Background: an optimization exercise with open tools, aiming at small area. Do not read the settings as production practice.
Only simulation tests tie the RTL to the original design; equivalence was not proved.

==> design/flow/run.sh <==
#!/bin/bash
# synth_recipe.tcl (not shown) runs the flow's synth.tcl, then flattens the netlist and writes it again
# the make line also repeats each setting of config.mk as NAME=value (left out here)
make -C /OpenROAD-flow-scripts/flow DESIGN_CONFIG=/design/flow/config.mk WORK_HOME=/design/flow/orfs CLKGATE_MAP_FILE= SYNTH_SCRIPT=/design/flow/synth_recipe.tcl finish
==> design/flow/config.mk <==
export PLATFORM = sky130hd
export DESIGN_NAME = tv80s
export DESIGN_NICKNAME = tv80s
export VERILOG_FILES = /design/flow/design.v
export SDC_FILE = /design/flow/constraint.sdc
export NUM_CORES = 4
export LEC_CHECK = 0
export CAP_MARGIN = 20
export CORE_MARGIN = 2
export CORE_UTILIZATION = 40
export SLEW_MARGIN = 20
==> design/flow/constraint.sdc <==
create_clock -name core_clock -period 15.0 [get_ports {clk}]
set_input_delay 3.0000 -clock core_clock [delete_from_list [all_inputs] [get_ports {clk}]]
set_output_delay 3.0000 -clock core_clock [all_outputs]
set_load 0.01 [all_outputs]
==> design/flow/design.v <==
module tv80_reg ( 
  DOBH, DOAL, DOCL, DOBL, DOCH, DOAH, 
  AddrC, AddrA, AddrB, DIH, DIL, clk, CEN, WEH, WEL
  );
    input  [2:0] AddrC;
    output [7:0] DOBH;
    input  [2:0] AddrA;
    input  [2:0] AddrB;
    input  [7:0] DIH;
    output [7:0] DOAL;
    output [7:0] DOCL;
    input  [7:0] DIL;
    output [7:0] DOBL;
    output [7:0] DOCH;
    output [7:0] DOAH;
    input  clk, CEN, WEH, WEL;
  reg [7:0] RegsH [0:7];
  reg [7:0] RegsL [0:7];
  always @(posedge clk)
    begin
      if (CEN)
        begin
          if (WEH) RegsH[AddrA] <= DIH;
          if (WEL) RegsL[AddrA] <= DIL;
        end
    end
  assign DOAH = RegsH[AddrA];
  assign DOAL = RegsL[AddrA];
  assign DOBH = RegsH[AddrB];
  assign DOBL = RegsL[AddrB];
  assign DOCH = RegsH[AddrC];
  assign DOCL = RegsL[AddrC];
  wire [7:0] B = RegsH[0];
  wire [7:0] C = RegsL[0];
  wire [7:0] D = RegsH[1];
  wire [7:0] E = RegsL[1];
  wire [7:0] H = RegsH[2];
  wire [7:0] L = RegsL[2];
  wire [15:0] IX = { RegsH[3], RegsL[3] };
  wire [15:0] IY = { RegsH[7], RegsL[7] };
endmodule
module tv80_alu ( 
  Q, F_Out, 
  Arith16, Z16, ALU_Op, IR, ISet, BusA, BusB, F_In
  );
  parameter		Mode   = 0;
  parameter		Flag_C = 0;
  parameter		Flag_N = 1;
  parameter		Flag_P = 2;
  parameter		Flag_X = 3;
  parameter		Flag_H = 4;
  parameter		Flag_Y = 5;
  parameter		Flag_Z = 6;
  parameter		Flag_S = 7;
  input 		Arith16;
  input 		Z16;
  input [3:0]           ALU_Op ;
  input [5:0]           IR;
  input [1:0]           ISet;
  input [7:0]           BusA;
  input [7:0]           BusB;
  input [7:0]           F_In;
  output [7:0]          Q;
  output [7:0]          F_Out;
  reg [7:0]             Q;
  reg [7:0]             F_Out;
  function [4:0] AddSub4;
    input [3:0] A;
    input [3:0] B;
    input Sub;
    input Carry_In;
    begin
      AddSub4 = { 1'b0, A } + { 1'b0, (Sub)?~B:B } + {4'h0,Carry_In};
    end
  endfunction  
  function [3:0] AddSub3;
    input [2:0] A;
    input [2:0] B;
    input Sub;
    input Carry_In;
    begin
      AddSub3 = { 1'b0, A } + { 1'b0, (Sub)?~B:B } + {3'h0,Carry_In};
    end
  endfunction  
  function [1:0] AddSub1;
    input A;
    input B;
    input Sub;
    input Carry_In;
    begin
      AddSub1 = { 1'b0, A } + { 1'b0, (Sub)?~B:B } + {1'h0,Carry_In};
    end
  endfunction  
  reg UseCarry;
  reg Carry7_v;
  reg OverFlow_v;
  reg HalfCarry_v;
  reg Carry_v;
  reg [7:0] Q_v;
  reg [7:0] BitMask;
  always @( ALU_Op or BusA or BusB or F_In or IR)
    begin
      case (IR[5:3])
        3'b000 : BitMask = 8'b00000001;
        3'b001 : BitMask = 8'b00000010;
        3'b010 : BitMask = 8'b00000100; 
        3'b011 : BitMask = 8'b00001000; 
        3'b100 : BitMask = 8'b00010000; 
        3'b101 : BitMask = 8'b00100000; 
        3'b110 : BitMask = 8'b01000000; 
        default: BitMask = 8'b10000000; 
      endcase  
      UseCarry = ~ ALU_Op[2] && ALU_Op[0];
      { HalfCarry_v, Q_v[3:0] } = AddSub4(BusA[3:0], BusB[3:0], ALU_Op[1], ALU_Op[1] ^ (UseCarry && F_In[Flag_C]) );
      { Carry7_v, Q_v[6:4]  } = AddSub3(BusA[6:4], BusB[6:4], ALU_Op[1], HalfCarry_v);
      { Carry_v, Q_v[7] } = AddSub1(BusA[7], BusB[7], ALU_Op[1], Carry7_v);
      OverFlow_v = Carry_v ^ Carry7_v;
    end  
  reg [7:0] Q_t;
  reg [8:0] DAA_Q;
  always @ ( ALU_Op or Arith16 or BitMask or BusA or BusB
	    or Carry_v or F_In or HalfCarry_v or IR or ISet
	    or OverFlow_v or Q_v or Z16)
    begin
      Q_t = 8'hxx;
      DAA_Q = {9{1'bx}};
      F_Out = F_In;
      case (ALU_Op)
	4'b0000, 4'b0001,  4'b0010, 4'b0011, 4'b0100, 4'b0101, 4'b0110, 4'b0111 :
          begin
	    F_Out[Flag_N] = 1'b0;
	    F_Out[Flag_C] = 1'b0;
	    case (ALU_Op[2:0])
	      3'b000, 3'b001 :  
                begin
		  Q_t = Q_v;
		  F_Out[Flag_C] = Carry_v;
		  F_Out[Flag_H] = HalfCarry_v;
		  F_Out[Flag_P] = OverFlow_v;
                end
	      3'b010, 3'b011, 3'b111 :  
                begin
		  Q_t = Q_v;
		  F_Out[Flag_N] = 1'b1;
		  F_Out[Flag_C] = ~ Carry_v;
		  F_Out[Flag_H] = ~ HalfCarry_v;
		  F_Out[Flag_P] = OverFlow_v;
                end
	      3'b100 :  
                begin
		  Q_t[7:0] = BusA & BusB;
		  F_Out[Flag_H] = 1'b1;
                end
	      3'b101 :  
                begin
		  Q_t[7:0] = BusA ^ BusB;
		  F_Out[Flag_H] = 1'b0;
                end
	      default :  
                begin
		  Q_t[7:0] = BusA | BusB;
		  F_Out[Flag_H] = 1'b0;
                end
	    endcase  
	    if (ALU_Op[2:0] == 3'b111 ) 
              begin  
		F_Out[Flag_X] = BusB[3];
		F_Out[Flag_Y] = BusB[5];
	      end 
            else 
              begin
		F_Out[Flag_X] = Q_t[3];
		F_Out[Flag_Y] = Q_t[5];
	      end
	    if (Q_t[7:0] == 8'b00000000 ) 
              begin
		F_Out[Flag_Z] = 1'b1;
		if (Z16 == 1'b1 ) 
                  begin
		    F_Out[Flag_Z] = F_In[Flag_Z];	 
		  end
	      end 
            else 
              begin
		F_Out[Flag_Z] = 1'b0;
	      end  
	    F_Out[Flag_S] = Q_t[7];
	    case (ALU_Op[2:0])
	      3'b000, 3'b001, 3'b010, 3'b011, 3'b111 :  
                ;
	      default :
	        F_Out[Flag_P] = ~(^Q_t);                    
	    endcase  
	    if (Arith16 == 1'b1 ) 
              begin
		F_Out[Flag_S] = F_In[Flag_S];
		F_Out[Flag_Z] = F_In[Flag_Z];
		F_Out[Flag_P] = F_In[Flag_P];
	      end
          end  
	4'b1100 :
          begin
	    F_Out[Flag_H] = F_In[Flag_H];
	    F_Out[Flag_C] = F_In[Flag_C];
	    DAA_Q[7:0] = BusA;
	    DAA_Q[8] = 1'b0;
	    if (F_In[Flag_N] == 1'b0 ) 
              begin
		if (DAA_Q[3:0] > 9 || F_In[Flag_H] == 1'b1 ) 
                  begin
		    if ((DAA_Q[3:0] > 9) ) 
                      begin
			F_Out[Flag_H] = 1'b1;
		      end 
                    else 
                      begin
			F_Out[Flag_H] = 1'b0;
		      end
		    DAA_Q = DAA_Q + 6;
		  end  
		if (DAA_Q[8:4] > 9 || F_In[Flag_C] == 1'b1 ) 
                  begin
		    DAA_Q = DAA_Q + 96;  
		  end
	      end 
            else 
              begin
		if (DAA_Q[3:0] > 9 || F_In[Flag_H] == 1'b1 ) 
                  begin
		    if (DAA_Q[3:0] > 5 ) 
                      begin
			F_Out[Flag_H] = 1'b0;
		      end
		    DAA_Q[7:0] = DAA_Q[7:0] - 6;
		  end
		if (BusA > 153 || F_In[Flag_C] == 1'b1 ) 
                  begin
		    DAA_Q = DAA_Q - 352;  
		  end
	      end  
	    F_Out[Flag_X] = DAA_Q[3];
	    F_Out[Flag_Y] = DAA_Q[5];
	    F_Out[Flag_C] = F_In[Flag_C] || DAA_Q[8];
	    Q_t = DAA_Q[7:0];
	    if (DAA_Q[7:0] == 8'b00000000 ) 
              begin
		F_Out[Flag_Z] = 1'b1;
	      end 
            else 
              begin
		F_Out[Flag_Z] = 1'b0;
	      end
	    F_Out[Flag_S] = DAA_Q[7];
	    F_Out[Flag_P] = ~ (^DAA_Q);
          end  
	4'b1101, 4'b1110 :
          begin
	    Q_t[7:4] = BusA[7:4];
	    if (ALU_Op[0] == 1'b1 ) 
              begin
		Q_t[3:0] = BusB[7:4];
	      end 
            else 
              begin
		Q_t[3:0] = BusB[3:0];
	      end
	    F_Out[Flag_H] = 1'b0;
	    F_Out[Flag_N] = 1'b0;
	    F_Out[Flag_X] = Q_t[3];
	    F_Out[Flag_Y] = Q_t[5];
	    if (Q_t[7:0] == 8'b00000000 ) 
              begin
		F_Out[Flag_Z] = 1'b1;
	      end 
            else 
              begin
		F_Out[Flag_Z] = 1'b0;
	      end
	    F_Out[Flag_S] = Q_t[7];
            F_Out[Flag_P] = ~(^Q_t);
          end  
	4'b1001 :
          begin
	    Q_t[7:0] = BusB & BitMask;
	    F_Out[Flag_S] = Q_t[7];
	    if (Q_t[7:0] == 8'b00000000 ) 
              begin
		F_Out[Flag_Z] = 1'b1;
		F_Out[Flag_P] = 1'b1;
	      end 
            else 
              begin
		F_Out[Flag_Z] = 1'b0;
		F_Out[Flag_P] = 1'b0;
	      end
	    F_Out[Flag_H] = 1'b1;
	    F_Out[Flag_N] = 1'b0;
	    F_Out[Flag_X] = 1'b0;
	    F_Out[Flag_Y] = 1'b0;
	    if (IR[2:0] != 3'b110 ) 
              begin
		F_Out[Flag_X] = BusB[3];
		F_Out[Flag_Y] = BusB[5];
	      end
          end  
	4'b1010 :
	  Q_t[7:0] = BusB | BitMask;
	4'b1011 :
	  Q_t[7:0] = BusB & ~ BitMask;
	4'b1000 :
          begin
	    case (IR[5:3])
	      3'b000 :  
                begin
		  Q_t[7:1] = BusA[6:0];
		  Q_t[0] = BusA[7];
		  F_Out[Flag_C] = BusA[7];
                end
	      3'b010 :  
                begin
		  Q_t[7:1] = BusA[6:0];
		  Q_t[0] = F_In[Flag_C];
		  F_Out[Flag_C] = BusA[7];
                end
	      3'b001 :  
                begin
		  Q_t[6:0] = BusA[7:1];
		  Q_t[7] = BusA[0];
		  F_Out[Flag_C] = BusA[0];
                end
	      3'b011 :  
                begin                        
		  Q_t[6:0] = BusA[7:1];
		  Q_t[7] = F_In[Flag_C];
		  F_Out[Flag_C] = BusA[0];
                end
	      3'b100 :  
                begin
		  Q_t[7:1] = BusA[6:0];
		  Q_t[0] = 1'b0;
		  F_Out[Flag_C] = BusA[7];
                end
	      3'b110 :  
                begin
		  if (Mode == 3 ) 
                    begin
		      Q_t[7:4] = BusA[3:0];
		      Q_t[3:0] = BusA[7:4];
		      F_Out[Flag_C] = 1'b0;                            
		    end 
                  else 
                    begin
		      Q_t[7:1] = BusA[6:0];
		      Q_t[0] = 1'b1;
		      F_Out[Flag_C] = BusA[7];
		    end  
                end  
	      3'b101 :  
                begin
		  Q_t[6:0] = BusA[7:1];
		  Q_t[7] = BusA[7];
		  F_Out[Flag_C] = BusA[0];
                end
	      default :  
                begin
		  Q_t[6:0] = BusA[7:1];
		  Q_t[7] = 1'b0;
		  F_Out[Flag_C] = BusA[0];
                end
	    endcase  
	    F_Out[Flag_H] = 1'b0;
	    F_Out[Flag_N] = 1'b0;
	    F_Out[Flag_X] = Q_t[3];
	    F_Out[Flag_Y] = Q_t[5];
	    F_Out[Flag_S] = Q_t[7];
	    if (Q_t[7:0] == 8'b00000000 ) 
              begin
		F_Out[Flag_Z] = 1'b1;
	      end 
            else 
              begin
		F_Out[Flag_Z] = 1'b0;
	      end
            F_Out[Flag_P] = ~(^Q_t);
	    if (ISet == 2'b00 ) 
              begin
		F_Out[Flag_P] = F_In[Flag_P];
		F_Out[Flag_S] = F_In[Flag_S];
		F_Out[Flag_Z] = F_In[Flag_Z];
	      end
          end  
	default :
	  ;
      endcase  
      Q = Q_t;
    end  
endmodule  
module tv80_mcode 
  ( 
  MCycles, TStates, Prefix, Inc_PC, Inc_WZ, IncDec_16, Read_To_Reg, 
  Read_To_Acc, Set_BusA_To, Set_BusB_To, ALU_Op, Save_ALU, PreserveC, 
  Arith16, Set_Addr_To, IORQ, Jump, JumpE, JumpXY, Call, RstP, LDZ, 
  LDW, LDSPHL, Special_LD, ExchangeDH, ExchangeRp, ExchangeAF, 
  ExchangeRS, I_DJNZ, I_CPL, I_CCF, I_SCF, I_RETN, I_BT, I_BC, I_BTR, 
  I_RLD, I_RRD, I_INRC, SetDI, SetEI, IMode, Halt, NoRead, Write, 
  IR, ISet, MCycle, F, NMICycle, IntCycle
  );
  parameter             Mode   = 0;
  parameter             Flag_C = 0;
  parameter             Flag_N = 1;
  parameter             Flag_P = 2;
  parameter             Flag_X = 3;
  parameter             Flag_H = 4;
  parameter             Flag_Y = 5;
  parameter             Flag_Z = 6;
  parameter             Flag_S = 7;
  input [7:0]           IR;
  input [1:0]           ISet                    ;
  input [6:0]           MCycle                  ;
  input [7:0]           F                       ;
  input                 NMICycle                ;
  input                 IntCycle                ;
  output [2:0]          MCycles                 ;
  output [2:0]          TStates                 ;
  output [1:0]          Prefix                  ;  
  output                Inc_PC                  ;
  output                Inc_WZ                  ;
  output [4:0]          IncDec_16               ;  
  output                Read_To_Reg             ;
  output                Read_To_Acc             ;
  output [3:0]          Set_BusA_To     ;  
  output [3:0]          Set_BusB_To     ;  
  output [3:0]          ALU_Op                  ;
  output                Save_ALU                ;
  output                PreserveC               ;
  output                Arith16                 ;
  output [2:0]          Set_Addr_To             ;  
  output                IORQ                    ;
  output                Jump                    ;
  output                JumpE                   ;
  output                JumpXY                  ;
  output                Call                    ;
  output                RstP                    ;
  output                LDZ                     ;
  output                LDW                     ;
  output                LDSPHL                  ;
  output [2:0]          Special_LD              ;  
  output                ExchangeDH              ;
  output                ExchangeRp              ;
  output                ExchangeAF              ;
  output                ExchangeRS              ;
  output                I_DJNZ                  ;
  output                I_CPL                   ;
  output                I_CCF                   ;
  output                I_SCF                   ;
  output                I_RETN                  ;
  output                I_BT                    ;
  output                I_BC                    ;
  output                I_BTR                   ;
  output                I_RLD                   ;
  output                I_RRD                   ;
  output                I_INRC                  ;
  output                SetDI                   ;
  output                SetEI                   ;
  output [1:0]          IMode                   ;
  output                Halt                    ;
  output                NoRead                  ;
  output                Write   ;                
  reg [2:0]             MCycles                 ;
  reg [2:0]             TStates                 ;
  reg [1:0]             Prefix                  ;  
  reg                   Inc_PC                  ;
  reg                   Inc_WZ                  ;
  reg [4:0]             IncDec_16               ;  
  reg                   Read_To_Reg             ;
  reg                   Read_To_Acc             ;
  reg [3:0]             Set_BusA_To     ;  
  reg [3:0]             Set_BusB_To     ;  
  reg [3:0]             ALU_Op                  ;
  reg                   Save_ALU                ;
  reg                   PreserveC               ;
  reg                   Arith16                 ;
  reg [2:0]             Set_Addr_To             ;  
  reg                   IORQ                    ;
  reg                   Jump                    ;
  reg                   JumpE                   ;
  reg                   JumpXY                  ;
  reg                   Call                    ;
  reg                   RstP                    ;
  reg                   LDZ                     ;
  reg                   LDW                     ;
  reg                   LDSPHL                  ;
  reg [2:0]             Special_LD              ;  
  reg                   ExchangeDH              ;
  reg                   ExchangeRp              ;
  reg                   ExchangeAF              ;
  reg                   ExchangeRS              ;
  reg                   I_DJNZ                  ;
  reg                   I_CPL                   ;
  reg                   I_CCF                   ;
  reg                   I_SCF                   ;
  reg                   I_RETN                  ;
  reg                   I_BT                    ;
  reg                   I_BC                    ;
  reg                   I_BTR                   ;
  reg                   I_RLD                   ;
  reg                   I_RRD                   ;
  reg                   I_INRC                  ;
  reg                   SetDI                   ;
  reg                   SetEI                   ;
  reg [1:0]             IMode                   ;
  reg                   Halt                    ;
  reg                   NoRead                  ;
  reg                   Write   ;                
  parameter             aNone   = 3'b111;
  parameter             aBC     = 3'b000;
  parameter             aDE     = 3'b001;
  parameter             aXY     = 3'b010;
  parameter             aIOA    = 3'b100;
  parameter             aSP     = 3'b101;
  parameter             aZI     = 3'b110;
  function is_cc_true;
    input [7:0] FF;
    input [2:0] cc;
    begin
      if (Mode == 3 ) 
        begin
          case (cc)
            3'b000  : is_cc_true = FF[7] == 1'b0;  
            3'b001  : is_cc_true = FF[7] == 1'b1;  
            3'b010  : is_cc_true = FF[4] == 1'b0;  
            3'b011  : is_cc_true = FF[4] == 1'b1;  
            3'b100  : is_cc_true = 0;
            3'b101  : is_cc_true = 0;
            3'b110  : is_cc_true = 0;
            3'b111  : is_cc_true = 0;
          endcase
        end 
      else 
        begin
          case (cc)
            3'b000  : is_cc_true = FF[6] == 1'b0;  
            3'b001  : is_cc_true = FF[6] == 1'b1;  
            3'b010  : is_cc_true = FF[0] == 1'b0;  
            3'b011  : is_cc_true = FF[0] == 1'b1;  
            3'b100  : is_cc_true = FF[2] == 1'b0;  
            3'b101  : is_cc_true = FF[2] == 1'b1;  
            3'b110  : is_cc_true = FF[7] == 1'b0;  
            3'b111  : is_cc_true = FF[7] == 1'b1;  
          endcase
        end
    end
  endfunction  
  reg [2:0] DDD;
  reg [2:0] SSS;
  reg [1:0] DPAIR;
  always @ ( F or IR or ISet or IntCycle or MCycle or NMICycle)
    begin
      DDD = IR[5:3];
      SSS = IR[2:0];
      DPAIR = IR[5:4];
      MCycles = 3'b001;
      if (MCycle[0] ) 
        begin
          TStates = 3'b100;
        end 
      else 
        begin
          TStates = 3'b011;
        end
      Prefix = 2'b00;
      Inc_PC = 1'b0;
      Inc_WZ = 1'b0;
      IncDec_16 = 5'b00000;
      Read_To_Acc = 1'b0;
      Read_To_Reg = 1'b0;
      Set_BusB_To = 4'b0000;
      Set_BusA_To = 4'b0000;
      ALU_Op = { 1'b0, IR[5:3] };
      Save_ALU = 1'b0;
      PreserveC = 1'b0;
      Arith16 = 1'b0;
      IORQ = 1'b0;
      Set_Addr_To = aNone;
      Jump = 1'b0;
      JumpE = 1'b0;
      JumpXY = 1'b0;
      Call = 1'b0;
      RstP = 1'b0;
      LDZ = 1'b0;
      LDW = 1'b0;
      LDSPHL = 1'b0;
      Special_LD = 3'b000;
      ExchangeDH = 1'b0;
      ExchangeRp = 1'b0;
      ExchangeAF = 1'b0;
      ExchangeRS = 1'b0;
      I_DJNZ = 1'b0;
      I_CPL = 1'b0;
      I_CCF = 1'b0;
      I_SCF = 1'b0;
      I_RETN = 1'b0;
      I_BT = 1'b0;
      I_BC = 1'b0;
      I_BTR = 1'b0;
      I_RLD = 1'b0;
      I_RRD = 1'b0;
      I_INRC = 1'b0;
      SetDI = 1'b0;
      SetEI = 1'b0;
      IMode = 2'b11;
      Halt = 1'b0;
      NoRead = 1'b0;
      Write = 1'b0;
      case (ISet)
        2'b00  :
          begin
            casez (IR)
              8'b01zzzzzz :				 
                begin
                  if (IR[5:0] == 6'b110110)		 
                    Halt = 1'b1;
                  else if (IR[2:0] == 3'b110)		 
                    begin
                      MCycles = 3'b010;
                      if (MCycle[0])
                        Set_Addr_To = aXY;
                      if (MCycle[1])
                        begin
                          Set_BusA_To[2:0] = DDD;
                          Read_To_Reg = 1'b1;
                        end
                    end  
                  else if (IR[5:3] == 3'b110)		 
                    begin
                      MCycles = 3'b010;
                      if (MCycle[0])
                        begin
                          Set_Addr_To = aXY;
                          Set_BusB_To[2:0] = SSS;
                          Set_BusB_To[3] = 1'b0;
                        end
                      if (MCycle[1])
                        Write = 1'b1;
                    end  
                  else
                    begin
                      Set_BusB_To[2:0] = SSS;
                      ExchangeRp = 1'b1;
                      Set_BusA_To[2:0] = DDD;
                      Read_To_Reg = 1'b1;
                    end  
                end  
              8'b00zzz110 :
                begin
                  if (IR[5:3] == 3'b110)
                    begin
                      MCycles = 3'b011;
                      if (MCycle[1])
                        begin
                          Inc_PC = 1'b1;
                          Set_Addr_To = aXY;
                          Set_BusB_To[2:0] = SSS;
                          Set_BusB_To[3] = 1'b0;
                        end
                      if (MCycle[2])
                        Write = 1'b1;
                    end  
                  else
                    begin
                      MCycles = 3'b010;
                      if (MCycle[1])
                        begin
                          Inc_PC = 1'b1;
                          Set_BusA_To[2:0] = DDD;
                          Read_To_Reg = 1'b1;
                        end
                    end
                end
              8'b00001010  :
                begin
                  MCycles = 3'b010;
                  if (MCycle[0])
                    Set_Addr_To = aBC;
                  if (MCycle[1])
                    Read_To_Acc = 1'b1;
                end  
              8'b00011010  :
                begin
                  MCycles = 3'b010;
                  if (MCycle[0])
                    Set_Addr_To = aDE;
                  if (MCycle[1])
                    Read_To_Acc = 1'b1;
                end  
              8'b00111010  :
                begin
                  if (Mode == 3 ) 
                    begin
                      MCycles = 3'b010;
                      if (MCycle[0])
                        Set_Addr_To = aXY;
                      if (MCycle[1])
                        begin
                          Read_To_Acc = 1'b1;
                          IncDec_16 = 5'b01110;
                        end
                    end 
                  else 
                    begin
                      MCycles = 3'b100;
                      if (MCycle[1])
                        begin
                          Inc_PC = 1'b1;
                          LDZ = 1'b1;
                        end
                      if (MCycle[2])
                        begin
                          Set_Addr_To = aZI;
                          Inc_PC = 1'b1;
                        end
                      if (MCycle[3])
                        begin
                          Read_To_Acc = 1'b1;
                        end
                    end  
                end  
              8'b00000010  :
                begin
                  MCycles = 3'b010;
                  if (MCycle[0])
                    begin
                      Set_Addr_To = aBC;
                      Set_BusB_To = 4'b0111;
                    end
                  if (MCycle[1])
                    begin
                      Write = 1'b1;
                    end
                end  
              8'b00010010  :
                begin
                  MCycles = 3'b010;
                  case (1'b1)  
                    MCycle[0] :
                      begin
                        Set_Addr_To = aDE;
                        Set_BusB_To = 4'b0111;
                      end
                    MCycle[1] :
                      Write = 1'b1;
                    default :;
                  endcase  
                end  
              8'b00110010  :
                begin
                  if (Mode == 3 ) 
                    begin
                      MCycles = 3'b010;
                      case (1'b1)  
                        MCycle[0] :
                          begin
                            Set_Addr_To = aXY;
                            Set_BusB_To = 4'b0111;
                          end
                        MCycle[1] :
                          begin
                            Write = 1'b1;
                            IncDec_16 = 5'b01110;
                          end
                        default :;
                      endcase  
                    end 
                  else 
                    begin
                      MCycles = 3'b100;
                      case (1'b1)  
                        MCycle[1] :
                          begin
                            Inc_PC = 1'b1;
                            LDZ = 1'b1;
                          end
                        MCycle[2] :
                          begin
                            Set_Addr_To = aZI;
                            Inc_PC = 1'b1;
                            Set_BusB_To = 4'b0111;
                          end
                        MCycle[3] :
                          begin
                            Write = 1'b1;
                          end
                        default :;
                      endcase
                    end  
                end  
              8'b00000001,8'b00010001,8'b00100001,8'b00110001  :
                begin
                  MCycles = 3'b011;
                  case (1'b1)  
                    MCycle[1] :
                      begin
                        Inc_PC = 1'b1;
                        Read_To_Reg = 1'b1;
                        if (DPAIR == 2'b11 ) 
                          begin
                            Set_BusA_To[3:0] = 4'b1000;
                          end 
                        else 
                          begin
                            Set_BusA_To[2:1] = DPAIR;
                            Set_BusA_To[0] = 1'b1;
                          end
                      end  
                    MCycle[2] :
                      begin
                        Inc_PC = 1'b1;
                        Read_To_Reg = 1'b1;
                        if (DPAIR == 2'b11 ) 
                          begin
                            Set_BusA_To[3:0] = 4'b1001;
                          end 
                        else 
                          begin
                            Set_BusA_To[2:1] = DPAIR;
                            Set_BusA_To[0] = 1'b0;
                          end
                      end  
                    default :;
                  endcase  
                end  
              8'b00101010  :
                begin
                  if (Mode == 3 ) 
                    begin
                      MCycles = 3'b010;
                      case (1'b1)  
                        MCycle[0] :
                          Set_Addr_To = aXY;
                        MCycle[1] :
                          begin
                            Read_To_Acc = 1'b1;
                            IncDec_16 = 5'b00110;
                          end
                        default :;
                      endcase
                    end 
                  else 
                    begin
                      MCycles = 3'b101;
                      case (1'b1)  
                        MCycle[1] :
                          begin
                            Inc_PC = 1'b1;
                            LDZ = 1'b1;
                          end
                        MCycle[2] :
                          begin
                            Set_Addr_To = aZI;
                            Inc_PC = 1'b1;
                            LDW = 1'b1;
                          end
                        MCycle[3] :
                          begin
                            Set_BusA_To[2:0] = 3'b101;  
                            Read_To_Reg = 1'b1;
                            Inc_WZ = 1'b1;
                            Set_Addr_To = aZI;
                          end
                        MCycle[4] :
                          begin
                            Set_BusA_To[2:0] = 3'b100;  
                            Read_To_Reg = 1'b1;
                          end
                        default :;
                      endcase
                    end  
                end  
              8'b00100010  :
                begin
                  if (Mode == 3 ) 
                    begin
                      MCycles = 3'b010;
                      case (1'b1)  
                        MCycle[0] :
                          begin
                            Set_Addr_To = aXY;
                            Set_BusB_To = 4'b0111;
                          end
                        MCycle[1] :
                          begin
                            Write = 1'b1;
                            IncDec_16 = 5'b00110;
                          end
                        default :;
                      endcase
                    end 
                  else 
                    begin
                      MCycles = 3'b101;
                      case (1'b1)  
                        MCycle[1] :
                          begin
                            Inc_PC = 1'b1;
                            LDZ = 1'b1;
                          end
                        MCycle[2] :
                          begin
                            Set_Addr_To = aZI;
                            Inc_PC = 1'b1;
                            LDW = 1'b1;
                            Set_BusB_To = 4'b0101;  
                          end
                        MCycle[3] :
                          begin
                            Inc_WZ = 1'b1;
                            Set_Addr_To = aZI;
                            Write = 1'b1;
                            Set_BusB_To = 4'b0100;  
                          end
                        MCycle[4] :                          
                          Write = 1'b1;
                        default :;
                      endcase
                    end  
                end  
              8'b11111001  :
                begin
                  TStates = 3'b110;
                  LDSPHL = 1'b1;
                end
              8'b11zz0101 :
                begin
                  MCycles = 3'b011;
                  case (1'b1)  
                    MCycle[0] :
                      begin
                        TStates = 3'b101;
                        IncDec_16 = 5'b01111;
                        Set_Addr_To = aSP;
                        if (DPAIR == 2'b11 ) 
                          begin
                            Set_BusB_To = 4'b0111;
                          end 
                        else
                          begin
                            Set_BusB_To[2:1] = DPAIR;
                            Set_BusB_To[0] = 1'b0;
                            Set_BusB_To[3] = 1'b0;
                          end
                      end  
                    MCycle[1] :
                      begin
                        IncDec_16 = 5'b01111;
                        Set_Addr_To = aSP;
                        if (DPAIR == 2'b11 ) 
                          begin
                            Set_BusB_To = 4'b1011;
                          end 
                        else 
                          begin
                            Set_BusB_To[2:1] = DPAIR;
                            Set_BusB_To[0] = 1'b1;
                            Set_BusB_To[3] = 1'b0;
                          end
                        Write = 1'b1;
                      end  
                    MCycle[2] :
                      Write = 1'b1;
                    default :;
                  endcase  
                end  
              8'b11zz0001 :
                begin
                  MCycles = 3'b011;
                  case (1'b1)  
                    MCycle[0] :
                      Set_Addr_To = aSP;
                    MCycle[1] :
                      begin
                        IncDec_16 = 5'b00111;
                        Set_Addr_To = aSP;
                        Read_To_Reg = 1'b1;
                        if (DPAIR == 2'b11 ) 
                          begin
                            Set_BusA_To[3:0] = 4'b1011;
                          end 
                        else 
                          begin
                            Set_BusA_To[2:1] = DPAIR;
                            Set_BusA_To[0] = 1'b1;
                          end
                      end  
                    MCycle[2] :
                      begin
                        IncDec_16 = 5'b00111;
                        Read_To_Reg = 1'b1;
                        if (DPAIR == 2'b11 ) 
                          begin
                            Set_BusA_To[3:0] = 4'b0111;
                          end 
                        else 
                          begin
                            Set_BusA_To[2:1] = DPAIR;
                            Set_BusA_To[0] = 1'b0;
                          end
                      end  
                    default :;
                  endcase  
                end  
              8'b11101011  :
                begin
                  if (Mode != 3 ) 
                    begin
                      ExchangeDH = 1'b1;
                    end
                end
              8'b00001000  :
                begin
                  if (Mode == 3 ) 
                    begin
                      MCycles = 3'b101;
                      case (1'b1)  
                        MCycle[1] :
                          begin
                            Inc_PC = 1'b1;
                            LDZ = 1'b1;
                          end
                        MCycle[2] :
                          begin
                            Set_Addr_To = aZI;
                            Inc_PC = 1'b1;
                            LDW = 1'b1;
                            Set_BusB_To = 4'b1000;
                          end
                        MCycle[3] :
                          begin
                            Inc_WZ = 1'b1;
                            Set_Addr_To = aZI;
                            Write = 1'b1;
                            Set_BusB_To = 4'b1001;
                          end
                        MCycle[4] :
                          Write = 1'b1;
                        default :;
                      endcase
                    end 
                  else if (Mode < 2 ) 
                    begin
                      ExchangeAF = 1'b1;
                    end
                end  
              8'b11011001  :
                begin
                  if (Mode == 3 ) 
                    begin
                      MCycles = 3'b011;
                      case (1'b1)  
                        MCycle[0] :
                          Set_Addr_To = aSP;
                        MCycle[1] :
                          begin
                            IncDec_16 = 5'b00111;
                            Set_Addr_To = aSP;
                            LDZ = 1'b1;
                          end
                        MCycle[2] :
                          begin
                            Jump = 1'b1;
                            IncDec_16 = 5'b00111;
                            I_RETN = 1'b1;
                            SetEI = 1'b1;
                          end
                        default :;
                      endcase
                    end 
                  else if (Mode < 2 ) 
                    begin
                      ExchangeRS = 1'b1;
                    end
                end  
              8'b11100011  :
                begin
                  if (Mode != 3 ) 
                    begin
                      MCycles = 3'b101;
                      case (1'b1)  
                        MCycle[0] :
                          Set_Addr_To = aSP;
                        MCycle[1] :
                          begin
                            Read_To_Reg = 1'b1;
                            Set_BusA_To = 4'b0101;
                            Set_BusB_To = 4'b0101;
                            Set_Addr_To = aSP;
                          end
                        MCycle[2] :
                          begin
                            IncDec_16 = 5'b00111;
                            Set_Addr_To = aSP;
                            TStates = 3'b100;
                            Write = 1'b1;
                          end
                        MCycle[3] :
                          begin
                            Read_To_Reg = 1'b1;
                            Set_BusA_To = 4'b0100;
                            Set_BusB_To = 4'b0100;
                            Set_Addr_To = aSP;
                          end
                        MCycle[4] :
                          begin
                            IncDec_16 = 5'b01111;
                            TStates = 3'b101;
                            Write = 1'b1;
                          end
                        default :;
                      endcase
                    end  
                end  
              8'b10zzzzzz :
                begin
                  if (IR[2:0] == 3'b110)
                    begin
                      MCycles = 3'b010;
                      case (1'b1)  
                        MCycle[0] :
                          Set_Addr_To = aXY;
                        MCycle[1] :
                          begin
                            Read_To_Reg = 1'b1;
                            Save_ALU = 1'b1;
                            Set_BusB_To[2:0] = SSS;
                            Set_BusA_To[2:0] = 3'b111;
                          end
                        default :;
                      endcase  
                    end  
                  else
                    begin
                      Set_BusB_To[2:0] = SSS;
                      Set_BusA_To[2:0] = 3'b111;
                      Read_To_Reg = 1'b1;
                      Save_ALU = 1'b1;
                    end  
                end  
              8'b11zzz110 :
                begin
                  MCycles = 3'b010;
                  if (MCycle[1] ) 
                    begin
                      Inc_PC = 1'b1;
                      Read_To_Reg = 1'b1;
                      Save_ALU = 1'b1;
                      Set_BusB_To[2:0] = SSS;
                      Set_BusA_To[2:0] = 3'b111;
                    end
                end
              8'b00zzz100 :
                begin
                  if (IR[5:3] == 3'b110)
                    begin
                      MCycles = 3'b011;
                      case (1'b1)  
                        MCycle[0] :
                          Set_Addr_To = aXY;
                        MCycle[1] :
                          begin
                            TStates = 3'b100;
                            Set_Addr_To = aXY;
                            Read_To_Reg = 1'b1;
                            Save_ALU = 1'b1;
                            PreserveC = 1'b1;
                            ALU_Op = 4'b0000;
                            Set_BusB_To = 4'b1010;
                            Set_BusA_To[2:0] = DDD;
                          end  
                        MCycle[2] :
                          Write = 1'b1;
                        default :;
                      endcase  
                    end  
                  else
                    begin
                      Set_BusB_To = 4'b1010;
                      Set_BusA_To[2:0] = DDD;
                      Read_To_Reg = 1'b1;
                      Save_ALU = 1'b1;
                      PreserveC = 1'b1;
                      ALU_Op = 4'b0000;
                    end
                end
              8'b00zzz101 :
                begin               
                  if (IR[5:3] == 3'b110)
                    begin
                      MCycles = 3'b011;
                      case (1'b1)  
                        MCycle[0] :
                          Set_Addr_To = aXY;
                        MCycle[1] :
                          begin
                            TStates = 3'b100;
                            Set_Addr_To = aXY;
                            ALU_Op = 4'b0010;
                            Read_To_Reg = 1'b1;
                            Save_ALU = 1'b1;
                            PreserveC = 1'b1;
                            Set_BusB_To = 4'b1010;
                            Set_BusA_To[2:0] = DDD;
                          end  
                        MCycle[2] :
                          Write = 1'b1;
                        default :;
                      endcase  
                    end
                  else
                    begin
                      Set_BusB_To = 4'b1010;
                      Set_BusA_To[2:0] = DDD;
                      Read_To_Reg = 1'b1;
                      Save_ALU = 1'b1;
                      PreserveC = 1'b1;
                      ALU_Op = 4'b0010;
                    end
                end
              8'b00100111  :
                begin
                  Set_BusA_To[2:0] = 3'b111;
                  Read_To_Reg = 1'b1;
                  ALU_Op = 4'b1100;
                  Save_ALU = 1'b1;
                end
              8'b00101111  :
                I_CPL = 1'b1;
              8'b00111111  :
                I_CCF = 1'b1;
              8'b00110111  :
                I_SCF = 1'b1;
              8'b00000000  :
                begin
                  if (NMICycle == 1'b1 ) 
                    begin
                      MCycles = 3'b011;
                      case (1'b1)  
                        MCycle[0] :
                          begin
                            TStates = 3'b101;
                            IncDec_16 = 5'b01111;
                            Set_Addr_To = aSP;
                            Set_BusB_To = 4'b1101;
                          end
                        MCycle[1] :
                          begin
                            TStates = 3'b100;
                            Write = 1'b1;
                            IncDec_16 = 5'b01111;
                            Set_Addr_To = aSP;
                            Set_BusB_To = 4'b1100;
                          end
                        MCycle[2] :
                          begin
                            TStates = 3'b100;
                            Write = 1'b1;
                          end
                        default :;
                      endcase  
                    end 
                  else if (IntCycle == 1'b1 ) 
                    begin
                      MCycles = 3'b101;
                      case (1'b1)  
                        MCycle[0] :
                          begin
                            LDZ = 1'b1;
                            TStates = 3'b101;
                            IncDec_16 = 5'b01111;
                            Set_Addr_To = aSP;
                            Set_BusB_To = 4'b1101;
                          end
                        MCycle[1] :
                          begin
                            TStates = 3'b100;
                            Write = 1'b1;
                            IncDec_16 = 5'b01111;
                            Set_Addr_To = aSP;
                            Set_BusB_To = 4'b1100;
                          end
                        MCycle[2] :
                          begin
                            TStates = 3'b100;
                            Write = 1'b1;
                          end
                        MCycle[3] :
                          begin
                            Inc_PC = 1'b1;
                            LDZ = 1'b1;
                          end
                        MCycle[4] :
                          Jump = 1'b1;
                        default :;
                      endcase
                    end
                end  
              8'b11110011  :
                SetDI = 1'b1;
              8'b11111011  :
                SetEI = 1'b1;
              8'b00zz1001  :
                begin
                  MCycles = 3'b011;
                  case (1'b1)  
                    MCycle[1] :
                      begin
                        NoRead = 1'b1;
                        ALU_Op = 4'b0000;
                        Read_To_Reg = 1'b1;
                        Save_ALU = 1'b1;
                        Set_BusA_To[2:0] = 3'b101;
                        case (IR[5:4])
                          0,1,2  :
                            begin
                              Set_BusB_To[2:1] = IR[5:4];
                              Set_BusB_To[0] = 1'b1;
                            end
                          default :
                            Set_BusB_To = 4'b1000;
                        endcase  
                        TStates = 3'b100;
                        Arith16 = 1'b1;
                      end  
                    MCycle[2] :
                      begin
                        NoRead = 1'b1;
                        Read_To_Reg = 1'b1;
                        Save_ALU = 1'b1;
                        ALU_Op = 4'b0001;
                        Set_BusA_To[2:0] = 3'b100;
                        case (IR[5:4])
                          0,1,2  :
                            Set_BusB_To[2:1] = IR[5:4];
                          default :
                            Set_BusB_To = 4'b1001;
                        endcase
                        Arith16 = 1'b1;
                      end  
                    default :;
                  endcase  
                end  
              8'b00zz0011 :				 
                begin
                  TStates = 3'b110;
                  IncDec_16[4:2] = 3'b001;
                  IncDec_16[1:0] = DPAIR;
                end
              8'b00zz1011 :				 
                begin
                  TStates = 3'b110;
                  IncDec_16[4:2] = 3'b011;
                  IncDec_16[1:0] = DPAIR;
                end
              8'b00000111,
                  8'b00010111,
                  8'b00001111,
                  8'b00011111 :
                    begin
                      Set_BusA_To[2:0] = 3'b111;
                      ALU_Op = 4'b1000;
                      Read_To_Reg = 1'b1;
                      Save_ALU = 1'b1;
                    end  
              8'b11000011  :
                begin
                  MCycles = 3'b011;
                  if (MCycle[1])
                    begin
                      Inc_PC = 1'b1;
                      LDZ = 1'b1;
                    end
                  if (MCycle[2])
                    begin
                      Inc_PC = 1'b1;
                      Jump = 1'b1;
                    end
                end  
              8'b11zzz010  :
                begin
                  if (IR[5] == 1'b1 && Mode == 3 ) 
                    begin
                      case (IR[4:3])
                        2'b00  :
                          begin
                            MCycles = 3'b010;
                            case (1'b1)  
                              MCycle[0] :
                                begin
                                  Set_Addr_To = aBC;
                                  Set_BusB_To   = 4'b0111;
                                end
                              MCycle[1] :
                                begin
                                  Write = 1'b1;
                                  IORQ = 1'b1;
                                end
                              default :;
                            endcase  
                          end  
                        2'b01  :
                          begin
                            MCycles = 3'b100;
                            case (1'b1)  
                              MCycle[1] :
                                begin
                                  Inc_PC = 1'b1;
                                  LDZ = 1'b1;
                                end
                              MCycle[2] :
                                begin
                                  Set_Addr_To = aZI;
                                  Inc_PC = 1'b1;
                                  Set_BusB_To = 4'b0111;
                                end
                              MCycle[3] :
                                Write = 1'b1;
                              default :;
                            endcase  
                          end  
                        2'b10  :
                          begin
                            MCycles = 3'b010;
                            case (1'b1)  
                              MCycle[0] :
                                Set_Addr_To = aBC;
                              MCycle[1] :
                                begin
                                  Read_To_Acc = 1'b1;
                                  IORQ = 1'b1;
                                end
                              default :;
                            endcase  
                          end  
                        2'b11  :
                          begin
                            MCycles = 3'b100;
                            case (1'b1)  
                              MCycle[1] :
                                begin
                                  Inc_PC = 1'b1;
                                  LDZ = 1'b1;
                                end
                              MCycle[2] :
                                begin
                                  Set_Addr_To = aZI;
                                  Inc_PC = 1'b1;
                                end
                              MCycle[3] :
                                Read_To_Acc = 1'b1;
                              default :;
                            endcase  
                          end
                      endcase
                    end 
                  else 
                    begin
                      MCycles = 3'b011;
                      case (1'b1)  
                        MCycle[1] :
                          begin
                            Inc_PC = 1'b1;
                            LDZ = 1'b1;
                          end
                        MCycle[2] :
                          begin
                            Inc_PC = 1'b1;
                            if (is_cc_true(F, IR[5:3]) ) 
                              begin
                                Jump = 1'b1;
                              end
                          end
                        default :;
                      endcase
                    end  
                end  
              8'b00011000  :
                begin
                  if (Mode != 2 ) 
                    begin
                      MCycles = 3'b011;
                      case (1'b1)  
                        MCycle[1] :
                          Inc_PC = 1'b1;
                        MCycle[2] :
                          begin
                            NoRead = 1'b1;
                            JumpE = 1'b1;
                            TStates = 3'b101;
                          end
                        default :;
                      endcase
                    end  
                end  
              8'b001zz000  :
                begin
                  if (Mode != 2 ) 
                    begin
                      MCycles = 3'd3;
                      case (1'b1)  
                        MCycle[1] :
                          begin
                            Inc_PC = 1'b1;
                            case (IR[4:3])
                              0 : MCycles = (F[Flag_Z]) ? 3'd2 : 3'd3;
                              1 : MCycles = (!F[Flag_Z]) ? 3'd2 : 3'd3;
                              2 : MCycles = (F[Flag_C]) ? 3'd2 : 3'd3;
                              3 : MCycles = (!F[Flag_C]) ? 3'd2 : 3'd3;
                            endcase
                          end
                        MCycle[2] :
                          begin
                            NoRead = 1'b1;
                            JumpE = 1'b1;
                            TStates = 3'd5;
                          end
                        default :;
                      endcase
                    end  
                end  
              8'b11101001  :
                JumpXY = 1'b1;
              8'b00010000  :
                begin
                  if (Mode == 3 ) 
                    begin
                      I_DJNZ = 1'b1;
                    end 
                  else if (Mode < 2 ) 
                    begin
                      MCycles = 3'b011;
                      case (1'b1)  
                        MCycle[0] :
                          begin
                            TStates = 3'b101;
                            I_DJNZ = 1'b1;
                            Set_BusB_To = 4'b1010;
                            Set_BusA_To[2:0] = 3'b000;
                            Read_To_Reg = 1'b1;
                            Save_ALU = 1'b1;
                            ALU_Op = 4'b0010;
                          end
                        MCycle[1] :
                          begin
                            I_DJNZ = 1'b1;
                            Inc_PC = 1'b1;
                          end
                        MCycle[2] :
                          begin
                            NoRead = 1'b1;
                            JumpE = 1'b1;
                            TStates = 3'b101;
                          end
                        default :;
                      endcase
                    end  
                end  
              8'b11001101  :
                begin
                  MCycles = 3'b101;
                  case (1'b1)  
                    MCycle[1] :
                      begin
                        Inc_PC = 1'b1;
                        LDZ = 1'b1;
                      end
                    MCycle[2] :
                      begin
                        IncDec_16 = 5'b01111;
                        Inc_PC = 1'b1;
                        TStates = 3'b100;
                        Set_Addr_To = aSP;
                        LDW = 1'b1;
                        Set_BusB_To = 4'b1101;
                      end
                    MCycle[3] :
                      begin
                        Write = 1'b1;
                        IncDec_16 = 5'b01111;
                        Set_Addr_To = aSP;
                        Set_BusB_To = 4'b1100;
                      end
                    MCycle[4] :
                      begin
                        Write = 1'b1;
                        Call = 1'b1;
                      end
                    default :;
                  endcase  
                end  
              8'b11zzz100  :
                begin
                  if (IR[5] == 1'b0 || Mode != 3 ) 
                    begin
                      MCycles = 3'b101;
                      case (1'b1)  
                        MCycle[1] :
                          begin
                            Inc_PC = 1'b1;
                            LDZ = 1'b1;
                          end
                        MCycle[2] :
                          begin
                            Inc_PC = 1'b1;
                            LDW = 1'b1;
                            if (is_cc_true(F, IR[5:3]) ) 
                              begin
                                IncDec_16 = 5'b01111;	 
                                Set_Addr_To = aSP;
                                TStates = 3'b100;
                                Set_BusB_To = 4'b1101;
                              end 
                            else 
                              begin
                                MCycles = 3'b011;
                              end  
                          end  
                        MCycle[3] :
                          begin
                            Write = 1'b1;
                            IncDec_16 = 5'b01111;	 
                            Set_Addr_To = aSP;
                            Set_BusB_To = 4'b1100;
                          end
                        MCycle[4] :
                          begin
                            Write = 1'b1;
                            Call = 1'b1;
                          end
                        default :;
                      endcase
                    end  
                end  
              8'b11001001  :			 
                begin
                  MCycles = 3'b011;
                  case (1'b1)  
                    MCycle[0] :
                      begin
                        TStates = 3'b101;
                        Set_Addr_To = aSP;
                      end
                    MCycle[1] :
                      begin
                        IncDec_16 = 5'b00111;	 
                        Set_Addr_To = aSP;
                        LDZ = 1'b1;
                      end
                    MCycle[2] :
                      begin
                        Jump = 1'b1;
                        IncDec_16 = 5'b00111;	 
                      end
                    default :;
                  endcase  
                end  
              8'b11000000,8'b11001000,8'b11010000,8'b11011000,8'b11100000,8'b11101000,8'b11110000,8'b11111000  :
                begin                  
                  if (IR[5] == 1'b1 && Mode == 3 ) 
                    begin
                      case (IR[4:3])
                        2'b00  :
                          begin
                            MCycles = 3'b011;
                            case (1'b1)  
                              MCycle[1] :
                                begin
                                  Inc_PC = 1'b1;
                                  Set_Addr_To = aIOA;
                                  Set_BusB_To   = 4'b0111;
                                end
                              MCycle[2] :
                                Write = 1'b1;
                              default :;
                            endcase  
                          end  
                        2'b01  :
                          begin
                            MCycles = 3'b011;
                            case (1'b1)  
                              MCycle[1] :
                                begin
                                  ALU_Op = 4'b0000;
                                  Inc_PC = 1'b1;
                                  Read_To_Reg = 1'b1;
                                  Save_ALU = 1'b1;
                                  Set_BusA_To = 4'b1000;
                                  Set_BusB_To = 4'b0110;
                                end
                              MCycle[2] :
                                begin
                                  NoRead = 1'b1;
                                  Read_To_Reg = 1'b1;
                                  Save_ALU = 1'b1;
                                  ALU_Op = 4'b0001;
                                  Set_BusA_To = 4'b1001;
                                  Set_BusB_To = 4'b1110;         
                                end
                              default :;
                            endcase  
                          end  
                        2'b10  :
                          begin
                            MCycles = 3'b011;
                            case (1'b1)  
                              MCycle[1] :
                                begin
                                  Inc_PC = 1'b1;
                                  Set_Addr_To = aIOA;
                                end
                              MCycle[2] :
                                Read_To_Acc = 1'b1;
                              default :;
                            endcase  
                          end  
                        2'b11  :
                          begin
                            MCycles = 3'b101;
                            case (1'b1)  
                              MCycle[1] :
                                begin
                                  Inc_PC = 1'b1;
                                  LDZ = 1'b1;
                                end
                              MCycle[2] :
                                begin
                                  Set_Addr_To = aZI;
                                  Inc_PC = 1'b1;
                                  LDW = 1'b1;
                                end
                              MCycle[3] :
                                begin
                                  Set_BusA_To[2:0] = 3'b101;  
                                  Read_To_Reg = 1'b1;
                                  Inc_WZ = 1'b1;
                                  Set_Addr_To = aZI;
                                end
                              MCycle[4] :
                                begin
                                  Set_BusA_To[2:0] = 3'b100;  
                                  Read_To_Reg = 1'b1;
                                end
                              default :;
                            endcase  
                          end  
                      endcase  
                    end 
                  else 
                    begin
                      MCycles = 3'b011;
                      case (1'b1)  
                        MCycle[0] :
                          begin
                            if (is_cc_true(F, IR[5:3]) )                              
                              begin
                                Set_Addr_To = aSP;
                              end 
                            else 
                              begin
                                MCycles = 3'b001;
                              end
                            TStates = 3'b101;
                          end  
                        MCycle[1] :
                          begin
                            IncDec_16 = 5'b00111;
                            Set_Addr_To = aSP;
                            LDZ = 1'b1;
                          end
                        MCycle[2] :
                          begin
                            Jump = 1'b1;
                            IncDec_16 = 5'b00111;
                          end
                        default :;
                      endcase
                    end  
                end  
              8'b11000111,8'b11001111,8'b11010111,8'b11011111,8'b11100111,8'b11101111,8'b11110111,8'b11111111  :
                begin
                  MCycles = 3'b011;
                  case (1'b1)  
                    MCycle[0] :
                      begin
                        TStates = 3'b101;
                        IncDec_16 = 5'b01111;
                        Set_Addr_To = aSP;
                        Set_BusB_To = 4'b1101;
                      end
                    MCycle[1] :
                      begin
                        Write = 1'b1;
                        IncDec_16 = 5'b01111;
                        Set_Addr_To = aSP;
                        Set_BusB_To = 4'b1100;
                      end
                    MCycle[2] :
                      begin
                        Write = 1'b1;
                        RstP = 1'b1;
                      end
                    default :;
                  endcase  
                end  
              8'b11011011  :
                begin
                  if (Mode != 3 ) 
                    begin
                      MCycles = 3'b011;
                      case (1'b1)  
                        MCycle[1] :
                          begin
                            Inc_PC = 1'b1;
                            Set_Addr_To = aIOA;
                          end
                        MCycle[2] :
                          begin
                            Read_To_Acc = 1'b1;
                            IORQ = 1'b1;
                          end
                        default :;
                      endcase
                    end  
                end  
              8'b11010011  :
                begin
                  if (Mode != 3 ) 
                    begin
                      MCycles = 3'b011;
                      case (1'b1)  
                        MCycle[1] :
                          begin
                            Inc_PC = 1'b1;
                            Set_Addr_To = aIOA;
                            Set_BusB_To = 4'b0111;
                          end
                        MCycle[2] :
                          begin
                            Write = 1'b1;
                            IORQ = 1'b1;
                          end
                        default :;
                      endcase
                    end  
                end  
              8'b11001011  :			 
                begin
                  if (Mode != 2 ) 
                    begin
                      Prefix = 2'b01;
                    end
                end              
              8'b11101101  :			 
                begin
                  if (Mode < 2 ) 
                    begin
                      Prefix = 2'b10;
                    end
                end
              8'b11011101,8'b11111101  :	 
                begin
                  if (Mode < 2 ) 
                    begin
                      Prefix = 2'b11;
                    end
                end
            endcase  
          end  
        2'b01  :
          begin
            Set_BusA_To[2:0] = IR[2:0];
            Set_BusB_To[2:0] = IR[2:0];
            casez (IR)
              8'b00000000,8'b00000001,8'b00000010,8'b00000011,8'b00000100,8'b00000101,8'b00000111,
              8'b00010000,8'b00010001,8'b00010010,8'b00010011,8'b00010100,8'b00010101,8'b00010111,
              8'b00001000,8'b00001001,8'b00001010,8'b00001011,8'b00001100,8'b00001101,8'b00001111,
              8'b00011000,8'b00011001,8'b00011010,8'b00011011,8'b00011100,8'b00011101,8'b00011111,
              8'b00100000,8'b00100001,8'b00100010,8'b00100011,8'b00100100,8'b00100101,8'b00100111,
              8'b00101000,8'b00101001,8'b00101010,8'b00101011,8'b00101100,8'b00101101,8'b00101111,
              8'b00110000,8'b00110001,8'b00110010,8'b00110011,8'b00110100,8'b00110101,8'b00110111,
              8'b00111000,8'b00111001,8'b00111010,8'b00111011,8'b00111100,8'b00111101,8'b00111111 :
                begin
                  if (MCycle[0] ) begin
                    ALU_Op = 4'b1000;
                    Read_To_Reg = 1'b1;
                    Save_ALU = 1'b1;
                  end
                end  
              8'b00zzz110  :
                begin
                  MCycles = 3'b011;
                  case (1'b1)  
                    MCycle[0], MCycle[6] :
                      Set_Addr_To = aXY;
                    MCycle[1] :
                      begin
                        ALU_Op = 4'b1000;
                        Read_To_Reg = 1'b1;
                        Save_ALU = 1'b1;
                        Set_Addr_To = aXY;
                        TStates = 3'b100;
                      end
                    MCycle[2] :
                      Write = 1'b1;
                    default :;
                  endcase  
                end  
              8'b01000000,8'b01000001,8'b01000010,8'b01000011,8'b01000100,8'b01000101,8'b01000111,
                  8'b01001000,8'b01001001,8'b01001010,8'b01001011,8'b01001100,8'b01001101,8'b01001111,
                  8'b01010000,8'b01010001,8'b01010010,8'b01010011,8'b01010100,8'b01010101,8'b01010111,
                  8'b01011000,8'b01011001,8'b01011010,8'b01011011,8'b01011100,8'b01011101,8'b01011111,
                  8'b01100000,8'b01100001,8'b01100010,8'b01100011,8'b01100100,8'b01100101,8'b01100111,
                  8'b01101000,8'b01101001,8'b01101010,8'b01101011,8'b01101100,8'b01101101,8'b01101111,
                  8'b01110000,8'b01110001,8'b01110010,8'b01110011,8'b01110100,8'b01110101,8'b01110111,
                  8'b01111000,8'b01111001,8'b01111010,8'b01111011,8'b01111100,8'b01111101,8'b01111111 :
                    begin
                      if (MCycle[0] )
                        begin
                          Set_BusB_To[2:0] = IR[2:0];
                          ALU_Op = 4'b1001;
                        end
                    end  
              8'b01000110,8'b01001110,8'b01010110,8'b01011110,8'b01100110,8'b01101110,8'b01110110,8'b01111110  :
                begin
                  MCycles = 3'b010;
                  case (1'b1)  
                    MCycle[0], MCycle[6] :
                      Set_Addr_To = aXY;
                    MCycle[1] :
                      begin
                        ALU_Op = 4'b1001;
                        TStates = 3'b100;
                      end
                    default :;
                  endcase  
                end  
              8'b11000000,8'b11000001,8'b11000010,8'b11000011,8'b11000100,8'b11000101,8'b11000111,
                  8'b11001000,8'b11001001,8'b11001010,8'b11001011,8'b11001100,8'b11001101,8'b11001111,
                  8'b11010000,8'b11010001,8'b11010010,8'b11010011,8'b11010100,8'b11010101,8'b11010111,
                  8'b11011000,8'b11011001,8'b11011010,8'b11011011,8'b11011100,8'b11011101,8'b11011111,
                  8'b11100000,8'b11100001,8'b11100010,8'b11100011,8'b11100100,8'b11100101,8'b11100111,
                  8'b11101000,8'b11101001,8'b11101010,8'b11101011,8'b11101100,8'b11101101,8'b11101111,
                  8'b11110000,8'b11110001,8'b11110010,8'b11110011,8'b11110100,8'b11110101,8'b11110111,
                  8'b11111000,8'b11111001,8'b11111010,8'b11111011,8'b11111100,8'b11111101,8'b11111111 :
                    begin
                      if (MCycle[0] ) 
                        begin
                          ALU_Op = 4'b1010;
                          Read_To_Reg = 1'b1;
                          Save_ALU = 1'b1;
                        end
                    end  
              8'b11000110,8'b11001110,8'b11010110,8'b11011110,8'b11100110,8'b11101110,8'b11110110,8'b11111110  :
                begin
                  MCycles = 3'b011;
                  case (1'b1)  
                    MCycle[0], MCycle[6] :
                      Set_Addr_To = aXY;
                    MCycle[1] :
                      begin
                        ALU_Op = 4'b1010;
                        Read_To_Reg = 1'b1;
                        Save_ALU = 1'b1;
                        Set_Addr_To = aXY;
                        TStates = 3'b100;
                      end
                    MCycle[2] :
                      Write = 1'b1;
                    default :;
                  endcase  
                end  
              8'b10000000,8'b10000001,8'b10000010,8'b10000011,8'b10000100,8'b10000101,8'b10000111,
                  8'b10001000,8'b10001001,8'b10001010,8'b10001011,8'b10001100,8'b10001101,8'b10001111,
                  8'b10010000,8'b10010001,8'b10010010,8'b10010011,8'b10010100,8'b10010101,8'b10010111,
                  8'b10011000,8'b10011001,8'b10011010,8'b10011011,8'b10011100,8'b10011101,8'b10011111,
                  8'b10100000,8'b10100001,8'b10100010,8'b10100011,8'b10100100,8'b10100101,8'b10100111,
                  8'b10101000,8'b10101001,8'b10101010,8'b10101011,8'b10101100,8'b10101101,8'b10101111,
                  8'b10110000,8'b10110001,8'b10110010,8'b10110011,8'b10110100,8'b10110101,8'b10110111,
                  8'b10111000,8'b10111001,8'b10111010,8'b10111011,8'b10111100,8'b10111101,8'b10111111 :
                    begin
                      if (MCycle[0] ) 
                        begin
                          ALU_Op = 4'b1011;
                          Read_To_Reg = 1'b1;
                          Save_ALU = 1'b1;
                        end
                    end  
              8'b10000110,8'b10001110,8'b10010110,8'b10011110,8'b10100110,8'b10101110,8'b10110110,8'b10111110  :
                begin
                  MCycles = 3'b011;
                  case (1'b1)  
                    MCycle[0], MCycle[6] :
                      Set_Addr_To = aXY;
                    MCycle[1] :
                      begin
                        ALU_Op = 4'b1011;
                        Read_To_Reg = 1'b1;
                        Save_ALU = 1'b1;
                        Set_Addr_To = aXY;
                        TStates = 3'b100;
                      end
                    MCycle[2] :
                      Write = 1'b1;
                    default :;
                  endcase  
                end  
            endcase  
          end  
        default :
          begin : default_ed_block
            casez (IR)
	      8'b01zz1100 :				 
                begin
                  TStates = 3'b101;
                  IncDec_16[4:2] = 3'b101;		 
                  IncDec_16[1:0] = DPAIR;
                end
              8'b01010111  :
                begin
                  Special_LD = 3'b100;
                  TStates = 3'b101;
                end
              8'b01011111  :
                begin
                  Special_LD = 3'b101;
                  TStates = 3'b101;
                end
              8'b01000111  :
                begin
                  Special_LD = 3'b110;
                  TStates = 3'b101;
                end
              8'b01001111  :
                begin
                  Special_LD = 3'b111;
                  TStates = 3'b101;
                end
              8'b01001011,8'b01011011,8'b01101011,8'b01111011  :
                begin
                  MCycles = 3'b101;
                  case (1'b1)  
                    MCycle[1] :
                      begin
                        Inc_PC = 1'b1;
                        LDZ = 1'b1;
                      end
                    MCycle[2] :
                      begin
                        Set_Addr_To = aZI;
                        Inc_PC = 1'b1;
                        LDW = 1'b1;
                      end
                    MCycle[3] :
                      begin
                        Read_To_Reg = 1'b1;
                        if (IR[5:4] == 2'b11 ) 
                          begin
                            Set_BusA_To = 4'b1000;
                          end 
                        else 
                          begin
                            Set_BusA_To[2:1] = IR[5:4];
                            Set_BusA_To[0] = 1'b1;
                          end
                        Inc_WZ = 1'b1;
                        Set_Addr_To = aZI;
                      end  
                    MCycle[4] :
                      begin
                        Read_To_Reg = 1'b1;
                        if (IR[5:4] == 2'b11 ) 
                          begin
                            Set_BusA_To = 4'b1001;
                          end 
                        else 
                          begin
                            Set_BusA_To[2:1] = IR[5:4];
                            Set_BusA_To[0] = 1'b0;
                          end
                      end  
                    default :;
                  endcase  
                end  
              8'b01000011,8'b01010011,8'b01100011,8'b01110011  :
                begin
                  MCycles = 3'b101;
                  case (1'b1)  
                    MCycle[1] :
                      begin
                        Inc_PC = 1'b1;
                        LDZ = 1'b1;
                      end
                    MCycle[2] :
                      begin
                        Set_Addr_To = aZI;
                        Inc_PC = 1'b1;
                        LDW = 1'b1;
                        if (IR[5:4] == 2'b11 ) 
                          begin
                            Set_BusB_To = 4'b1000;
                          end 
                        else 
                          begin
                            Set_BusB_To[2:1] = IR[5:4];
                            Set_BusB_To[0] = 1'b1;
                            Set_BusB_To[3] = 1'b0;
                          end
                      end  
                    MCycle[3] :
                      begin
                        Inc_WZ = 1'b1;
                        Set_Addr_To = aZI;
                        Write = 1'b1;
                        if (IR[5:4] == 2'b11 ) 
                          begin
                            Set_BusB_To = 4'b1001;
                          end 
                        else 
                          begin
                            Set_BusB_To[2:1] = IR[5:4];
                            Set_BusB_To[0] = 1'b0;
                            Set_BusB_To[3] = 1'b0;
                          end
                      end  
                    MCycle[4] :
                      begin
                        Write = 1'b1;
                      end
                    default :;
                  endcase  
                end  
              8'b10100000 , 8'b10101000 , 8'b10110000 , 8'b10111000  :
                begin
                  MCycles = 3'b100;
                  case (1'b1)  
                    MCycle[0] :
                      begin
                        Set_Addr_To = aXY;
                        IncDec_16 = 5'b01100;  
                      end
                    MCycle[1] :
                      begin
                        Set_BusB_To = 4'b0110;
                        Set_BusA_To[2:0] = 3'b111;
                        ALU_Op = 4'b0000;
                        Set_Addr_To = aDE;
                        if (IR[3] == 1'b0 ) 
                          begin
                            IncDec_16 = 5'b00110;  
                          end 
                        else 
                          begin
                            IncDec_16 = 5'b01110;
                          end
                      end  
                    MCycle[2] :
                      begin
                        I_BT = 1'b1;
                        TStates = 3'b101;
                        Write = 1'b1;
                        if (IR[3] == 1'b0 ) 
                          begin
                            IncDec_16 = 5'b00101;  
                          end 
                        else 
                          begin
                            IncDec_16 = 5'b01101;
                          end
                      end  
                    MCycle[3] :
                      begin
                        NoRead = 1'b1;
                        TStates = 3'b101;
                      end
                    default :;
                  endcase  
                end  
              8'b10100001 , 8'b10101001 , 8'b10110001 , 8'b10111001  :
                begin
                  MCycles = 3'b100;
                  case (1'b1)  
                    MCycle[0] :
                      begin
                        Set_Addr_To = aXY;
                        IncDec_16 = 5'b01100;  
                      end
                    MCycle[1] :
                      begin
                        Set_BusB_To = 5'b00110;
                        Set_BusA_To[2:0] = 3'b111;
                        ALU_Op = 4'b0111;
                        Save_ALU = 1'b1;
                        PreserveC = 1'b1;
                        if (IR[3] == 1'b0 ) 
                          begin
                            IncDec_16 = 5'b00110;
                          end 
                        else 
                          begin
                            IncDec_16 = 5'b01110;
                          end
                      end  
                    MCycle[2] :
                      begin
                        NoRead = 1'b1;
                        I_BC = 1'b1;
                        TStates = 3'b101;
                      end
                    MCycle[3] :
                      begin
                        NoRead = 1'b1;
                        TStates = 3'b101;
                      end
                    default :;
                  endcase  
                end  
              8'b01000100,8'b01001100,8'b01010100,8'b01011100,8'b01100100,8'b01101100,8'b01110100,8'b01111100  :
                begin
                  ALU_Op = 4'b0010;
                  Set_BusB_To = 4'b0111;
                  Set_BusA_To = 4'b1010;
                  Read_To_Acc = 1'b1;
                  Save_ALU = 1'b1;
                end
              8'b01000110,8'b01001110,8'b01100110,8'b01101110  :
                begin
                  IMode = 2'b00;
                end
              8'b01010110,8'b01110110  :
                IMode = 2'b01;
              8'b01011110,8'b01110111  :
                IMode = 2'b10;
              8'b01001010,8'b01011010,8'b01101010,8'b01111010  :
                begin
                  MCycles = 3'b011;
                  case (1'b1)  
                    MCycle[1] :
                      begin
                        NoRead = 1'b1;
                        ALU_Op = 4'b0001;
                        Read_To_Reg = 1'b1;
                        Save_ALU = 1'b1;
                        Set_BusA_To[2:0] = 3'b101;
                        case (IR[5:4])
                          0,1,2  :
                            begin
                              Set_BusB_To[2:1] = IR[5:4];
                              Set_BusB_To[0] = 1'b1;
                            end
                          default :
                            Set_BusB_To = 4'b1000;
                        endcase
                        TStates = 3'b100;
                      end  
                    MCycle[2] :
                      begin
                        NoRead = 1'b1;
                        Read_To_Reg = 1'b1;
                        Save_ALU = 1'b1;
                        ALU_Op = 4'b0001;
                        Set_BusA_To[2:0] = 3'b100;
                        case (IR[5:4])
                          0,1,2  :
                            begin
                              Set_BusB_To[2:1] = IR[5:4];
                              Set_BusB_To[0] = 1'b0;
                            end
                          default :
                            Set_BusB_To = 4'b1001;
                        endcase  
                      end  
                    default :;
                  endcase  
                end  
              8'b01000010,8'b01010010,8'b01100010,8'b01110010  :
                begin
                  MCycles = 3'b011;
                  case (1'b1)  
                    MCycle[1] :
                      begin
                        NoRead = 1'b1;
                        ALU_Op = 4'b0011;
                        Read_To_Reg = 1'b1;
                        Save_ALU = 1'b1;
                        Set_BusA_To[2:0] = 3'b101;
                        case (IR[5:4])
                          0,1,2  :
                            begin
                              Set_BusB_To[2:1] = IR[5:4];
                              Set_BusB_To[0] = 1'b1;
                            end
                          default :
                            Set_BusB_To = 4'b1000;
                        endcase
                        TStates = 3'b100;
                      end  
                    MCycle[2] :
                      begin
                        NoRead = 1'b1;
                        ALU_Op = 4'b0011;
                        Read_To_Reg = 1'b1;
                        Save_ALU = 1'b1;
                        Set_BusA_To[2:0] = 3'b100;
                        case (IR[5:4])
                          0,1,2  :
                            Set_BusB_To[2:1] = IR[5:4];
                          default :
                            Set_BusB_To = 4'b1001;
                        endcase
                      end  
                    default :;
                  endcase  
                end  
              8'b01101111  :
                begin
                  MCycles = 3'b100;
                  case (1'b1)  
                    MCycle[1] :
                      begin
                        NoRead = 1'b1;
                        Set_Addr_To = aXY;
                      end
                    MCycle[2] :
                      begin
                        Read_To_Reg = 1'b1;
                        Set_BusB_To[2:0] = 3'b110;
                        Set_BusA_To[2:0] = 3'b111;
                        ALU_Op = 4'b1101;
                        TStates = 3'b100;
                        Set_Addr_To = aXY;
                        Save_ALU = 1'b1;
                      end
                    MCycle[3] :
                      begin
                        I_RLD = 1'b1;
                        Write = 1'b1;
                      end
                    default :;
                  endcase  
                end  
              8'b01100111  :
                begin
                  MCycles = 3'b100;
                  case (1'b1)  
                    MCycle[1] :
                      Set_Addr_To = aXY;
                    MCycle[2] :
                      begin
                        Read_To_Reg = 1'b1;
                        Set_BusB_To[2:0] = 3'b110;
                        Set_BusA_To[2:0] = 3'b111;
                        ALU_Op = 4'b1110;
                        TStates = 3'b100;
                        Set_Addr_To = aXY;
                        Save_ALU = 1'b1;
                      end
                    MCycle[3] :
                      begin
                        I_RRD = 1'b1;
                        Write = 1'b1;
                      end
                    default :;
                  endcase  
                end  
              8'b01000101,8'b01001101,8'b01010101,8'b01011101,8'b01100101,8'b01101101,8'b01110101,8'b01111101  :
                begin
                  MCycles = 3'b011;
                  case (1'b1)  
                    MCycle[0] :
                      Set_Addr_To = aSP;
                    MCycle[1] :
                      begin
                        IncDec_16 = 5'b00111;
                        Set_Addr_To = aSP;
                        LDZ = 1'b1;
                      end
                    MCycle[2] :
                      begin
                        Jump = 1'b1;
                        IncDec_16 = 5'b00111;
                        I_RETN = 1'b1;
                      end
                    default :;
                  endcase  
                end  
              8'b01000000,8'b01001000,8'b01010000,8'b01011000,8'b01100000,8'b01101000,8'b01110000,8'b01111000  :
                begin
                  MCycles = 3'b010;
                  case (1'b1)  
                    MCycle[0] :
                      Set_Addr_To = aBC;
                    MCycle[1] :
                      begin
                        IORQ = 1'b1;
                        if (IR[5:3] != 3'b110 ) 
                          begin
                            Read_To_Reg = 1'b1;
                            Set_BusA_To[2:0] = IR[5:3];
                          end
                        I_INRC = 1'b1;
                      end
                    default :;
                  endcase  
                end  
              8'b01000001,8'b01001001,8'b01010001,8'b01011001,8'b01100001,8'b01101001,8'b01110001,8'b01111001  :
                begin
                  MCycles = 3'b010;
                  case (1'b1)  
                    MCycle[0] :
                      begin
                        Set_Addr_To = aBC;
                        Set_BusB_To[2:0]        = IR[5:3];
                        if (IR[5:3] == 3'b110 ) 
                          begin
                            Set_BusB_To[3] = 1'b1;
                          end
                      end
                    MCycle[1] :
                      begin
                        Write = 1'b1;
                        IORQ = 1'b1;
                      end
                    default :;
                  endcase  
                end  
              8'b10100010 , 8'b10101010 , 8'b10110010 , 8'b10111010  :
                begin
                  MCycles = 3'b100;
                  case (1'b1)  
                    MCycle[0] :
                      begin
                        Set_Addr_To = aBC;
                        Set_BusB_To = 4'b1010;
                        Set_BusA_To = 4'b0000;
                        Read_To_Reg = 1'b1;
                        Save_ALU = 1'b1;
                        ALU_Op = 4'b0010;
                      end
                    MCycle[1] :
                      begin
                        IORQ = 1'b1;
                        Set_BusB_To = 4'b0110;
                        Set_Addr_To = aXY;
                      end
                    MCycle[2] :
                      begin
                        if (IR[3] == 1'b0 ) 
                          begin
			    IncDec_16 = 5'b00110;
                          end 
                        else 
                          begin
			    IncDec_16 = 5'b01110;
                          end
                        TStates = 3'b100;
                        Write = 1'b1;
                        I_BTR = 1'b1;
                      end  
                    MCycle[3] :
                      begin
                        NoRead = 1'b1;
                        TStates = 3'b101;
                      end
                    default :;
                  endcase  
                end  
              8'b10100011 , 8'b10101011 , 8'b10110011 , 8'b10111011  :
                begin
                  MCycles = 3'b100;
                  case (1'b1)  
                    MCycle[0] :
                      begin
                        TStates = 3'b101;
                        Set_Addr_To = aXY;
                        Set_BusB_To = 4'b1010;
                        Set_BusA_To = 4'b0000;
                        Read_To_Reg = 1'b1;
                        Save_ALU = 1'b1;
                        ALU_Op = 4'b0010;
                      end
                    MCycle[1] :
                      begin
                        Set_BusB_To = 4'b0110;
                        Set_Addr_To = aBC;
                        if (IR[3] == 1'b0 ) 
                          begin
                            IncDec_16 = 5'b00110;
                          end 
                        else 
                          begin
                            IncDec_16 = 5'b01110;
                          end
                      end
                    MCycle[2] :
                      begin
                        if (IR[3] == 1'b0 ) 
                          begin
                            IncDec_16 = 5'b00010;
                          end 
                        else 
                          begin
                            IncDec_16 = 5'b01010;
                          end
                        IORQ = 1'b1;
                        Write = 1'b1;
                        I_BTR = 1'b1;
                      end  
                    MCycle[3] :
                      begin
                        NoRead = 1'b1;
                        TStates = 3'b101;
                      end
                    default :;
                  endcase  
                end  
              default : ;
            endcase  
          end  
      endcase  
      if (Mode == 1 ) 
        begin
          if (MCycle[0] ) 
            begin
            end 
          else 
            begin
              TStates = 3'b011;
            end
        end
      if (Mode == 3 ) 
        begin
          if (MCycle[0] ) 
            begin
            end 
          else 
            begin
              TStates = 3'b100;
            end
        end
      if (Mode < 2 ) 
        begin
          if (MCycle[5] ) 
            begin
              Inc_PC = 1'b1;
              if (Mode == 1 ) 
                begin
                  Set_Addr_To = aXY;
                  TStates = 3'b100;
                  Set_BusB_To[2:0] = SSS;
                  Set_BusB_To[3] = 1'b0;
                end
              if (IR == 8'b00110110 || IR == 8'b11001011 ) 
                begin
                  Set_Addr_To = aNone;
                end
            end
          if (MCycle[6] ) 
            begin
              if (Mode == 0 ) 
                begin
                  TStates = 3'b101;
                end
              if (ISet != 2'b01 ) 
                begin
                  Set_Addr_To = aXY;
                end
              Set_BusB_To[2:0] = SSS;
              Set_BusB_To[3] = 1'b0;
              if (IR == 8'b00110110 || ISet == 2'b01 ) 
                begin
                  Inc_PC = 1'b1;
                end 
              else 
                begin
                  NoRead = 1'b1;
                end
            end
        end  
    end  
endmodule  
module tv80_core ( 
  m1_n, iorq, no_read, write, rfsh_n, halt_n, busak_n, A, dout, mc,
  ts, intcycle_n, IntE, stop,
  reset_n, clk, cen, wait_n, int_n, nmi_n, busrq_n, dinst, di
  );
  parameter Mode = 1;    
  parameter IOWait = 1;  
  parameter Flag_C = 0;
  parameter Flag_N = 1;
  parameter Flag_P = 2;
  parameter Flag_X = 3;
  parameter Flag_H = 4;
  parameter Flag_Y = 5;
  parameter Flag_Z = 6;
  parameter Flag_S = 7;
  input     reset_n;            
  input     clk;                
  input     cen;                
  input     wait_n;             
  input     int_n;              
  input     nmi_n;              
  input     busrq_n;            
  output    m1_n;               
  output    iorq;               
  output    no_read;            
  output    write;              
  output    rfsh_n;             
  output    halt_n;             
  output    busak_n;            
  output [15:0] A; 
  input [7:0]   dinst;  
  input [7:0]   di;     
  output [7:0]  dout;     
  output [6:0]  mc;     
  output [6:0]  ts;     
  output        intcycle_n;     
  output        IntE;           
  output        stop;           
  reg    m1_n;          
  reg    iorq; 
  reg    halt_n;                
  reg    busak_n;               
  reg [15:0] A; 
  reg [7:0]  dout;        
  reg [6:0]  mc;        
  reg [6:0]  ts;        
  reg   intcycle_n;     
  reg   IntE;           
  reg   stop;           
  parameter     aNone    = 3'b111;
  parameter     aBC      = 3'b000;
  parameter     aDE      = 3'b001;
  parameter     aXY      = 3'b010;
  parameter     aIOA     = 3'b100;
  parameter     aSP      = 3'b101;
  parameter     aZI      = 3'b110;
  reg [7:0]     ACC, F;
  reg [7:0]     Ap, Fp;
  reg [7:0]     I;
  reg [15:0]    SP, PC;
  reg [7:0]     RegDIH;
  reg [7:0]     RegDIL;
  wire [15:0]   RegBusA;
  wire [15:0]   RegBusB;
  wire [15:0]   RegBusC;
  reg [2:0]     RegAddrA_r;
  reg [2:0]     RegAddrA;
  reg [2:0]     RegAddrB_r;
  reg [2:0]     RegAddrB;
  reg [2:0]     RegAddrC;
  reg           RegWEH;
  reg           RegWEL;
  reg           Alternate;
  reg [15:0]    TmpAddr;         
  reg [7:0]     IR;              
  reg [1:0]     ISet;            
  reg [15:0]    RegBusA_r;
  reg [15:0]    ID16;
  reg [7:0]     Save_Mux;
  reg [6:0]     tstate;
  reg [6:0]     mcycle;
  reg           last_mcycle, last_tstate;
  reg           IntE_FF1;
  reg           IntE_FF2;
  reg           Halt_FF;
  reg           BusReq_s;
  reg           BusAck;
  reg           ClkEn;
  reg           NMI_s;
  reg           INT_s;
  reg [1:0]     IStatus;
  reg [7:0]     DI_Reg;
  reg           T_Res;
  reg [1:0]     XY_State;
  reg [2:0]     Pre_XY_F_M;
  reg           NextIs_XY_Fetch;
  reg           XY_Ind;
  reg           No_BTR;
  reg           BTR_r;
  reg           Auto_Wait;
  reg           Auto_Wait_t1;
  reg           Auto_Wait_t2;
  reg           IncDecZ;
  reg [7:0]     BusB;
  reg [7:0]     BusA;
  wire [7:0]    ALU_Q;
  wire [7:0]    F_Out;
  reg [4:0]     Read_To_Reg_r;
  reg           Arith16_r;
  reg           Z16_r;
  reg [3:0]     ALU_Op_r;
  reg           Save_ALU_r;
  reg           PreserveC_r;
  reg [2:0]     mcycles;
  wire [2:0]    mcycles_d;
  wire [2:0]    tstates;
  reg           IntCycle;
  reg           NMICycle;
  wire          Inc_PC;
  wire          Inc_WZ;
  wire [4:0]    IncDec_16;
  wire [1:0]    Prefix;
  wire          Read_To_Acc;
  wire          Read_To_Reg;
  wire [3:0]     Set_BusB_To;
  wire [3:0]     Set_BusA_To;
  wire [3:0]     ALU_Op;
  wire           Save_ALU;
  wire           PreserveC;
  wire           Arith16;
  wire [2:0]     Set_Addr_To;
  wire           Jump;
  wire           JumpE;
  wire           JumpXY;
  wire           Call;
  wire           RstP;
  wire           LDZ;
  wire           LDW;
  wire           LDSPHL;
  wire           iorq_i;
  wire [2:0]     Special_LD;
  wire           ExchangeDH;
  wire           ExchangeRp;
  wire           ExchangeAF;
  wire           ExchangeRS;
  wire           I_DJNZ;
  wire           I_CPL;
  wire           I_CCF;
  wire           I_SCF;
  wire           I_RETN;
  wire           I_BT;
  wire           I_BC;
  wire           I_BTR;
  wire           I_RLD;
  wire           I_RRD;
  wire           I_INRC;
  wire           SetDI;
  wire           SetEI;
  wire [1:0]     IMode;
  wire           Halt;
  reg [15:0]     PC16;
  reg [15:0]     PC16_B;
  reg [15:0]     SP16, SP16_A, SP16_B;
  reg [15:0]     ID16_B;
  reg            Oldnmi_n;
  tv80_mcode #(Mode, Flag_C, Flag_N, Flag_P, Flag_X, Flag_H, Flag_Y, Flag_Z, Flag_S) i_mcode
    (
     .IR                   (IR),
     .ISet                 (ISet),
     .MCycle               (mcycle),
     .F                    (F),
     .NMICycle             (NMICycle),
     .IntCycle             (IntCycle),
     .MCycles              (mcycles_d),
     .TStates              (tstates),
     .Prefix               (Prefix),
     .Inc_PC               (Inc_PC),
     .Inc_WZ               (Inc_WZ),
     .IncDec_16            (IncDec_16),
     .Read_To_Acc          (Read_To_Acc),
     .Read_To_Reg          (Read_To_Reg),
     .Set_BusB_To          (Set_BusB_To),
     .Set_BusA_To          (Set_BusA_To),
     .ALU_Op               (ALU_Op),
     .Save_ALU             (Save_ALU),
     .PreserveC            (PreserveC),
     .Arith16              (Arith16),
     .Set_Addr_To          (Set_Addr_To),
     .IORQ                 (iorq_i),
     .Jump                 (Jump),
     .JumpE                (JumpE),
     .JumpXY               (JumpXY),
     .Call                 (Call),
     .RstP                 (RstP),
     .LDZ                  (LDZ),
     .LDW                  (LDW),
     .LDSPHL               (LDSPHL),
     .Special_LD           (Special_LD),
     .ExchangeDH           (ExchangeDH),
     .ExchangeRp           (ExchangeRp),
     .ExchangeAF           (ExchangeAF),
     .ExchangeRS           (ExchangeRS),
     .I_DJNZ               (I_DJNZ),
     .I_CPL                (I_CPL),
     .I_CCF                (I_CCF),
     .I_SCF                (I_SCF),
     .I_RETN               (I_RETN),
     .I_BT                 (I_BT),
     .I_BC                 (I_BC),
     .I_BTR                (I_BTR),
     .I_RLD                (I_RLD),
     .I_RRD                (I_RRD),
     .I_INRC               (I_INRC),
     .SetDI                (SetDI),
     .SetEI                (SetEI),
     .IMode                (IMode),
     .Halt                 (Halt),
     .NoRead               (no_read),
     .Write                (write)
     );
  tv80_alu #(Mode, Flag_C, Flag_N, Flag_P, Flag_X, Flag_H, Flag_Y, Flag_Z, Flag_S) i_alu
    (
     .Arith16              (Arith16_r),
     .Z16                  (Z16_r),
     .ALU_Op               (ALU_Op_r),
     .IR                   (IR[5:0]),
     .ISet                 (ISet),
     .BusA                 (BusA),
     .BusB                 (BusB),
     .F_In                 (F),
     .Q                    (ALU_Q),
     .F_Out                (F_Out)
     );
  function [6:0] number_to_bitvec;
    input [2:0] num;
    begin
      case (num)
        1 : number_to_bitvec = 7'b0000001;
        2 : number_to_bitvec = 7'b0000010;
        3 : number_to_bitvec = 7'b0000100;
        4 : number_to_bitvec = 7'b0001000;
        5 : number_to_bitvec = 7'b0010000;
        6 : number_to_bitvec = 7'b0100000;
        7 : number_to_bitvec = 7'b1000000;
        default : number_to_bitvec = 7'bx;
      endcase  
    end
  endfunction  
  function [2:0] mcyc_to_number;
    input [6:0] mcyc;
    begin
      casez (mcyc)
        7'b1zzzzzz : mcyc_to_number = 3'h7;
        7'b01zzzzz : mcyc_to_number = 3'h6;
        7'b001zzzz : mcyc_to_number = 3'h5;
        7'b0001zzz : mcyc_to_number = 3'h4;
        7'b00001zz : mcyc_to_number = 3'h3;
        7'b000001z : mcyc_to_number = 3'h2;
        7'b0000001 : mcyc_to_number = 3'h1;
        default : mcyc_to_number = 3'h1;
      endcase
    end
  endfunction
  always @( mcycle or mcycles or tstate or tstates)
    begin
      case (mcycles)
        1 : last_mcycle = mcycle[0];
        2 : last_mcycle = mcycle[1];
        3 : last_mcycle = mcycle[2];
        4 : last_mcycle = mcycle[3];
        5 : last_mcycle = mcycle[4];
        6 : last_mcycle = mcycle[5];
        7 : last_mcycle = mcycle[6];
        default : last_mcycle = 1'bx;
      endcase  
      case (tstates)
        0 : last_tstate = tstate[0];
        1 : last_tstate = tstate[1];
        2 : last_tstate = tstate[2];
        3 : last_tstate = tstate[3];
        4 : last_tstate = tstate[4];
        5 : last_tstate = tstate[5];
        6 : last_tstate = tstate[6];
        default : last_tstate = 1'bx;
      endcase
    end  
  always @( ALU_Q or BusAck or BusB or DI_Reg or ExchangeRp or IR or Save_ALU_r or Set_Addr_To or XY_Ind or XY_State or cen or last_tstate or mcycle)
    begin
      ClkEn = cen && ~ BusAck;
      if (last_tstate)
        T_Res = 1'b1;
      else T_Res = 1'b0;
      if (XY_State != 2'b00 && XY_Ind == 1'b0 &&
          ((Set_Addr_To == aXY) ||
           (mcycle[0] && IR == 8'b11001011) ||
           (mcycle[0] && IR == 8'b00110110)))
        NextIs_XY_Fetch = 1'b1;
      else 
        NextIs_XY_Fetch = 1'b0;
      if (ExchangeRp)
        Save_Mux = BusB;
      else if (!Save_ALU_r)
        Save_Mux = DI_Reg;
      else
        Save_Mux = ALU_Q;
    end  
  always @ (posedge clk or negedge reset_n)
    begin
      if (reset_n == 1'b0 ) 
        begin
          PC <= #1 0;   
          A <= #1 0;
          TmpAddr <= #1 0;
          IR <= #1 8'b00000000;
          ISet <= #1 2'b00;
          XY_State <= #1 2'b00;
          IStatus <= #1 2'b00;
          mcycles <= #1 3'b000;
          dout <= #1 8'b00000000;
          ACC <= #1 8'hFF;
          F <= #1 8'hFF;
          Ap <= #1 8'hFF;
          Fp <= #1 8'hFF;
          I <= #1 0;
          SP <= #1 16'hFFFF;
          Alternate <= #1 1'b0;
          Read_To_Reg_r <= #1 5'b00000;
          Arith16_r <= #1 1'b0;
          BTR_r <= #1 1'b0;
          Z16_r <= #1 1'b0;
          ALU_Op_r <= #1 4'b0000;
          Save_ALU_r <= #1 1'b0;
          PreserveC_r <= #1 1'b0;
          XY_Ind <= #1 1'b0;
        end 
      else 
        begin
          if (ClkEn == 1'b1 ) 
            begin
              ALU_Op_r <= #1 4'b0000;
              Save_ALU_r <= #1 1'b0;
              Read_To_Reg_r <= #1 5'b00000;
              mcycles <= #1 mcycles_d;
              if (IMode != 2'b11 ) 
                begin
                  IStatus <= #1 IMode;
                end
              Arith16_r <= #1 Arith16;
              PreserveC_r <= #1 PreserveC;
              if (ISet == 2'b10 && ALU_Op[2] == 1'b0 && ALU_Op[0] == 1'b1 && mcycle[2] ) 
                begin
                  Z16_r <= #1 1'b1;
                end 
              else 
                begin
                  Z16_r <= #1 1'b0;
                end
              if (mcycle[0] && (tstate[1] | tstate[2] | tstate[3] )) 
                begin
                  if (tstate[2] && wait_n == 1'b1 ) 
                    begin
                      if (Jump == 1'b0 && Call == 1'b0 && NMICycle == 1'b0 && IntCycle == 1'b0 && ~ (Halt_FF == 1'b1 || Halt == 1'b1) ) 
                        begin
                          PC <= #1 PC16;
                        end
                      if (IntCycle == 1'b1 && IStatus == 2'b01 ) 
                        begin
                          IR <= #1 8'b11111111;
                        end 
                      else if (Halt_FF == 1'b1 || (IntCycle == 1'b1 && IStatus == 2'b10) || NMICycle == 1'b1 ) 
                        begin
                          IR <= #1 8'b00000000;
			  TmpAddr[7:0] <= #1 dinst;  
                        end 
                      else 
                        begin
                          IR <= #1 dinst;
                        end
                      ISet <= #1 2'b00;
                      if (Prefix != 2'b00 ) 
                        begin
                          if (Prefix == 2'b11 ) 
                            begin
                              if (IR[5] == 1'b1 ) 
                                begin
                                  XY_State <= #1 2'b10;
                                end 
                              else 
                                begin
                                  XY_State <= #1 2'b01;
                                end
                            end 
                          else 
                            begin
                              if (Prefix == 2'b10 ) 
                                begin
                                  XY_State <= #1 2'b00;
                                  XY_Ind <= #1 1'b0;
                                end
                              ISet <= #1 Prefix;
                            end
                        end 
                      else 
                        begin
                          XY_State <= #1 2'b00;
                          XY_Ind <= #1 1'b0;
                        end
                    end  
                end 
              else 
                begin
                  if (mcycle[5] ) 
                    begin
                      XY_Ind <= #1 1'b1;
                      if (Prefix == 2'b01 ) 
                        begin
                          ISet <= #1 2'b01;
                        end
                    end
                  if (T_Res == 1'b1 ) 
                    begin
                      BTR_r <= #1 (I_BT || I_BC || I_BTR) && ~ No_BTR;
                      if (Jump == 1'b1 ) 
                        begin
                          A[15:8] <= #1 DI_Reg;
                          A[7:0] <= #1 TmpAddr[7:0];
                          PC[15:8] <= #1 DI_Reg;
                          PC[7:0] <= #1 TmpAddr[7:0];
                        end 
                      else if (JumpXY == 1'b1 ) 
                        begin
                          A <= #1 RegBusC;
                          PC <= #1 RegBusC;
                        end else if (Call == 1'b1 || RstP == 1'b1 ) 
                          begin
                            A <= #1 TmpAddr;
                            PC <= #1 TmpAddr;
                          end 
                        else if (last_mcycle && NMICycle == 1'b1 ) 
                          begin
                            A <= #1 16'b0000000001100110;
                            PC <= #1 16'b0000000001100110;
                          end 
                        else if (mcycle[2] && IntCycle == 1'b1 && IStatus == 2'b10 ) 
                          begin
                            A[15:8] <= #1 I;
                            A[7:0] <= #1 TmpAddr[7:0];
                            PC[15:8] <= #1 I;
                            PC[7:0] <= #1 TmpAddr[7:0];
                          end 
                        else 
                          begin
                            case (Set_Addr_To)
                              aXY :
                                begin
                                  if (XY_State == 2'b00 ) 
                                    begin
                                      A <= #1 RegBusC;
                                    end 
                                  else 
                                    begin
                                      if (NextIs_XY_Fetch == 1'b1 )
                                        begin
                                          A <= #1 PC;
                                        end 
                                      else 
                                        begin
                                          A <= #1 TmpAddr;
                                        end
                                    end  
                                end  
                              aIOA :
                                begin
                                  if (Mode == 3 ) 
                                    begin
                                      A[15:8] <= #1 8'hFF;
                                    end 
                                  else if (Mode == 2 ) 
                                    begin
                                      A[15:8] <= #1 DI_Reg;
                                    end 
                                  else 
                                    begin
                                      A[15:8] <= #1 ACC;
                                    end
                                  A[7:0] <= #1 DI_Reg;
                                end  
                              aSP :
                                begin
                                  A <= #1 SP;
                                end
                              aBC :
                                begin
                                  if (Mode == 3 && iorq_i == 1'b1 ) 
                                    begin
                                      A[15:8] <= #1 8'hFF;
                                      A[7:0] <= #1 RegBusC[7:0];
                                    end 
                                  else 
                                    begin
                                      A <= #1 RegBusC;
                                    end
                                end  
                              aDE :
                                begin
                                  A <= #1 RegBusC;
                                end
                              aZI :
                                begin                                  
                                  if (Inc_WZ == 1'b1 ) 
                                    begin
                                      A <= #1 TmpAddr + 1;
                                    end 
                                  else 
                                    begin
                                      A[15:8] <= #1 DI_Reg;
                                      A[7:0] <= #1 TmpAddr[7:0];
                                    end
                                end  
                              default   :
                                begin                                    
                                  A <= #1 PC;
                                end
                            endcase  
                          end  
                      Save_ALU_r <= #1 Save_ALU;
                      ALU_Op_r <= #1 ALU_Op;
                      if (I_CPL == 1'b1 ) 
                        begin
                          ACC <= #1 ~ ACC;
                          F[Flag_Y] <= #1 ~ ACC[5];
                          F[Flag_H] <= #1 1'b1;
                          F[Flag_X] <= #1 ~ ACC[3];
                          F[Flag_N] <= #1 1'b1;
                        end
                      if (I_CCF == 1'b1 ) 
                        begin
                          F[Flag_C] <= #1 ~ F[Flag_C];
                          F[Flag_Y] <= #1 ACC[5];
                          F[Flag_H] <= #1 F[Flag_C];
                          F[Flag_X] <= #1 ACC[3];
                          F[Flag_N] <= #1 1'b0;
                        end
                      if (I_SCF == 1'b1 ) 
                        begin
                          F[Flag_C] <= #1 1'b1;
                          F[Flag_Y] <= #1 ACC[5];
                          F[Flag_H] <= #1 1'b0;
                          F[Flag_X] <= #1 ACC[3];
                          F[Flag_N] <= #1 1'b0;
                        end
                    end  
                  if (tstate[2] && wait_n == 1'b1 ) 
                    begin
                      if (ISet == 2'b01 && mcycle[6] ) 
                        begin
                          IR <= #1 dinst;
                        end
                      if (JumpE == 1'b1 ) 
                        begin
                          PC <= #1 PC16;
                        end 
                      else if (Inc_PC == 1'b1 ) 
                        begin
                          PC <= #1 PC16;
                        end
                      if (BTR_r == 1'b1 ) 
                        begin
                          PC <= #1 PC16;
                        end
                      if (RstP == 1'b1 ) 
                        begin
                          TmpAddr <= #1 { 10'h0, IR[5:3], 3'h0 };
                        end
                    end
                  if (tstate[3] && mcycle[5] ) 
                    begin
                      TmpAddr <= #1 SP16;
                    end
                  if ((tstate[2] && wait_n == 1'b1) || (tstate[4] && mcycle[0]) ) 
                    begin
                      if (IncDec_16[2:0] == 3'b111 ) 
                        begin
                          SP <= #1 SP16;
                        end
                    end
                  if (LDSPHL == 1'b1 ) 
                    begin
                      SP <= #1 RegBusC;
                    end
                  if (ExchangeAF == 1'b1 ) 
                    begin
                      Ap <= #1 ACC;
                      ACC <= #1 Ap;
                      Fp <= #1 F;
                      F <= #1 Fp;
                    end
                  if (ExchangeRS == 1'b1 ) 
                    begin
                      Alternate <= #1 ~ Alternate;
                    end
                end  
              if (tstate[3] ) 
                begin
                  if (LDZ == 1'b1 ) 
                    begin
                      TmpAddr[7:0] <= #1 DI_Reg;
                    end
                  if (LDW == 1'b1 ) 
                    begin
                      TmpAddr[15:8] <= #1 DI_Reg;
                    end
                  if (Special_LD[2] == 1'b1 ) 
                    begin
                      case (Special_LD[1:0])
                        2'b00 :
                          begin
                            ACC <= #1 I;
                            F[Flag_P] <= #1 IntE_FF2;
			    F[Flag_Z] <= (I == 0);
			    F[Flag_S] <= I[7];
			    F[Flag_H] <= 0;
			    F[Flag_N] <= 0; 
                          end
                        2'b01 :
                          begin
                            ACC <= #1 0;
                            F[Flag_P] <= #1 IntE_FF2;
			    F[Flag_Z] <= (I == 0);
			    F[Flag_S] <= I[7];
			    F[Flag_H] <= 0;
			    F[Flag_N] <= 0; 
                          end
                        2'b10 :
                          I <= #1 ACC;
                        default : ;
                      endcase
                    end
                end  
              if ((I_DJNZ == 1'b0 && Save_ALU_r == 1'b1) || ALU_Op_r == 4'b1001 ) 
                begin
                  if (Mode == 3 ) 
                    begin
                      F[6] <= #1 F_Out[6];
                      F[5] <= #1 F_Out[5];
                      F[7] <= #1 F_Out[7];
                      if (PreserveC_r == 1'b0 ) 
                        begin
                          F[4] <= #1 F_Out[4];
                        end
                    end 
                  else 
                    begin
                      F[7:1] <= #1 F_Out[7:1];
                      if (PreserveC_r == 1'b0 ) 
                        begin
                          F[Flag_C] <= #1 F_Out[0];
                        end
                    end
                end  
              if (T_Res == 1'b1 && I_INRC == 1'b1 ) 
                begin
                  F[Flag_H] <= #1 1'b0;
                  F[Flag_N] <= #1 1'b0;
                  if (DI_Reg[7:0] == 8'b00000000 ) 
                    begin
                      F[Flag_Z] <= #1 1'b1;
                    end 
                  else 
                    begin
                      F[Flag_Z] <= #1 1'b0;
                    end
                  F[Flag_S] <= #1 DI_Reg[7];
                  F[Flag_P] <= #1 ~ (^DI_Reg[7:0]);
                end  
              if (tstate[1] && Auto_Wait_t1 == 1'b0 ) 
                begin
                  dout <= #1 BusB;
                  if (I_RLD == 1'b1 ) 
                    begin
                      dout[3:0] <= #1 BusA[3:0];
                      dout[7:4] <= #1 BusB[3:0];
                    end
                  if (I_RRD == 1'b1 ) 
                    begin
                      dout[3:0] <= #1 BusB[7:4];
                      dout[7:4] <= #1 BusA[3:0];
                    end
                end
              if (T_Res == 1'b1 ) 
                begin
                  Read_To_Reg_r[3:0] <= #1 Set_BusA_To;
                  Read_To_Reg_r[4] <= #1 Read_To_Reg;
                  if (Read_To_Acc == 1'b1 ) 
                    begin
                      Read_To_Reg_r[3:0] <= #1 4'b0111;
                      Read_To_Reg_r[4] <= #1 1'b1;
                    end
                end
              if (tstate[1] && I_BT == 1'b1 ) 
                begin
                  F[Flag_X] <= #1 ALU_Q[3];
                  F[Flag_Y] <= #1 ALU_Q[1];
                  F[Flag_H] <= #1 1'b0;
                  F[Flag_N] <= #1 1'b0;
                end
              if (I_BC == 1'b1 || I_BT == 1'b1 ) 
                begin
                  F[Flag_P] <= #1 IncDecZ;
                end
              if ((tstate[1] && Save_ALU_r == 1'b0 && Auto_Wait_t1 == 1'b0) ||
                  (Save_ALU_r == 1'b1 && ALU_Op_r != 4'b0111) ) 
                begin
                  case (Read_To_Reg_r)
                    5'b10111 :
                      ACC <= #1 Save_Mux;
                    5'b10110 :
                      dout <= #1 Save_Mux;
                    5'b11000 :
                      SP[7:0] <= #1 Save_Mux;
                    5'b11001 :
                      SP[15:8] <= #1 Save_Mux;
                    5'b11011 :
                      F <= #1 Save_Mux;
                    default : ;
                  endcase
                end  
            end  
        end  
    end
  always @ (posedge clk)
    begin
      if (ClkEn == 1'b1 ) 
        begin
          RegAddrA_r <= #1  { Alternate, Set_BusA_To[2:1] };
          if (XY_Ind == 1'b0 && XY_State != 2'b00 && Set_BusA_To[2:1] == 2'b10 ) 
            begin
              RegAddrA_r <= #1 { XY_State[1],  2'b11 };
            end
          RegAddrB_r <= #1 { Alternate, Set_BusB_To[2:1] };
          if (XY_Ind == 1'b0 && XY_State != 2'b00 && Set_BusB_To[2:1] == 2'b10 ) 
            begin
              RegAddrB_r <= #1 { XY_State[1],  2'b11 };
            end
          RegAddrC <= #1 { Alternate,  Set_Addr_To[1:0] };
          if ((JumpXY == 1'b1 || LDSPHL == 1'b1) ) 
            begin
              RegAddrC <= #1 { Alternate, 2'b10 };
            end
          if (((JumpXY == 1'b1 || LDSPHL == 1'b1) && XY_State != 2'b00) || (mcycle[5]) ) 
            begin
              RegAddrC <= #1 { XY_State[1],  2'b11 };
            end
          if (I_DJNZ == 1'b1 && Save_ALU_r == 1'b1 && Mode < 2 ) 
            begin
              IncDecZ <= #1 F_Out[Flag_Z];
            end
          if ((tstate[2] || (tstate[3] && mcycle[0])) && IncDec_16[2:0] == 3'b100 ) 
            begin
              if (ID16 == 0 ) 
                begin
                  IncDecZ <= #1 1'b0;
                end 
              else 
                begin
                  IncDecZ <= #1 1'b1;
                end
            end
          RegBusA_r <= #1 RegBusA;
        end
    end  
  always @( Alternate or ExchangeDH or IncDec_16 or RegAddrA_r or RegAddrB_r or XY_State or mcycle or tstate)
    begin
      if ((tstate[2] || (tstate[3] && mcycle[0] && IncDec_16[2] == 1'b1)) && XY_State == 2'b00)
        RegAddrA = { Alternate, IncDec_16[1:0] };
      else if ((tstate[2] || (tstate[3] && mcycle[0] && IncDec_16[2] == 1'b1)) && IncDec_16[1:0] == 2'b10)
        RegAddrA = { XY_State[1], 2'b11 };
      else if (ExchangeDH == 1'b1 && tstate[3])
        RegAddrA = { Alternate, 2'b10 };
      else if (ExchangeDH == 1'b1 && tstate[4])
        RegAddrA = { Alternate, 2'b01 };
      else
        RegAddrA = RegAddrA_r;
      if (ExchangeDH == 1'b1 && tstate[3])
        RegAddrB = { Alternate, 2'b01 };
      else
        RegAddrB = RegAddrB_r;
    end  
  always @( ALU_Op_r or Auto_Wait_t1 or ExchangeDH or IncDec_16 or Read_To_Reg_r or Save_ALU_r or mcycle or tstate or wait_n)
    begin
      RegWEH = 1'b0;
      RegWEL = 1'b0;
      if ((tstate[1] && ~Save_ALU_r && ~Auto_Wait_t1) || (Save_ALU_r && (ALU_Op_r != 4'b0111)) ) 
        begin
          case (Read_To_Reg_r)
            5'b10000 , 5'b10001 , 5'b10010 , 5'b10011 , 5'b10100 , 5'b10101 :
              begin
                RegWEH = ~ Read_To_Reg_r[0];
                RegWEL = Read_To_Reg_r[0];
              end  
            default : ;
          endcase  
        end  
      if (ExchangeDH && (tstate[3] || tstate[4]) ) 
        begin
          RegWEH = 1'b1;
          RegWEL = 1'b1;
        end
      if (IncDec_16[2] && ((tstate[2] && wait_n && ~mcycle[0]) || (tstate[3] && mcycle[0])) ) 
        begin
          case (IncDec_16[1:0])
            2'b00 , 2'b01 , 2'b10 :		 
              begin
                RegWEH = 1'b1;
                RegWEL = 1'b1;
              end  
            default : ;
          endcase
        end
    end  
  always @( ExchangeDH or ID16 or IncDec_16 or RegBusA_r or RegBusB or Save_Mux or mcycle or tstate)
    begin
      RegDIH = Save_Mux;
      RegDIL = Save_Mux;
      if (ExchangeDH == 1'b1 && tstate[3] ) 
        begin
          RegDIH = RegBusB[15:8];
          RegDIL = RegBusB[7:0];
        end
      else if (ExchangeDH == 1'b1 && tstate[4] ) 
        begin
          RegDIH = RegBusA_r[15:8];
          RegDIL = RegBusA_r[7:0];
        end
      else if (IncDec_16[2] == 1'b1 && ((tstate[2] && ~mcycle[0]) || (tstate[3] && mcycle[0])) ) 
        begin
          RegDIH = ID16[15:8];
          RegDIL = ID16[7:0];
        end
    end
  tv80_reg i_reg
    (
     .clk                  (clk),
     .CEN                  (ClkEn),
     .WEH                  (RegWEH),
     .WEL                  (RegWEL),
     .AddrA                (RegAddrA),
     .AddrB                (RegAddrB),
     .AddrC                (RegAddrC),
     .DIH                  (RegDIH),
     .DIL                  (RegDIL),
     .DOAH                 (RegBusA[15:8]),
     .DOAL                 (RegBusA[7:0]),
     .DOBH                 (RegBusB[15:8]),
     .DOBL                 (RegBusB[7:0]),
     .DOCH                 (RegBusC[15:8]),
     .DOCL                 (RegBusC[7:0])
     );
  always @ (posedge clk)
    begin
      if (ClkEn == 1'b1 ) 
        begin
          case (Set_BusB_To)
            4'b0111 :
              BusB <= #1 ACC;
            4'b0000 , 4'b0001 , 4'b0010 , 4'b0011 , 4'b0100 , 4'b0101 :
              begin
                if (Set_BusB_To[0] == 1'b1 ) 
                  begin
                    BusB <= #1 RegBusB[7:0];
                  end 
                else 
                  begin
                    BusB <= #1 RegBusB[15:8];
                  end
              end
            4'b0110 :
              BusB <= #1 DI_Reg;
            4'b1000 :
              BusB <= #1 SP[7:0];
            4'b1001 :
              BusB <= #1 SP[15:8];
            4'b1010 :
              BusB <= #1 8'b00000001;
            4'b1011 :
              BusB <= #1 F;
            4'b1100 :
              BusB <= #1 PC[7:0];
            4'b1101 :
              BusB <= #1 PC[15:8];
            4'b1110 :
              BusB <= #1 8'b00000000;
            default :
              BusB <= #1 8'h0;
          endcase
          case (Set_BusA_To)
            4'b0111 :
              BusA <= #1 ACC;
            4'b0000 , 4'b0001 , 4'b0010 , 4'b0011 , 4'b0100 , 4'b0101 :
              begin
                if (Set_BusA_To[0] == 1'b1 )
                  begin
                    BusA <= #1 RegBusA[7:0];
                  end 
                else 
                  begin
                    BusA <= #1 RegBusA[15:8];
                  end
              end
            4'b0110 :
              BusA <= #1 DI_Reg;
            4'b1000 :
              BusA <= #1 SP[7:0];
            4'b1001 :
              BusA <= #1 SP[15:8];
            4'b1010 :
              BusA <= #1 8'b00000000;
            default :
              BusA <= #1  8'h0;
          endcase
        end
    end
  assign rfsh_n = 1'b1;
  always @( BusAck or Halt_FF or I_DJNZ or IntCycle
	   or IntE_FF1 or di or iorq_i or mcycle or tstate)
    begin
      mc = mcycle;
      ts = tstate;
      DI_Reg = di;
      halt_n = ~ Halt_FF;
      busak_n = ~ BusAck;
      intcycle_n = ~ IntCycle;
      IntE = IntE_FF1;
      iorq = iorq_i;
      stop = I_DJNZ;
    end
  always @ (posedge clk or negedge reset_n)
    begin : sync_inputs
      if (~reset_n) 
        begin
          BusReq_s <= #1 1'b0;
          INT_s <= #1 1'b0;
          NMI_s <= #1 1'b0;
          Oldnmi_n <= #1 1'b0;
        end 
      else
        begin
          if (cen == 1'b1 ) 
            begin
              BusReq_s <= #1 ~ busrq_n;
              INT_s <= #1 ~ int_n;
              if (NMICycle == 1'b1 ) 
                begin
                  NMI_s <= #1 1'b0;
                end 
              else if (nmi_n == 1'b0 && Oldnmi_n == 1'b1 ) 
                begin
                  NMI_s <= #1 1'b1;
                end
              Oldnmi_n <= #1 nmi_n;
            end
        end
    end
  always @ (posedge clk or negedge reset_n)
    begin
      if (reset_n == 1'b0 ) 
        begin
          mcycle <= #1 7'b0000001;
          tstate <= #1 7'b0000001;
          Pre_XY_F_M <= #1 3'b000;
          Halt_FF <= #1 1'b0;
          BusAck <= #1 1'b0;
          NMICycle <= #1 1'b0;
          IntCycle <= #1 1'b0;
          IntE_FF1 <= #1 1'b0;
          IntE_FF2 <= #1 1'b0;
          No_BTR <= #1 1'b0;
          Auto_Wait_t1 <= #1 1'b0;
          Auto_Wait_t2 <= #1 1'b0;
          m1_n <= #1 1'b1;
        end 
      else
        begin
          if (cen == 1'b1 ) 
            begin
              if (T_Res == 1'b1 ) 
                begin
                  Auto_Wait_t1 <= #1 1'b0;
                end 
              else 
                begin
		  Auto_Wait_t1 <= #1 Auto_Wait || (iorq_i & ~Auto_Wait_t2);
                end
              Auto_Wait_t2 <= #1 Auto_Wait_t1 & !T_Res;
              No_BTR <= #1 (I_BT && (~ IR[4] || ~ F[Flag_P])) ||
                        (I_BC && (~ IR[4] || F[Flag_Z] || ~ F[Flag_P])) ||
                        (I_BTR && (~ IR[4] || F[Flag_Z]));
              if (tstate[2] ) 
                begin
                  if (SetEI == 1'b1 ) 
                    begin
                      if (!NMICycle)
                        IntE_FF1 <= #1 1'b1;
                      IntE_FF2 <= #1 1'b1;
                    end
                  if (I_RETN == 1'b1 ) 
                    begin
                      IntE_FF1 <= #1 IntE_FF2;
                    end
                end
              if (tstate[3] ) 
                begin
                  if (SetDI == 1'b1 ) 
                    begin
                      IntE_FF1 <= #1 1'b0;
                      IntE_FF2 <= #1 1'b0;
                    end
                end
              if (IntCycle == 1'b1 || NMICycle == 1'b1 ) 
                begin
                  Halt_FF <= #1 1'b0;
                end
              if (mcycle[0] && tstate[2] && wait_n == 1'b1 ) 
                begin
                  m1_n <= #1 1'b1;
                end
              if (BusReq_s == 1'b1 && BusAck == 1'b1 ) 
                begin
                end 
              else 
                begin
                  BusAck <= #1 1'b0;
                  if (tstate[2] && wait_n == 1'b0 ) 
                    begin
                    end 
                  else if (T_Res == 1'b1 ) 
                    begin
                      if (Halt == 1'b1 ) 
                        begin
                          Halt_FF <= #1 1'b1;
                        end
                      if (BusReq_s == 1'b1 ) 
                        begin
                          BusAck <= #1 1'b1;
                        end 
                      else 
                        begin
                          tstate <= #1 7'b0000010;
                          if (NextIs_XY_Fetch == 1'b1 ) 
                            begin
                              mcycle <= #1 7'b0100000;
                              Pre_XY_F_M <= #1 mcyc_to_number(mcycle);
                              if (IR == 8'b00110110 && Mode == 0 ) 
                                begin
                                  Pre_XY_F_M <= #1 3'b010;
                                end
                            end 
                          else if ((mcycle[6]) || (mcycle[5] && Mode == 1 && ISet != 2'b01) ) 
                            begin
                              mcycle <= #1 number_to_bitvec(Pre_XY_F_M + 1);
                            end 
                          else if ((last_mcycle) ||
                                   No_BTR == 1'b1 ||
                                   (mcycle[1] && I_DJNZ == 1'b1 && IncDecZ == 1'b1) ) 
                            begin
                              m1_n <= #1 1'b0;
                              mcycle <= #1 7'b0000001;
                              IntCycle <= #1 1'b0;
                              NMICycle <= #1 1'b0;
                              if (NMI_s == 1'b1 && Prefix == 2'b00 ) 
                                begin
                                  NMICycle <= #1 1'b1;
                                  IntE_FF1 <= #1 1'b0;
                                end 
                              else if ((IntE_FF1 == 1'b1 && INT_s == 1'b1) && Prefix == 2'b00 && SetEI == 1'b0 ) 
                                begin
                                  IntCycle <= #1 1'b1;
                                  IntE_FF1 <= #1 1'b0;
                                  IntE_FF2 <= #1 1'b0;
                                end
                            end 
                          else 
                            begin
                              mcycle <= #1 { mcycle[5:0], mcycle[6] };
                            end
                        end
                    end 
                  else 
                    begin    
                      if ( ~(Auto_Wait == 1'b1 && Auto_Wait_t2 == 1'b0) &&
                           ~(IOWait == 1 && iorq_i == 1'b1 && Auto_Wait_t1 == 1'b0) ) 
                        begin
                          tstate <= #1 { tstate[5:0], tstate[6] };
                        end
                    end
                end
              if (tstate[0]) 
                begin
                  m1_n <= #1 1'b0;
                end
            end
        end
    end
  always @( BTR_r or DI_Reg or IncDec_16 or JumpE or PC or RegBusA or RegBusC or SP or tstate)
    begin
      if (JumpE == 1'b1 ) 
        begin
          PC16_B = { {8{DI_Reg[7]}}, DI_Reg };	 
        end 
      else if (BTR_r == 1'b1 ) 
        begin
          PC16_B = -2;
        end
      else
        begin
          PC16_B = 1;
        end
      if (tstate[3])
        begin
          SP16_A = RegBusC;
          SP16_B = { {8{DI_Reg[7]}}, DI_Reg };
        end
      else
        begin
          SP16_A = SP;
	  if (IncDec_16[4:3] == 2'b01)
            SP16_B = -1;
          else
            SP16_B = 1;
        end
      if (IncDec_16[4:3] == 2'b01)
        ID16_B = -1;
      else
        ID16_B = 1;
      if (IncDec_16[4])	 
			ID16 = RegBusA[15:8] * RegBusA[7:0];
      else
      	ID16 = RegBusA + ID16_B;
      PC16 = PC + PC16_B;
      SP16 = SP16_A + SP16_B;
    end  
  always @( IntCycle or NMICycle or mcycle)
    begin
      Auto_Wait = 1'b0;
      if (IntCycle == 1'b1 || NMICycle == 1'b1 ) 
        begin
          if (mcycle[0] ) 
            begin
              Auto_Wait = 1'b1;
            end
        end
    end  
endmodule  
module tv80s ( 
  m1_n, mreq_n, iorq_n, rd_n, wr_n, rfsh_n, halt_n, busak_n, A, dout, 
  reset_n, clk, wait_n, int_n, nmi_n, busrq_n, di
  );
  parameter Mode = 0;     
  parameter T2Write = 1;  
  parameter IOWait  = 1;  
  input         reset_n; 
  input         clk; 
  input         wait_n; 
  input         int_n; 
  input         nmi_n; 
  input         busrq_n; 
  output        m1_n; 
  output        mreq_n; 
  output        iorq_n; 
  output        rd_n; 
  output        wr_n; 
  output        rfsh_n; 
  output        halt_n; 
  output        busak_n; 
  output [15:0] A;
  input [7:0]   di;
  output [7:0]  dout;
  reg           mreq_n; 
  reg           iorq_n; 
  reg           rd_n; 
  reg           wr_n; 
  wire          cen;
  wire          intcycle_n;
  wire          no_read;
  wire          write;
  wire          iorq;
  reg [7:0]     di_reg;
  wire [6:0]    mcycle;
  wire [6:0]    tstate;
  assign    cen = 1;
  tv80_core #(Mode, IOWait) i_tv80_core
    (
     .cen (cen),
     .m1_n (m1_n),
     .iorq (iorq),
     .no_read (no_read),
     .write (write),
     .rfsh_n (rfsh_n),
     .halt_n (halt_n),
     .wait_n (wait_n),
     .int_n (int_n),
     .nmi_n (nmi_n),
     .reset_n (reset_n),
     .busrq_n (busrq_n),
     .busak_n (busak_n),
     .clk (clk),
     .IntE (),
     .stop (),
     .A (A),
     .dinst (di),
     .di (di_reg),
     .dout (dout),
     .mc (mcycle),
     .ts (tstate),
     .intcycle_n (intcycle_n)
     );  
  always @(posedge clk or negedge reset_n)
    begin
      if (!reset_n)
        begin
          rd_n   <= #1 1'b1;
          wr_n   <= #1 1'b1;
          iorq_n <= #1 1'b1;
          mreq_n <= #1 1'b1;
          di_reg <= #1 0;
        end
      else
        begin
          rd_n <= #1 1'b1;
          wr_n <= #1 1'b1;
          iorq_n <= #1 1'b1;
          mreq_n <= #1 1'b1;
          if (mcycle[0])
            begin
              if (tstate[1] || (tstate[2] && wait_n == 1'b0))
                begin
                  rd_n <= #1 ~ intcycle_n;
                  mreq_n <= #1 ~ intcycle_n;
                  iorq_n <= #1 intcycle_n;
                end
            end  
          else
            begin
              if ((tstate[1] || (tstate[2] && wait_n == 1'b0)) && no_read == 1'b0 && write == 1'b0)
                begin
                  rd_n <= #1 1'b0;
                  iorq_n <= #1 ~ iorq;
                  mreq_n <= #1 iorq;
                end
              if (T2Write == 0)
                begin                          
                  if (tstate[2] && write == 1'b1)
                    begin
                      wr_n <= #1 1'b0;
                      iorq_n <= #1 ~ iorq;
                      mreq_n <= #1 iorq;
                    end
                end
              else
                begin
                  if ((tstate[1] || (tstate[2] && wait_n == 1'b0)) && write == 1'b1)
                    begin
                      wr_n <= #1 1'b0;
                      iorq_n <= #1 ~ iorq;
                      mreq_n <= #1 iorq;
                  end
                end  
            end  
          if (tstate[2] && wait_n == 1'b1)
            di_reg <= #1 di;
        end  
    end  
endmodule  
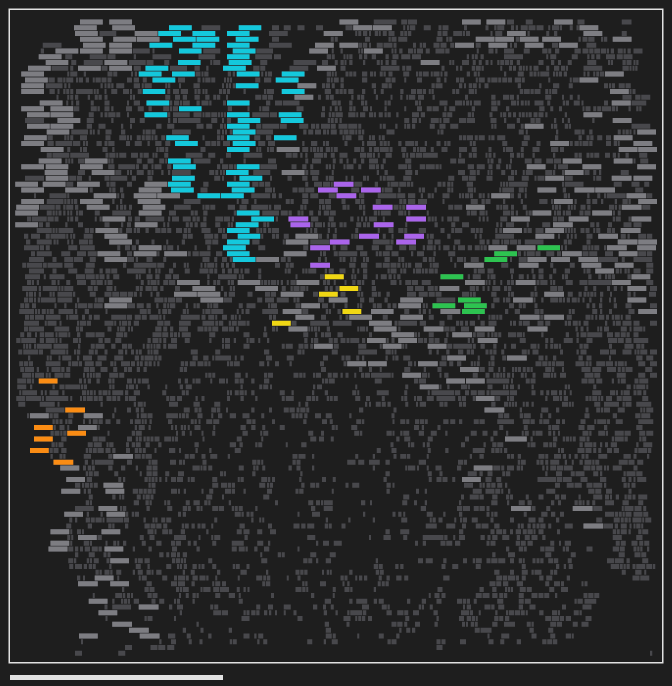
**Above:** sequential cells coloured by netlist name.
The bar under the picture is 100 um long. Other sequential cells in the stronger grey, the rest of the logic in the fainter grey.
Orange is i_tv80_core.tstate, placed flops 7. Purple is i_tv80_core.SP, placed flops 16. Cyan is i_tv80_core.i_reg.RegsH, placed flops 64. Green is i_tv80_core.BusB, placed flops 8. Yellow is i_tv80_core.Read_To_Reg_r, placed flops 5, where centre.

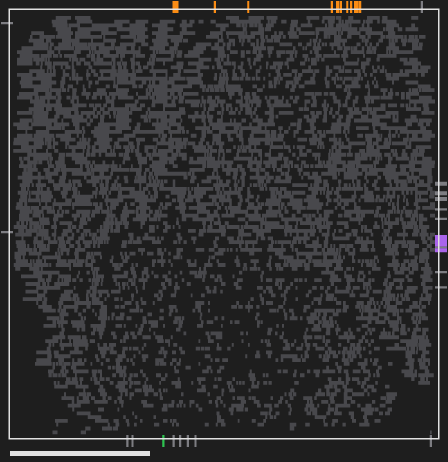
**Above:** pin placement.
The bar under the picture is 100 um long. Pins as bars across the die edge, other pins in grey.
Green is m1_n, pins 1, direction output, edge south. Orange is A, pins 16, direction output, edge north. Purple is di, pins 8, direction input, edge east.
All pins by edge: 19 east, 17 north, 8 south, 2 west.

==> summary.txt <==
Outcome
  • Status: timing/DRC/antenna clean

Clock network
  • Clock Pin Slew Worst Setup and Hold Paths: roughly 0.070 ns
  • Clk sinks: between 300 and 400
  • Post-CTS Setup Bufs: 0
  • Clk root buf: clkbuf_16
  • # hold bufs at CTS: 0
  • CTS max path bufs: 3
  • CTS tree: built
  • Post-cts repair resize count: 0
  • CTS buffer count: 45
  • H-tree Lvls: 2
  • Later-pin clock latency in the skew report: 0.62 ns

Global route
  • Vias in the first global route: 38121
  • All-Layer GR Usage: 42.41%
  • Pin count of the biggest net entering global routing: 71
  • GRT overflow: 0
  • First-pass GRT wire length: 289300 um
  • Initial antenna violation count: 10

STA
  • Fin crit share: approximately 78%
  • Clk_skew: 0.04318 ns
  • Final min period: 11.64 ns
  • Endpoints failing setup: 0
  • Slew Viols, Final: 0
  • FMAX: roughly 86 MHz
  • Slew @ Worst Pin: 1.156 ns
  • RSZ-0062 raised after global routing: no
  • Hold Vio Cnt, Final: 0
  • Worst Slack Setup Final: ~3.4 ns
  • Worst rel slew slack: 22.25%
  • WHS: 0.4814 ns

Route
  • Drt wl/cell: 35.31 um
  • Total wire length: slightly above 200000 um
  • Detailed Routing Iterations Pass 1: 7
  • Post-route DRC: 0
  • Vias per cell: 7.107
  • Vias: 41152
  • Antenna Nets Post-Route: 0
  • DRT iter0 DRCs: 6937

Placed design
  • GPL Wtd Cong: 1.089
  • Placement Setup Slack: 3.783 ns
  • Placed Area: between 30000 and 40000 sq um
  • Dpl hpwl: 152600 um
  • Placed insts: 5701
  • PortBufs: 44

Logic synthesis
  • Mux share of post-synthesis cell area: about 7.4%
  • Post-synthesis cell area: 36530 sq um
  • Async set-reset flop share out of synthesis: 52.51%
  • Dominant cells by area after synthesis: edfxtp_1 14%, dfrtp_1 9.1%, nand2_1 6.5%
  • Synth Flop Type: edfxtp_1
  • Seq/Total Area, Yosys: 27.05%
  • Synth Area in Simple Gates: 21.55%
  • Syn Nets: 4853
  • Syn avg cell area: 7.840 sq um
  • Compound-gate portion of the synthesized area: 28.32%
  • Yosys warns: 5
  • Number of synthesized flops with an enable pin: between 150 and 200
  • Yosys top cell area share: 13.98%
  • Cell taking the most area after synthesis: edfxtp_1
  • Adder-Cell Fraction of Synth Area: 7.070%
  • Instance count of the mapped netlist: 4659
  • Library cells used by synthesis: 120
  • Largest family of logic cells by synthesized area: compound AO/OA/AOI/OAI gates
  • Xor/xnor share of the synthesized area: 2.634%
  • Yosys reg bits: ~360

Worst setup path
  • Critical path type: reg2reg
  • Most used cell, CP: fa_1
  • Req. time, crit path: 15.28 ns
  • CP max-delay cell: a31oi_1
  • Worst EP arrival: between 10 and 15 ns
  • R2r setup slk: about 3.4 ns
  • Critical Path Max Stage Delay: 0.80 ns
  • CP max FO: 64
  • Critical path capture point type: flip-flop
  • Setup crit start kind: flip-flop

Floorplanning
  • I/O pin total: 46
  • Die area: 93750 sq um
  • # rows: 110
  • Core Area: 90290 sq um
  • Die X: 306.2 um
  • Die height: 306.2 um
  • Initial core utilization: about two fifths

Min path
  • Min-delay worst type: reg2reg

Finish
  • Largest registers: i_tv80_core.i_reg.RegsH (64), i_tv80_core.i_reg.RegsL (64)
  • Layout Area Growth over Synthesis: 9.643%
  • Post-Layout Inst Area: 40050 sq um
  • Share of layout cells above drive strength 1: between 10% and 20%
  • Nets: approximately 4800

Flow run
  • Number of max-cap violations: 0
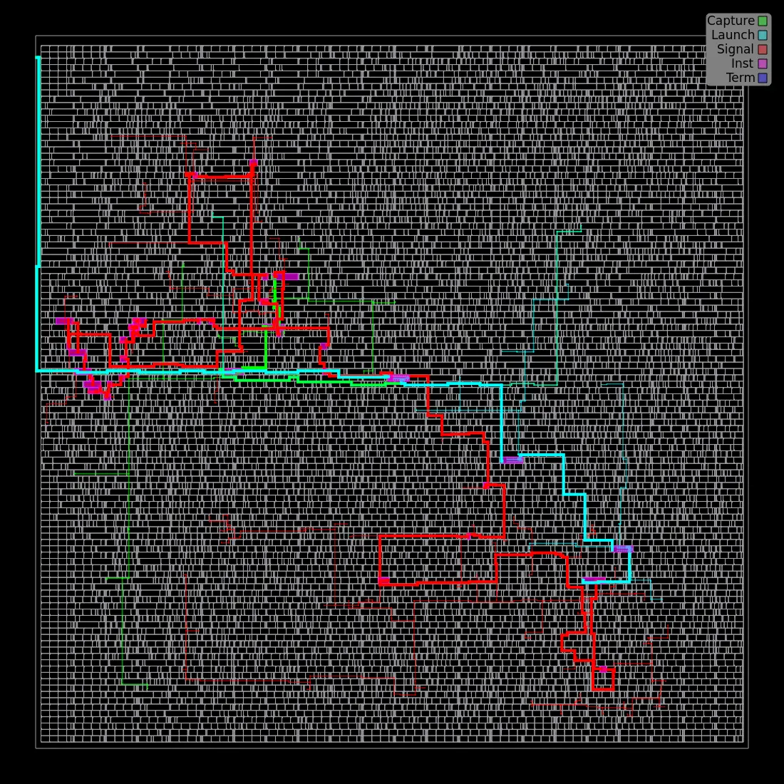
**Above:** worst path highlighted.
setup_tns: 0 ns
final core utilization: 44.36%
Layout Cells excl Fill: 5790

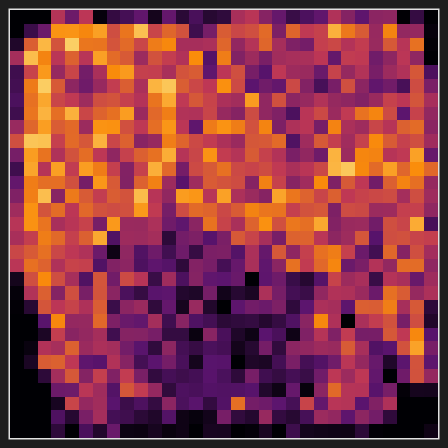
**Above:** placement density heat map.
31 x 31 tiles, from black (low) to pale yellow (high), 0 to 100% covered.
The mean over all tiles is 41%. The emptiest ninth of the die: south. 5.6% of the tiles are nearly empty. 6.1% of the tiles are over 75% full. The fullest tile reaches 90%.

## critical path: cells and delay by family (launching register included)
kind / cells / cell delay (ns)
xor gates and xnor gates: 1 / 0.19
AOI/OAI and AO/OA: 14 / 3.87
and+or+nand+nor: 9 / 3.22
DFF: 1 / 0.74
buffers and inverters: 4 / 0.83
adders and majority gates: 5 / 2.36
## worst paths after layout
check / start / to / cells after the start
worst min register to register: i_tv80_core.A[1]$_DFFE_PN0P_ / i_tv80_core.A[1]$_DFFE_PN0P_ / 2
worst min-delay path: i_tv80_core.A[1]$_DFFE_PN0P_ / i_tv80_core.A[1]$_DFFE_PN0P_ / 2
max in group asynchronous: reset_n / i_tv80_core.BusAck$_DFFE_PN0N_ / 2
worst max register to register: i_tv80_core.IR[0]$_DFFE_PN0P_ / i_tv80_core.i_reg.RegsH[7][7]$_DFFE_PP_ / 33
min in group asynchronous: reset_n / i_tv80_core.TmpAddr[13]$_DFFE_PN0N_ / 1
worst max-delay path: i_tv80_core.IR[0]$_DFFE_PN0P_ / i_tv80_core.i_reg.RegsH[7][7]$_DFFE_PP_ / 33
## area by class of cell
cell class / instances / area, sq um
antenna: 6 / 15.01
clock buffer: 57 / 1211
clock inverter: 26 / 380.4
fill: 9114 / 50240
inverter: 169 / 635.6
multi-input combinational: 3773 / 24640
sequential: 358 / 9891
tap: 1176 / 1471
timing repair buffer: 225 / 1803
## routing by layer
| layer | routed length, um | vias to the layer above | global-route usage [%] | part of all wire, % |
|---|---|---|---|---|
| met5 | 172 | - | 0.9819 | 0.084 |
| met4 | 11940 | 8 | 20.17 | 5.8 |
| met3 | 28270 | 657 | 14.07 | 14 |
| met2 | 81670 | 3220 | 59.23 | 40 |
| met1 | 82380 | 20097 | 58.44 | 40 |
| li1 | - | 17170 | - | - |
## synthesized netlist by cell type (all sizes together), types with 17 or more instances
cell type	instances
a211oi	73
a21boi	22
a21o	34
a21oi	382
a221oi	53
a22o	18
a22oi	71
a311oi	18
a31oi	71
and2	74
and3	37
buf	106
clkbuf	253
dfrtp	133
dfstp	55
edfxtp	170
fa	44
ha	136
inv	163
mux2	60
mux2i	123
mux4	35
nand2	636
nand2b	35
nand3	158
nand4	34
nor2	432
nor2b	39
nor3	77
nor3b	17
nor4	33
o2111ai	19
o211ai	64
o21ai	383
o21bai	26
o221ai	22
o22a	18
o22ai	90
o31ai	34
o32ai	24
or2	20
or3	20
xnor2	74
xor2	35
## cell families after synthesis
family / after synthesis
other: 1
adder cells (fa/ha/maj): 180
XOR/XNOR: 109
AO/OA/AOI/OAI: 1583
multiplexers: 218
AND/OR/NAND/NOR: 1682
flip-flops: 358
buffers and inverters: 528
## layout by cell type, fill, tap and decap left out, types with 44 or more instances in the layout
cell       count
xnor2_1       73
a31oi_1       69
a211oi_1      72
o22ai_1       87
o21ai_0      362
inv_1        160
ha_1         136
dfstp_2       55
buf_4        181
nor3_1        67
a21oi_1      379
edfxtp_1     170
and2_1        73
dfrtp_1      125
a221oi_1      52
a22oi_1       71
fa_1          44
clkbuf_16     45
nand3_1      157
o211ai_1      63
nor2_1       421
mux2_2        60
nand2_1      635
mux2i_1      123

==> afterwards: timing with drivers on the ports <==
Ports are ideal in the flow. The routed layout listed here was re-timed in OpenROAD.
Step 1 (the two cells are an assumption about what drives the block):
set clk [get_ports {clk}]
set_driving_cell -lib_cell sky130_fd_sc_hd__clkbuf_16 $clk
set_driving_cell -lib_cell sky130_fd_sc_hd__buf_2 [delete_from_list [all_inputs] $clk]
Step 2, shift: input delay + t, output delay - t, t = (earliest + latest rising clock arrival at the registers) / 2. This alone moves slack from input paths to output paths.
a / b / c = ideal / step 1 / step 2; a / b = the first two.
t (ns): 0.671
slack for setup (ns): 3.356 / 3.356 / 3.356
latest minus earliest clock arrival (ns): 0.050 / 0.049
After both steps setup and hold are still met in this run. The setup slack of this run moves by 0.000 ns with the drivers and by 0.000 ns with both steps.
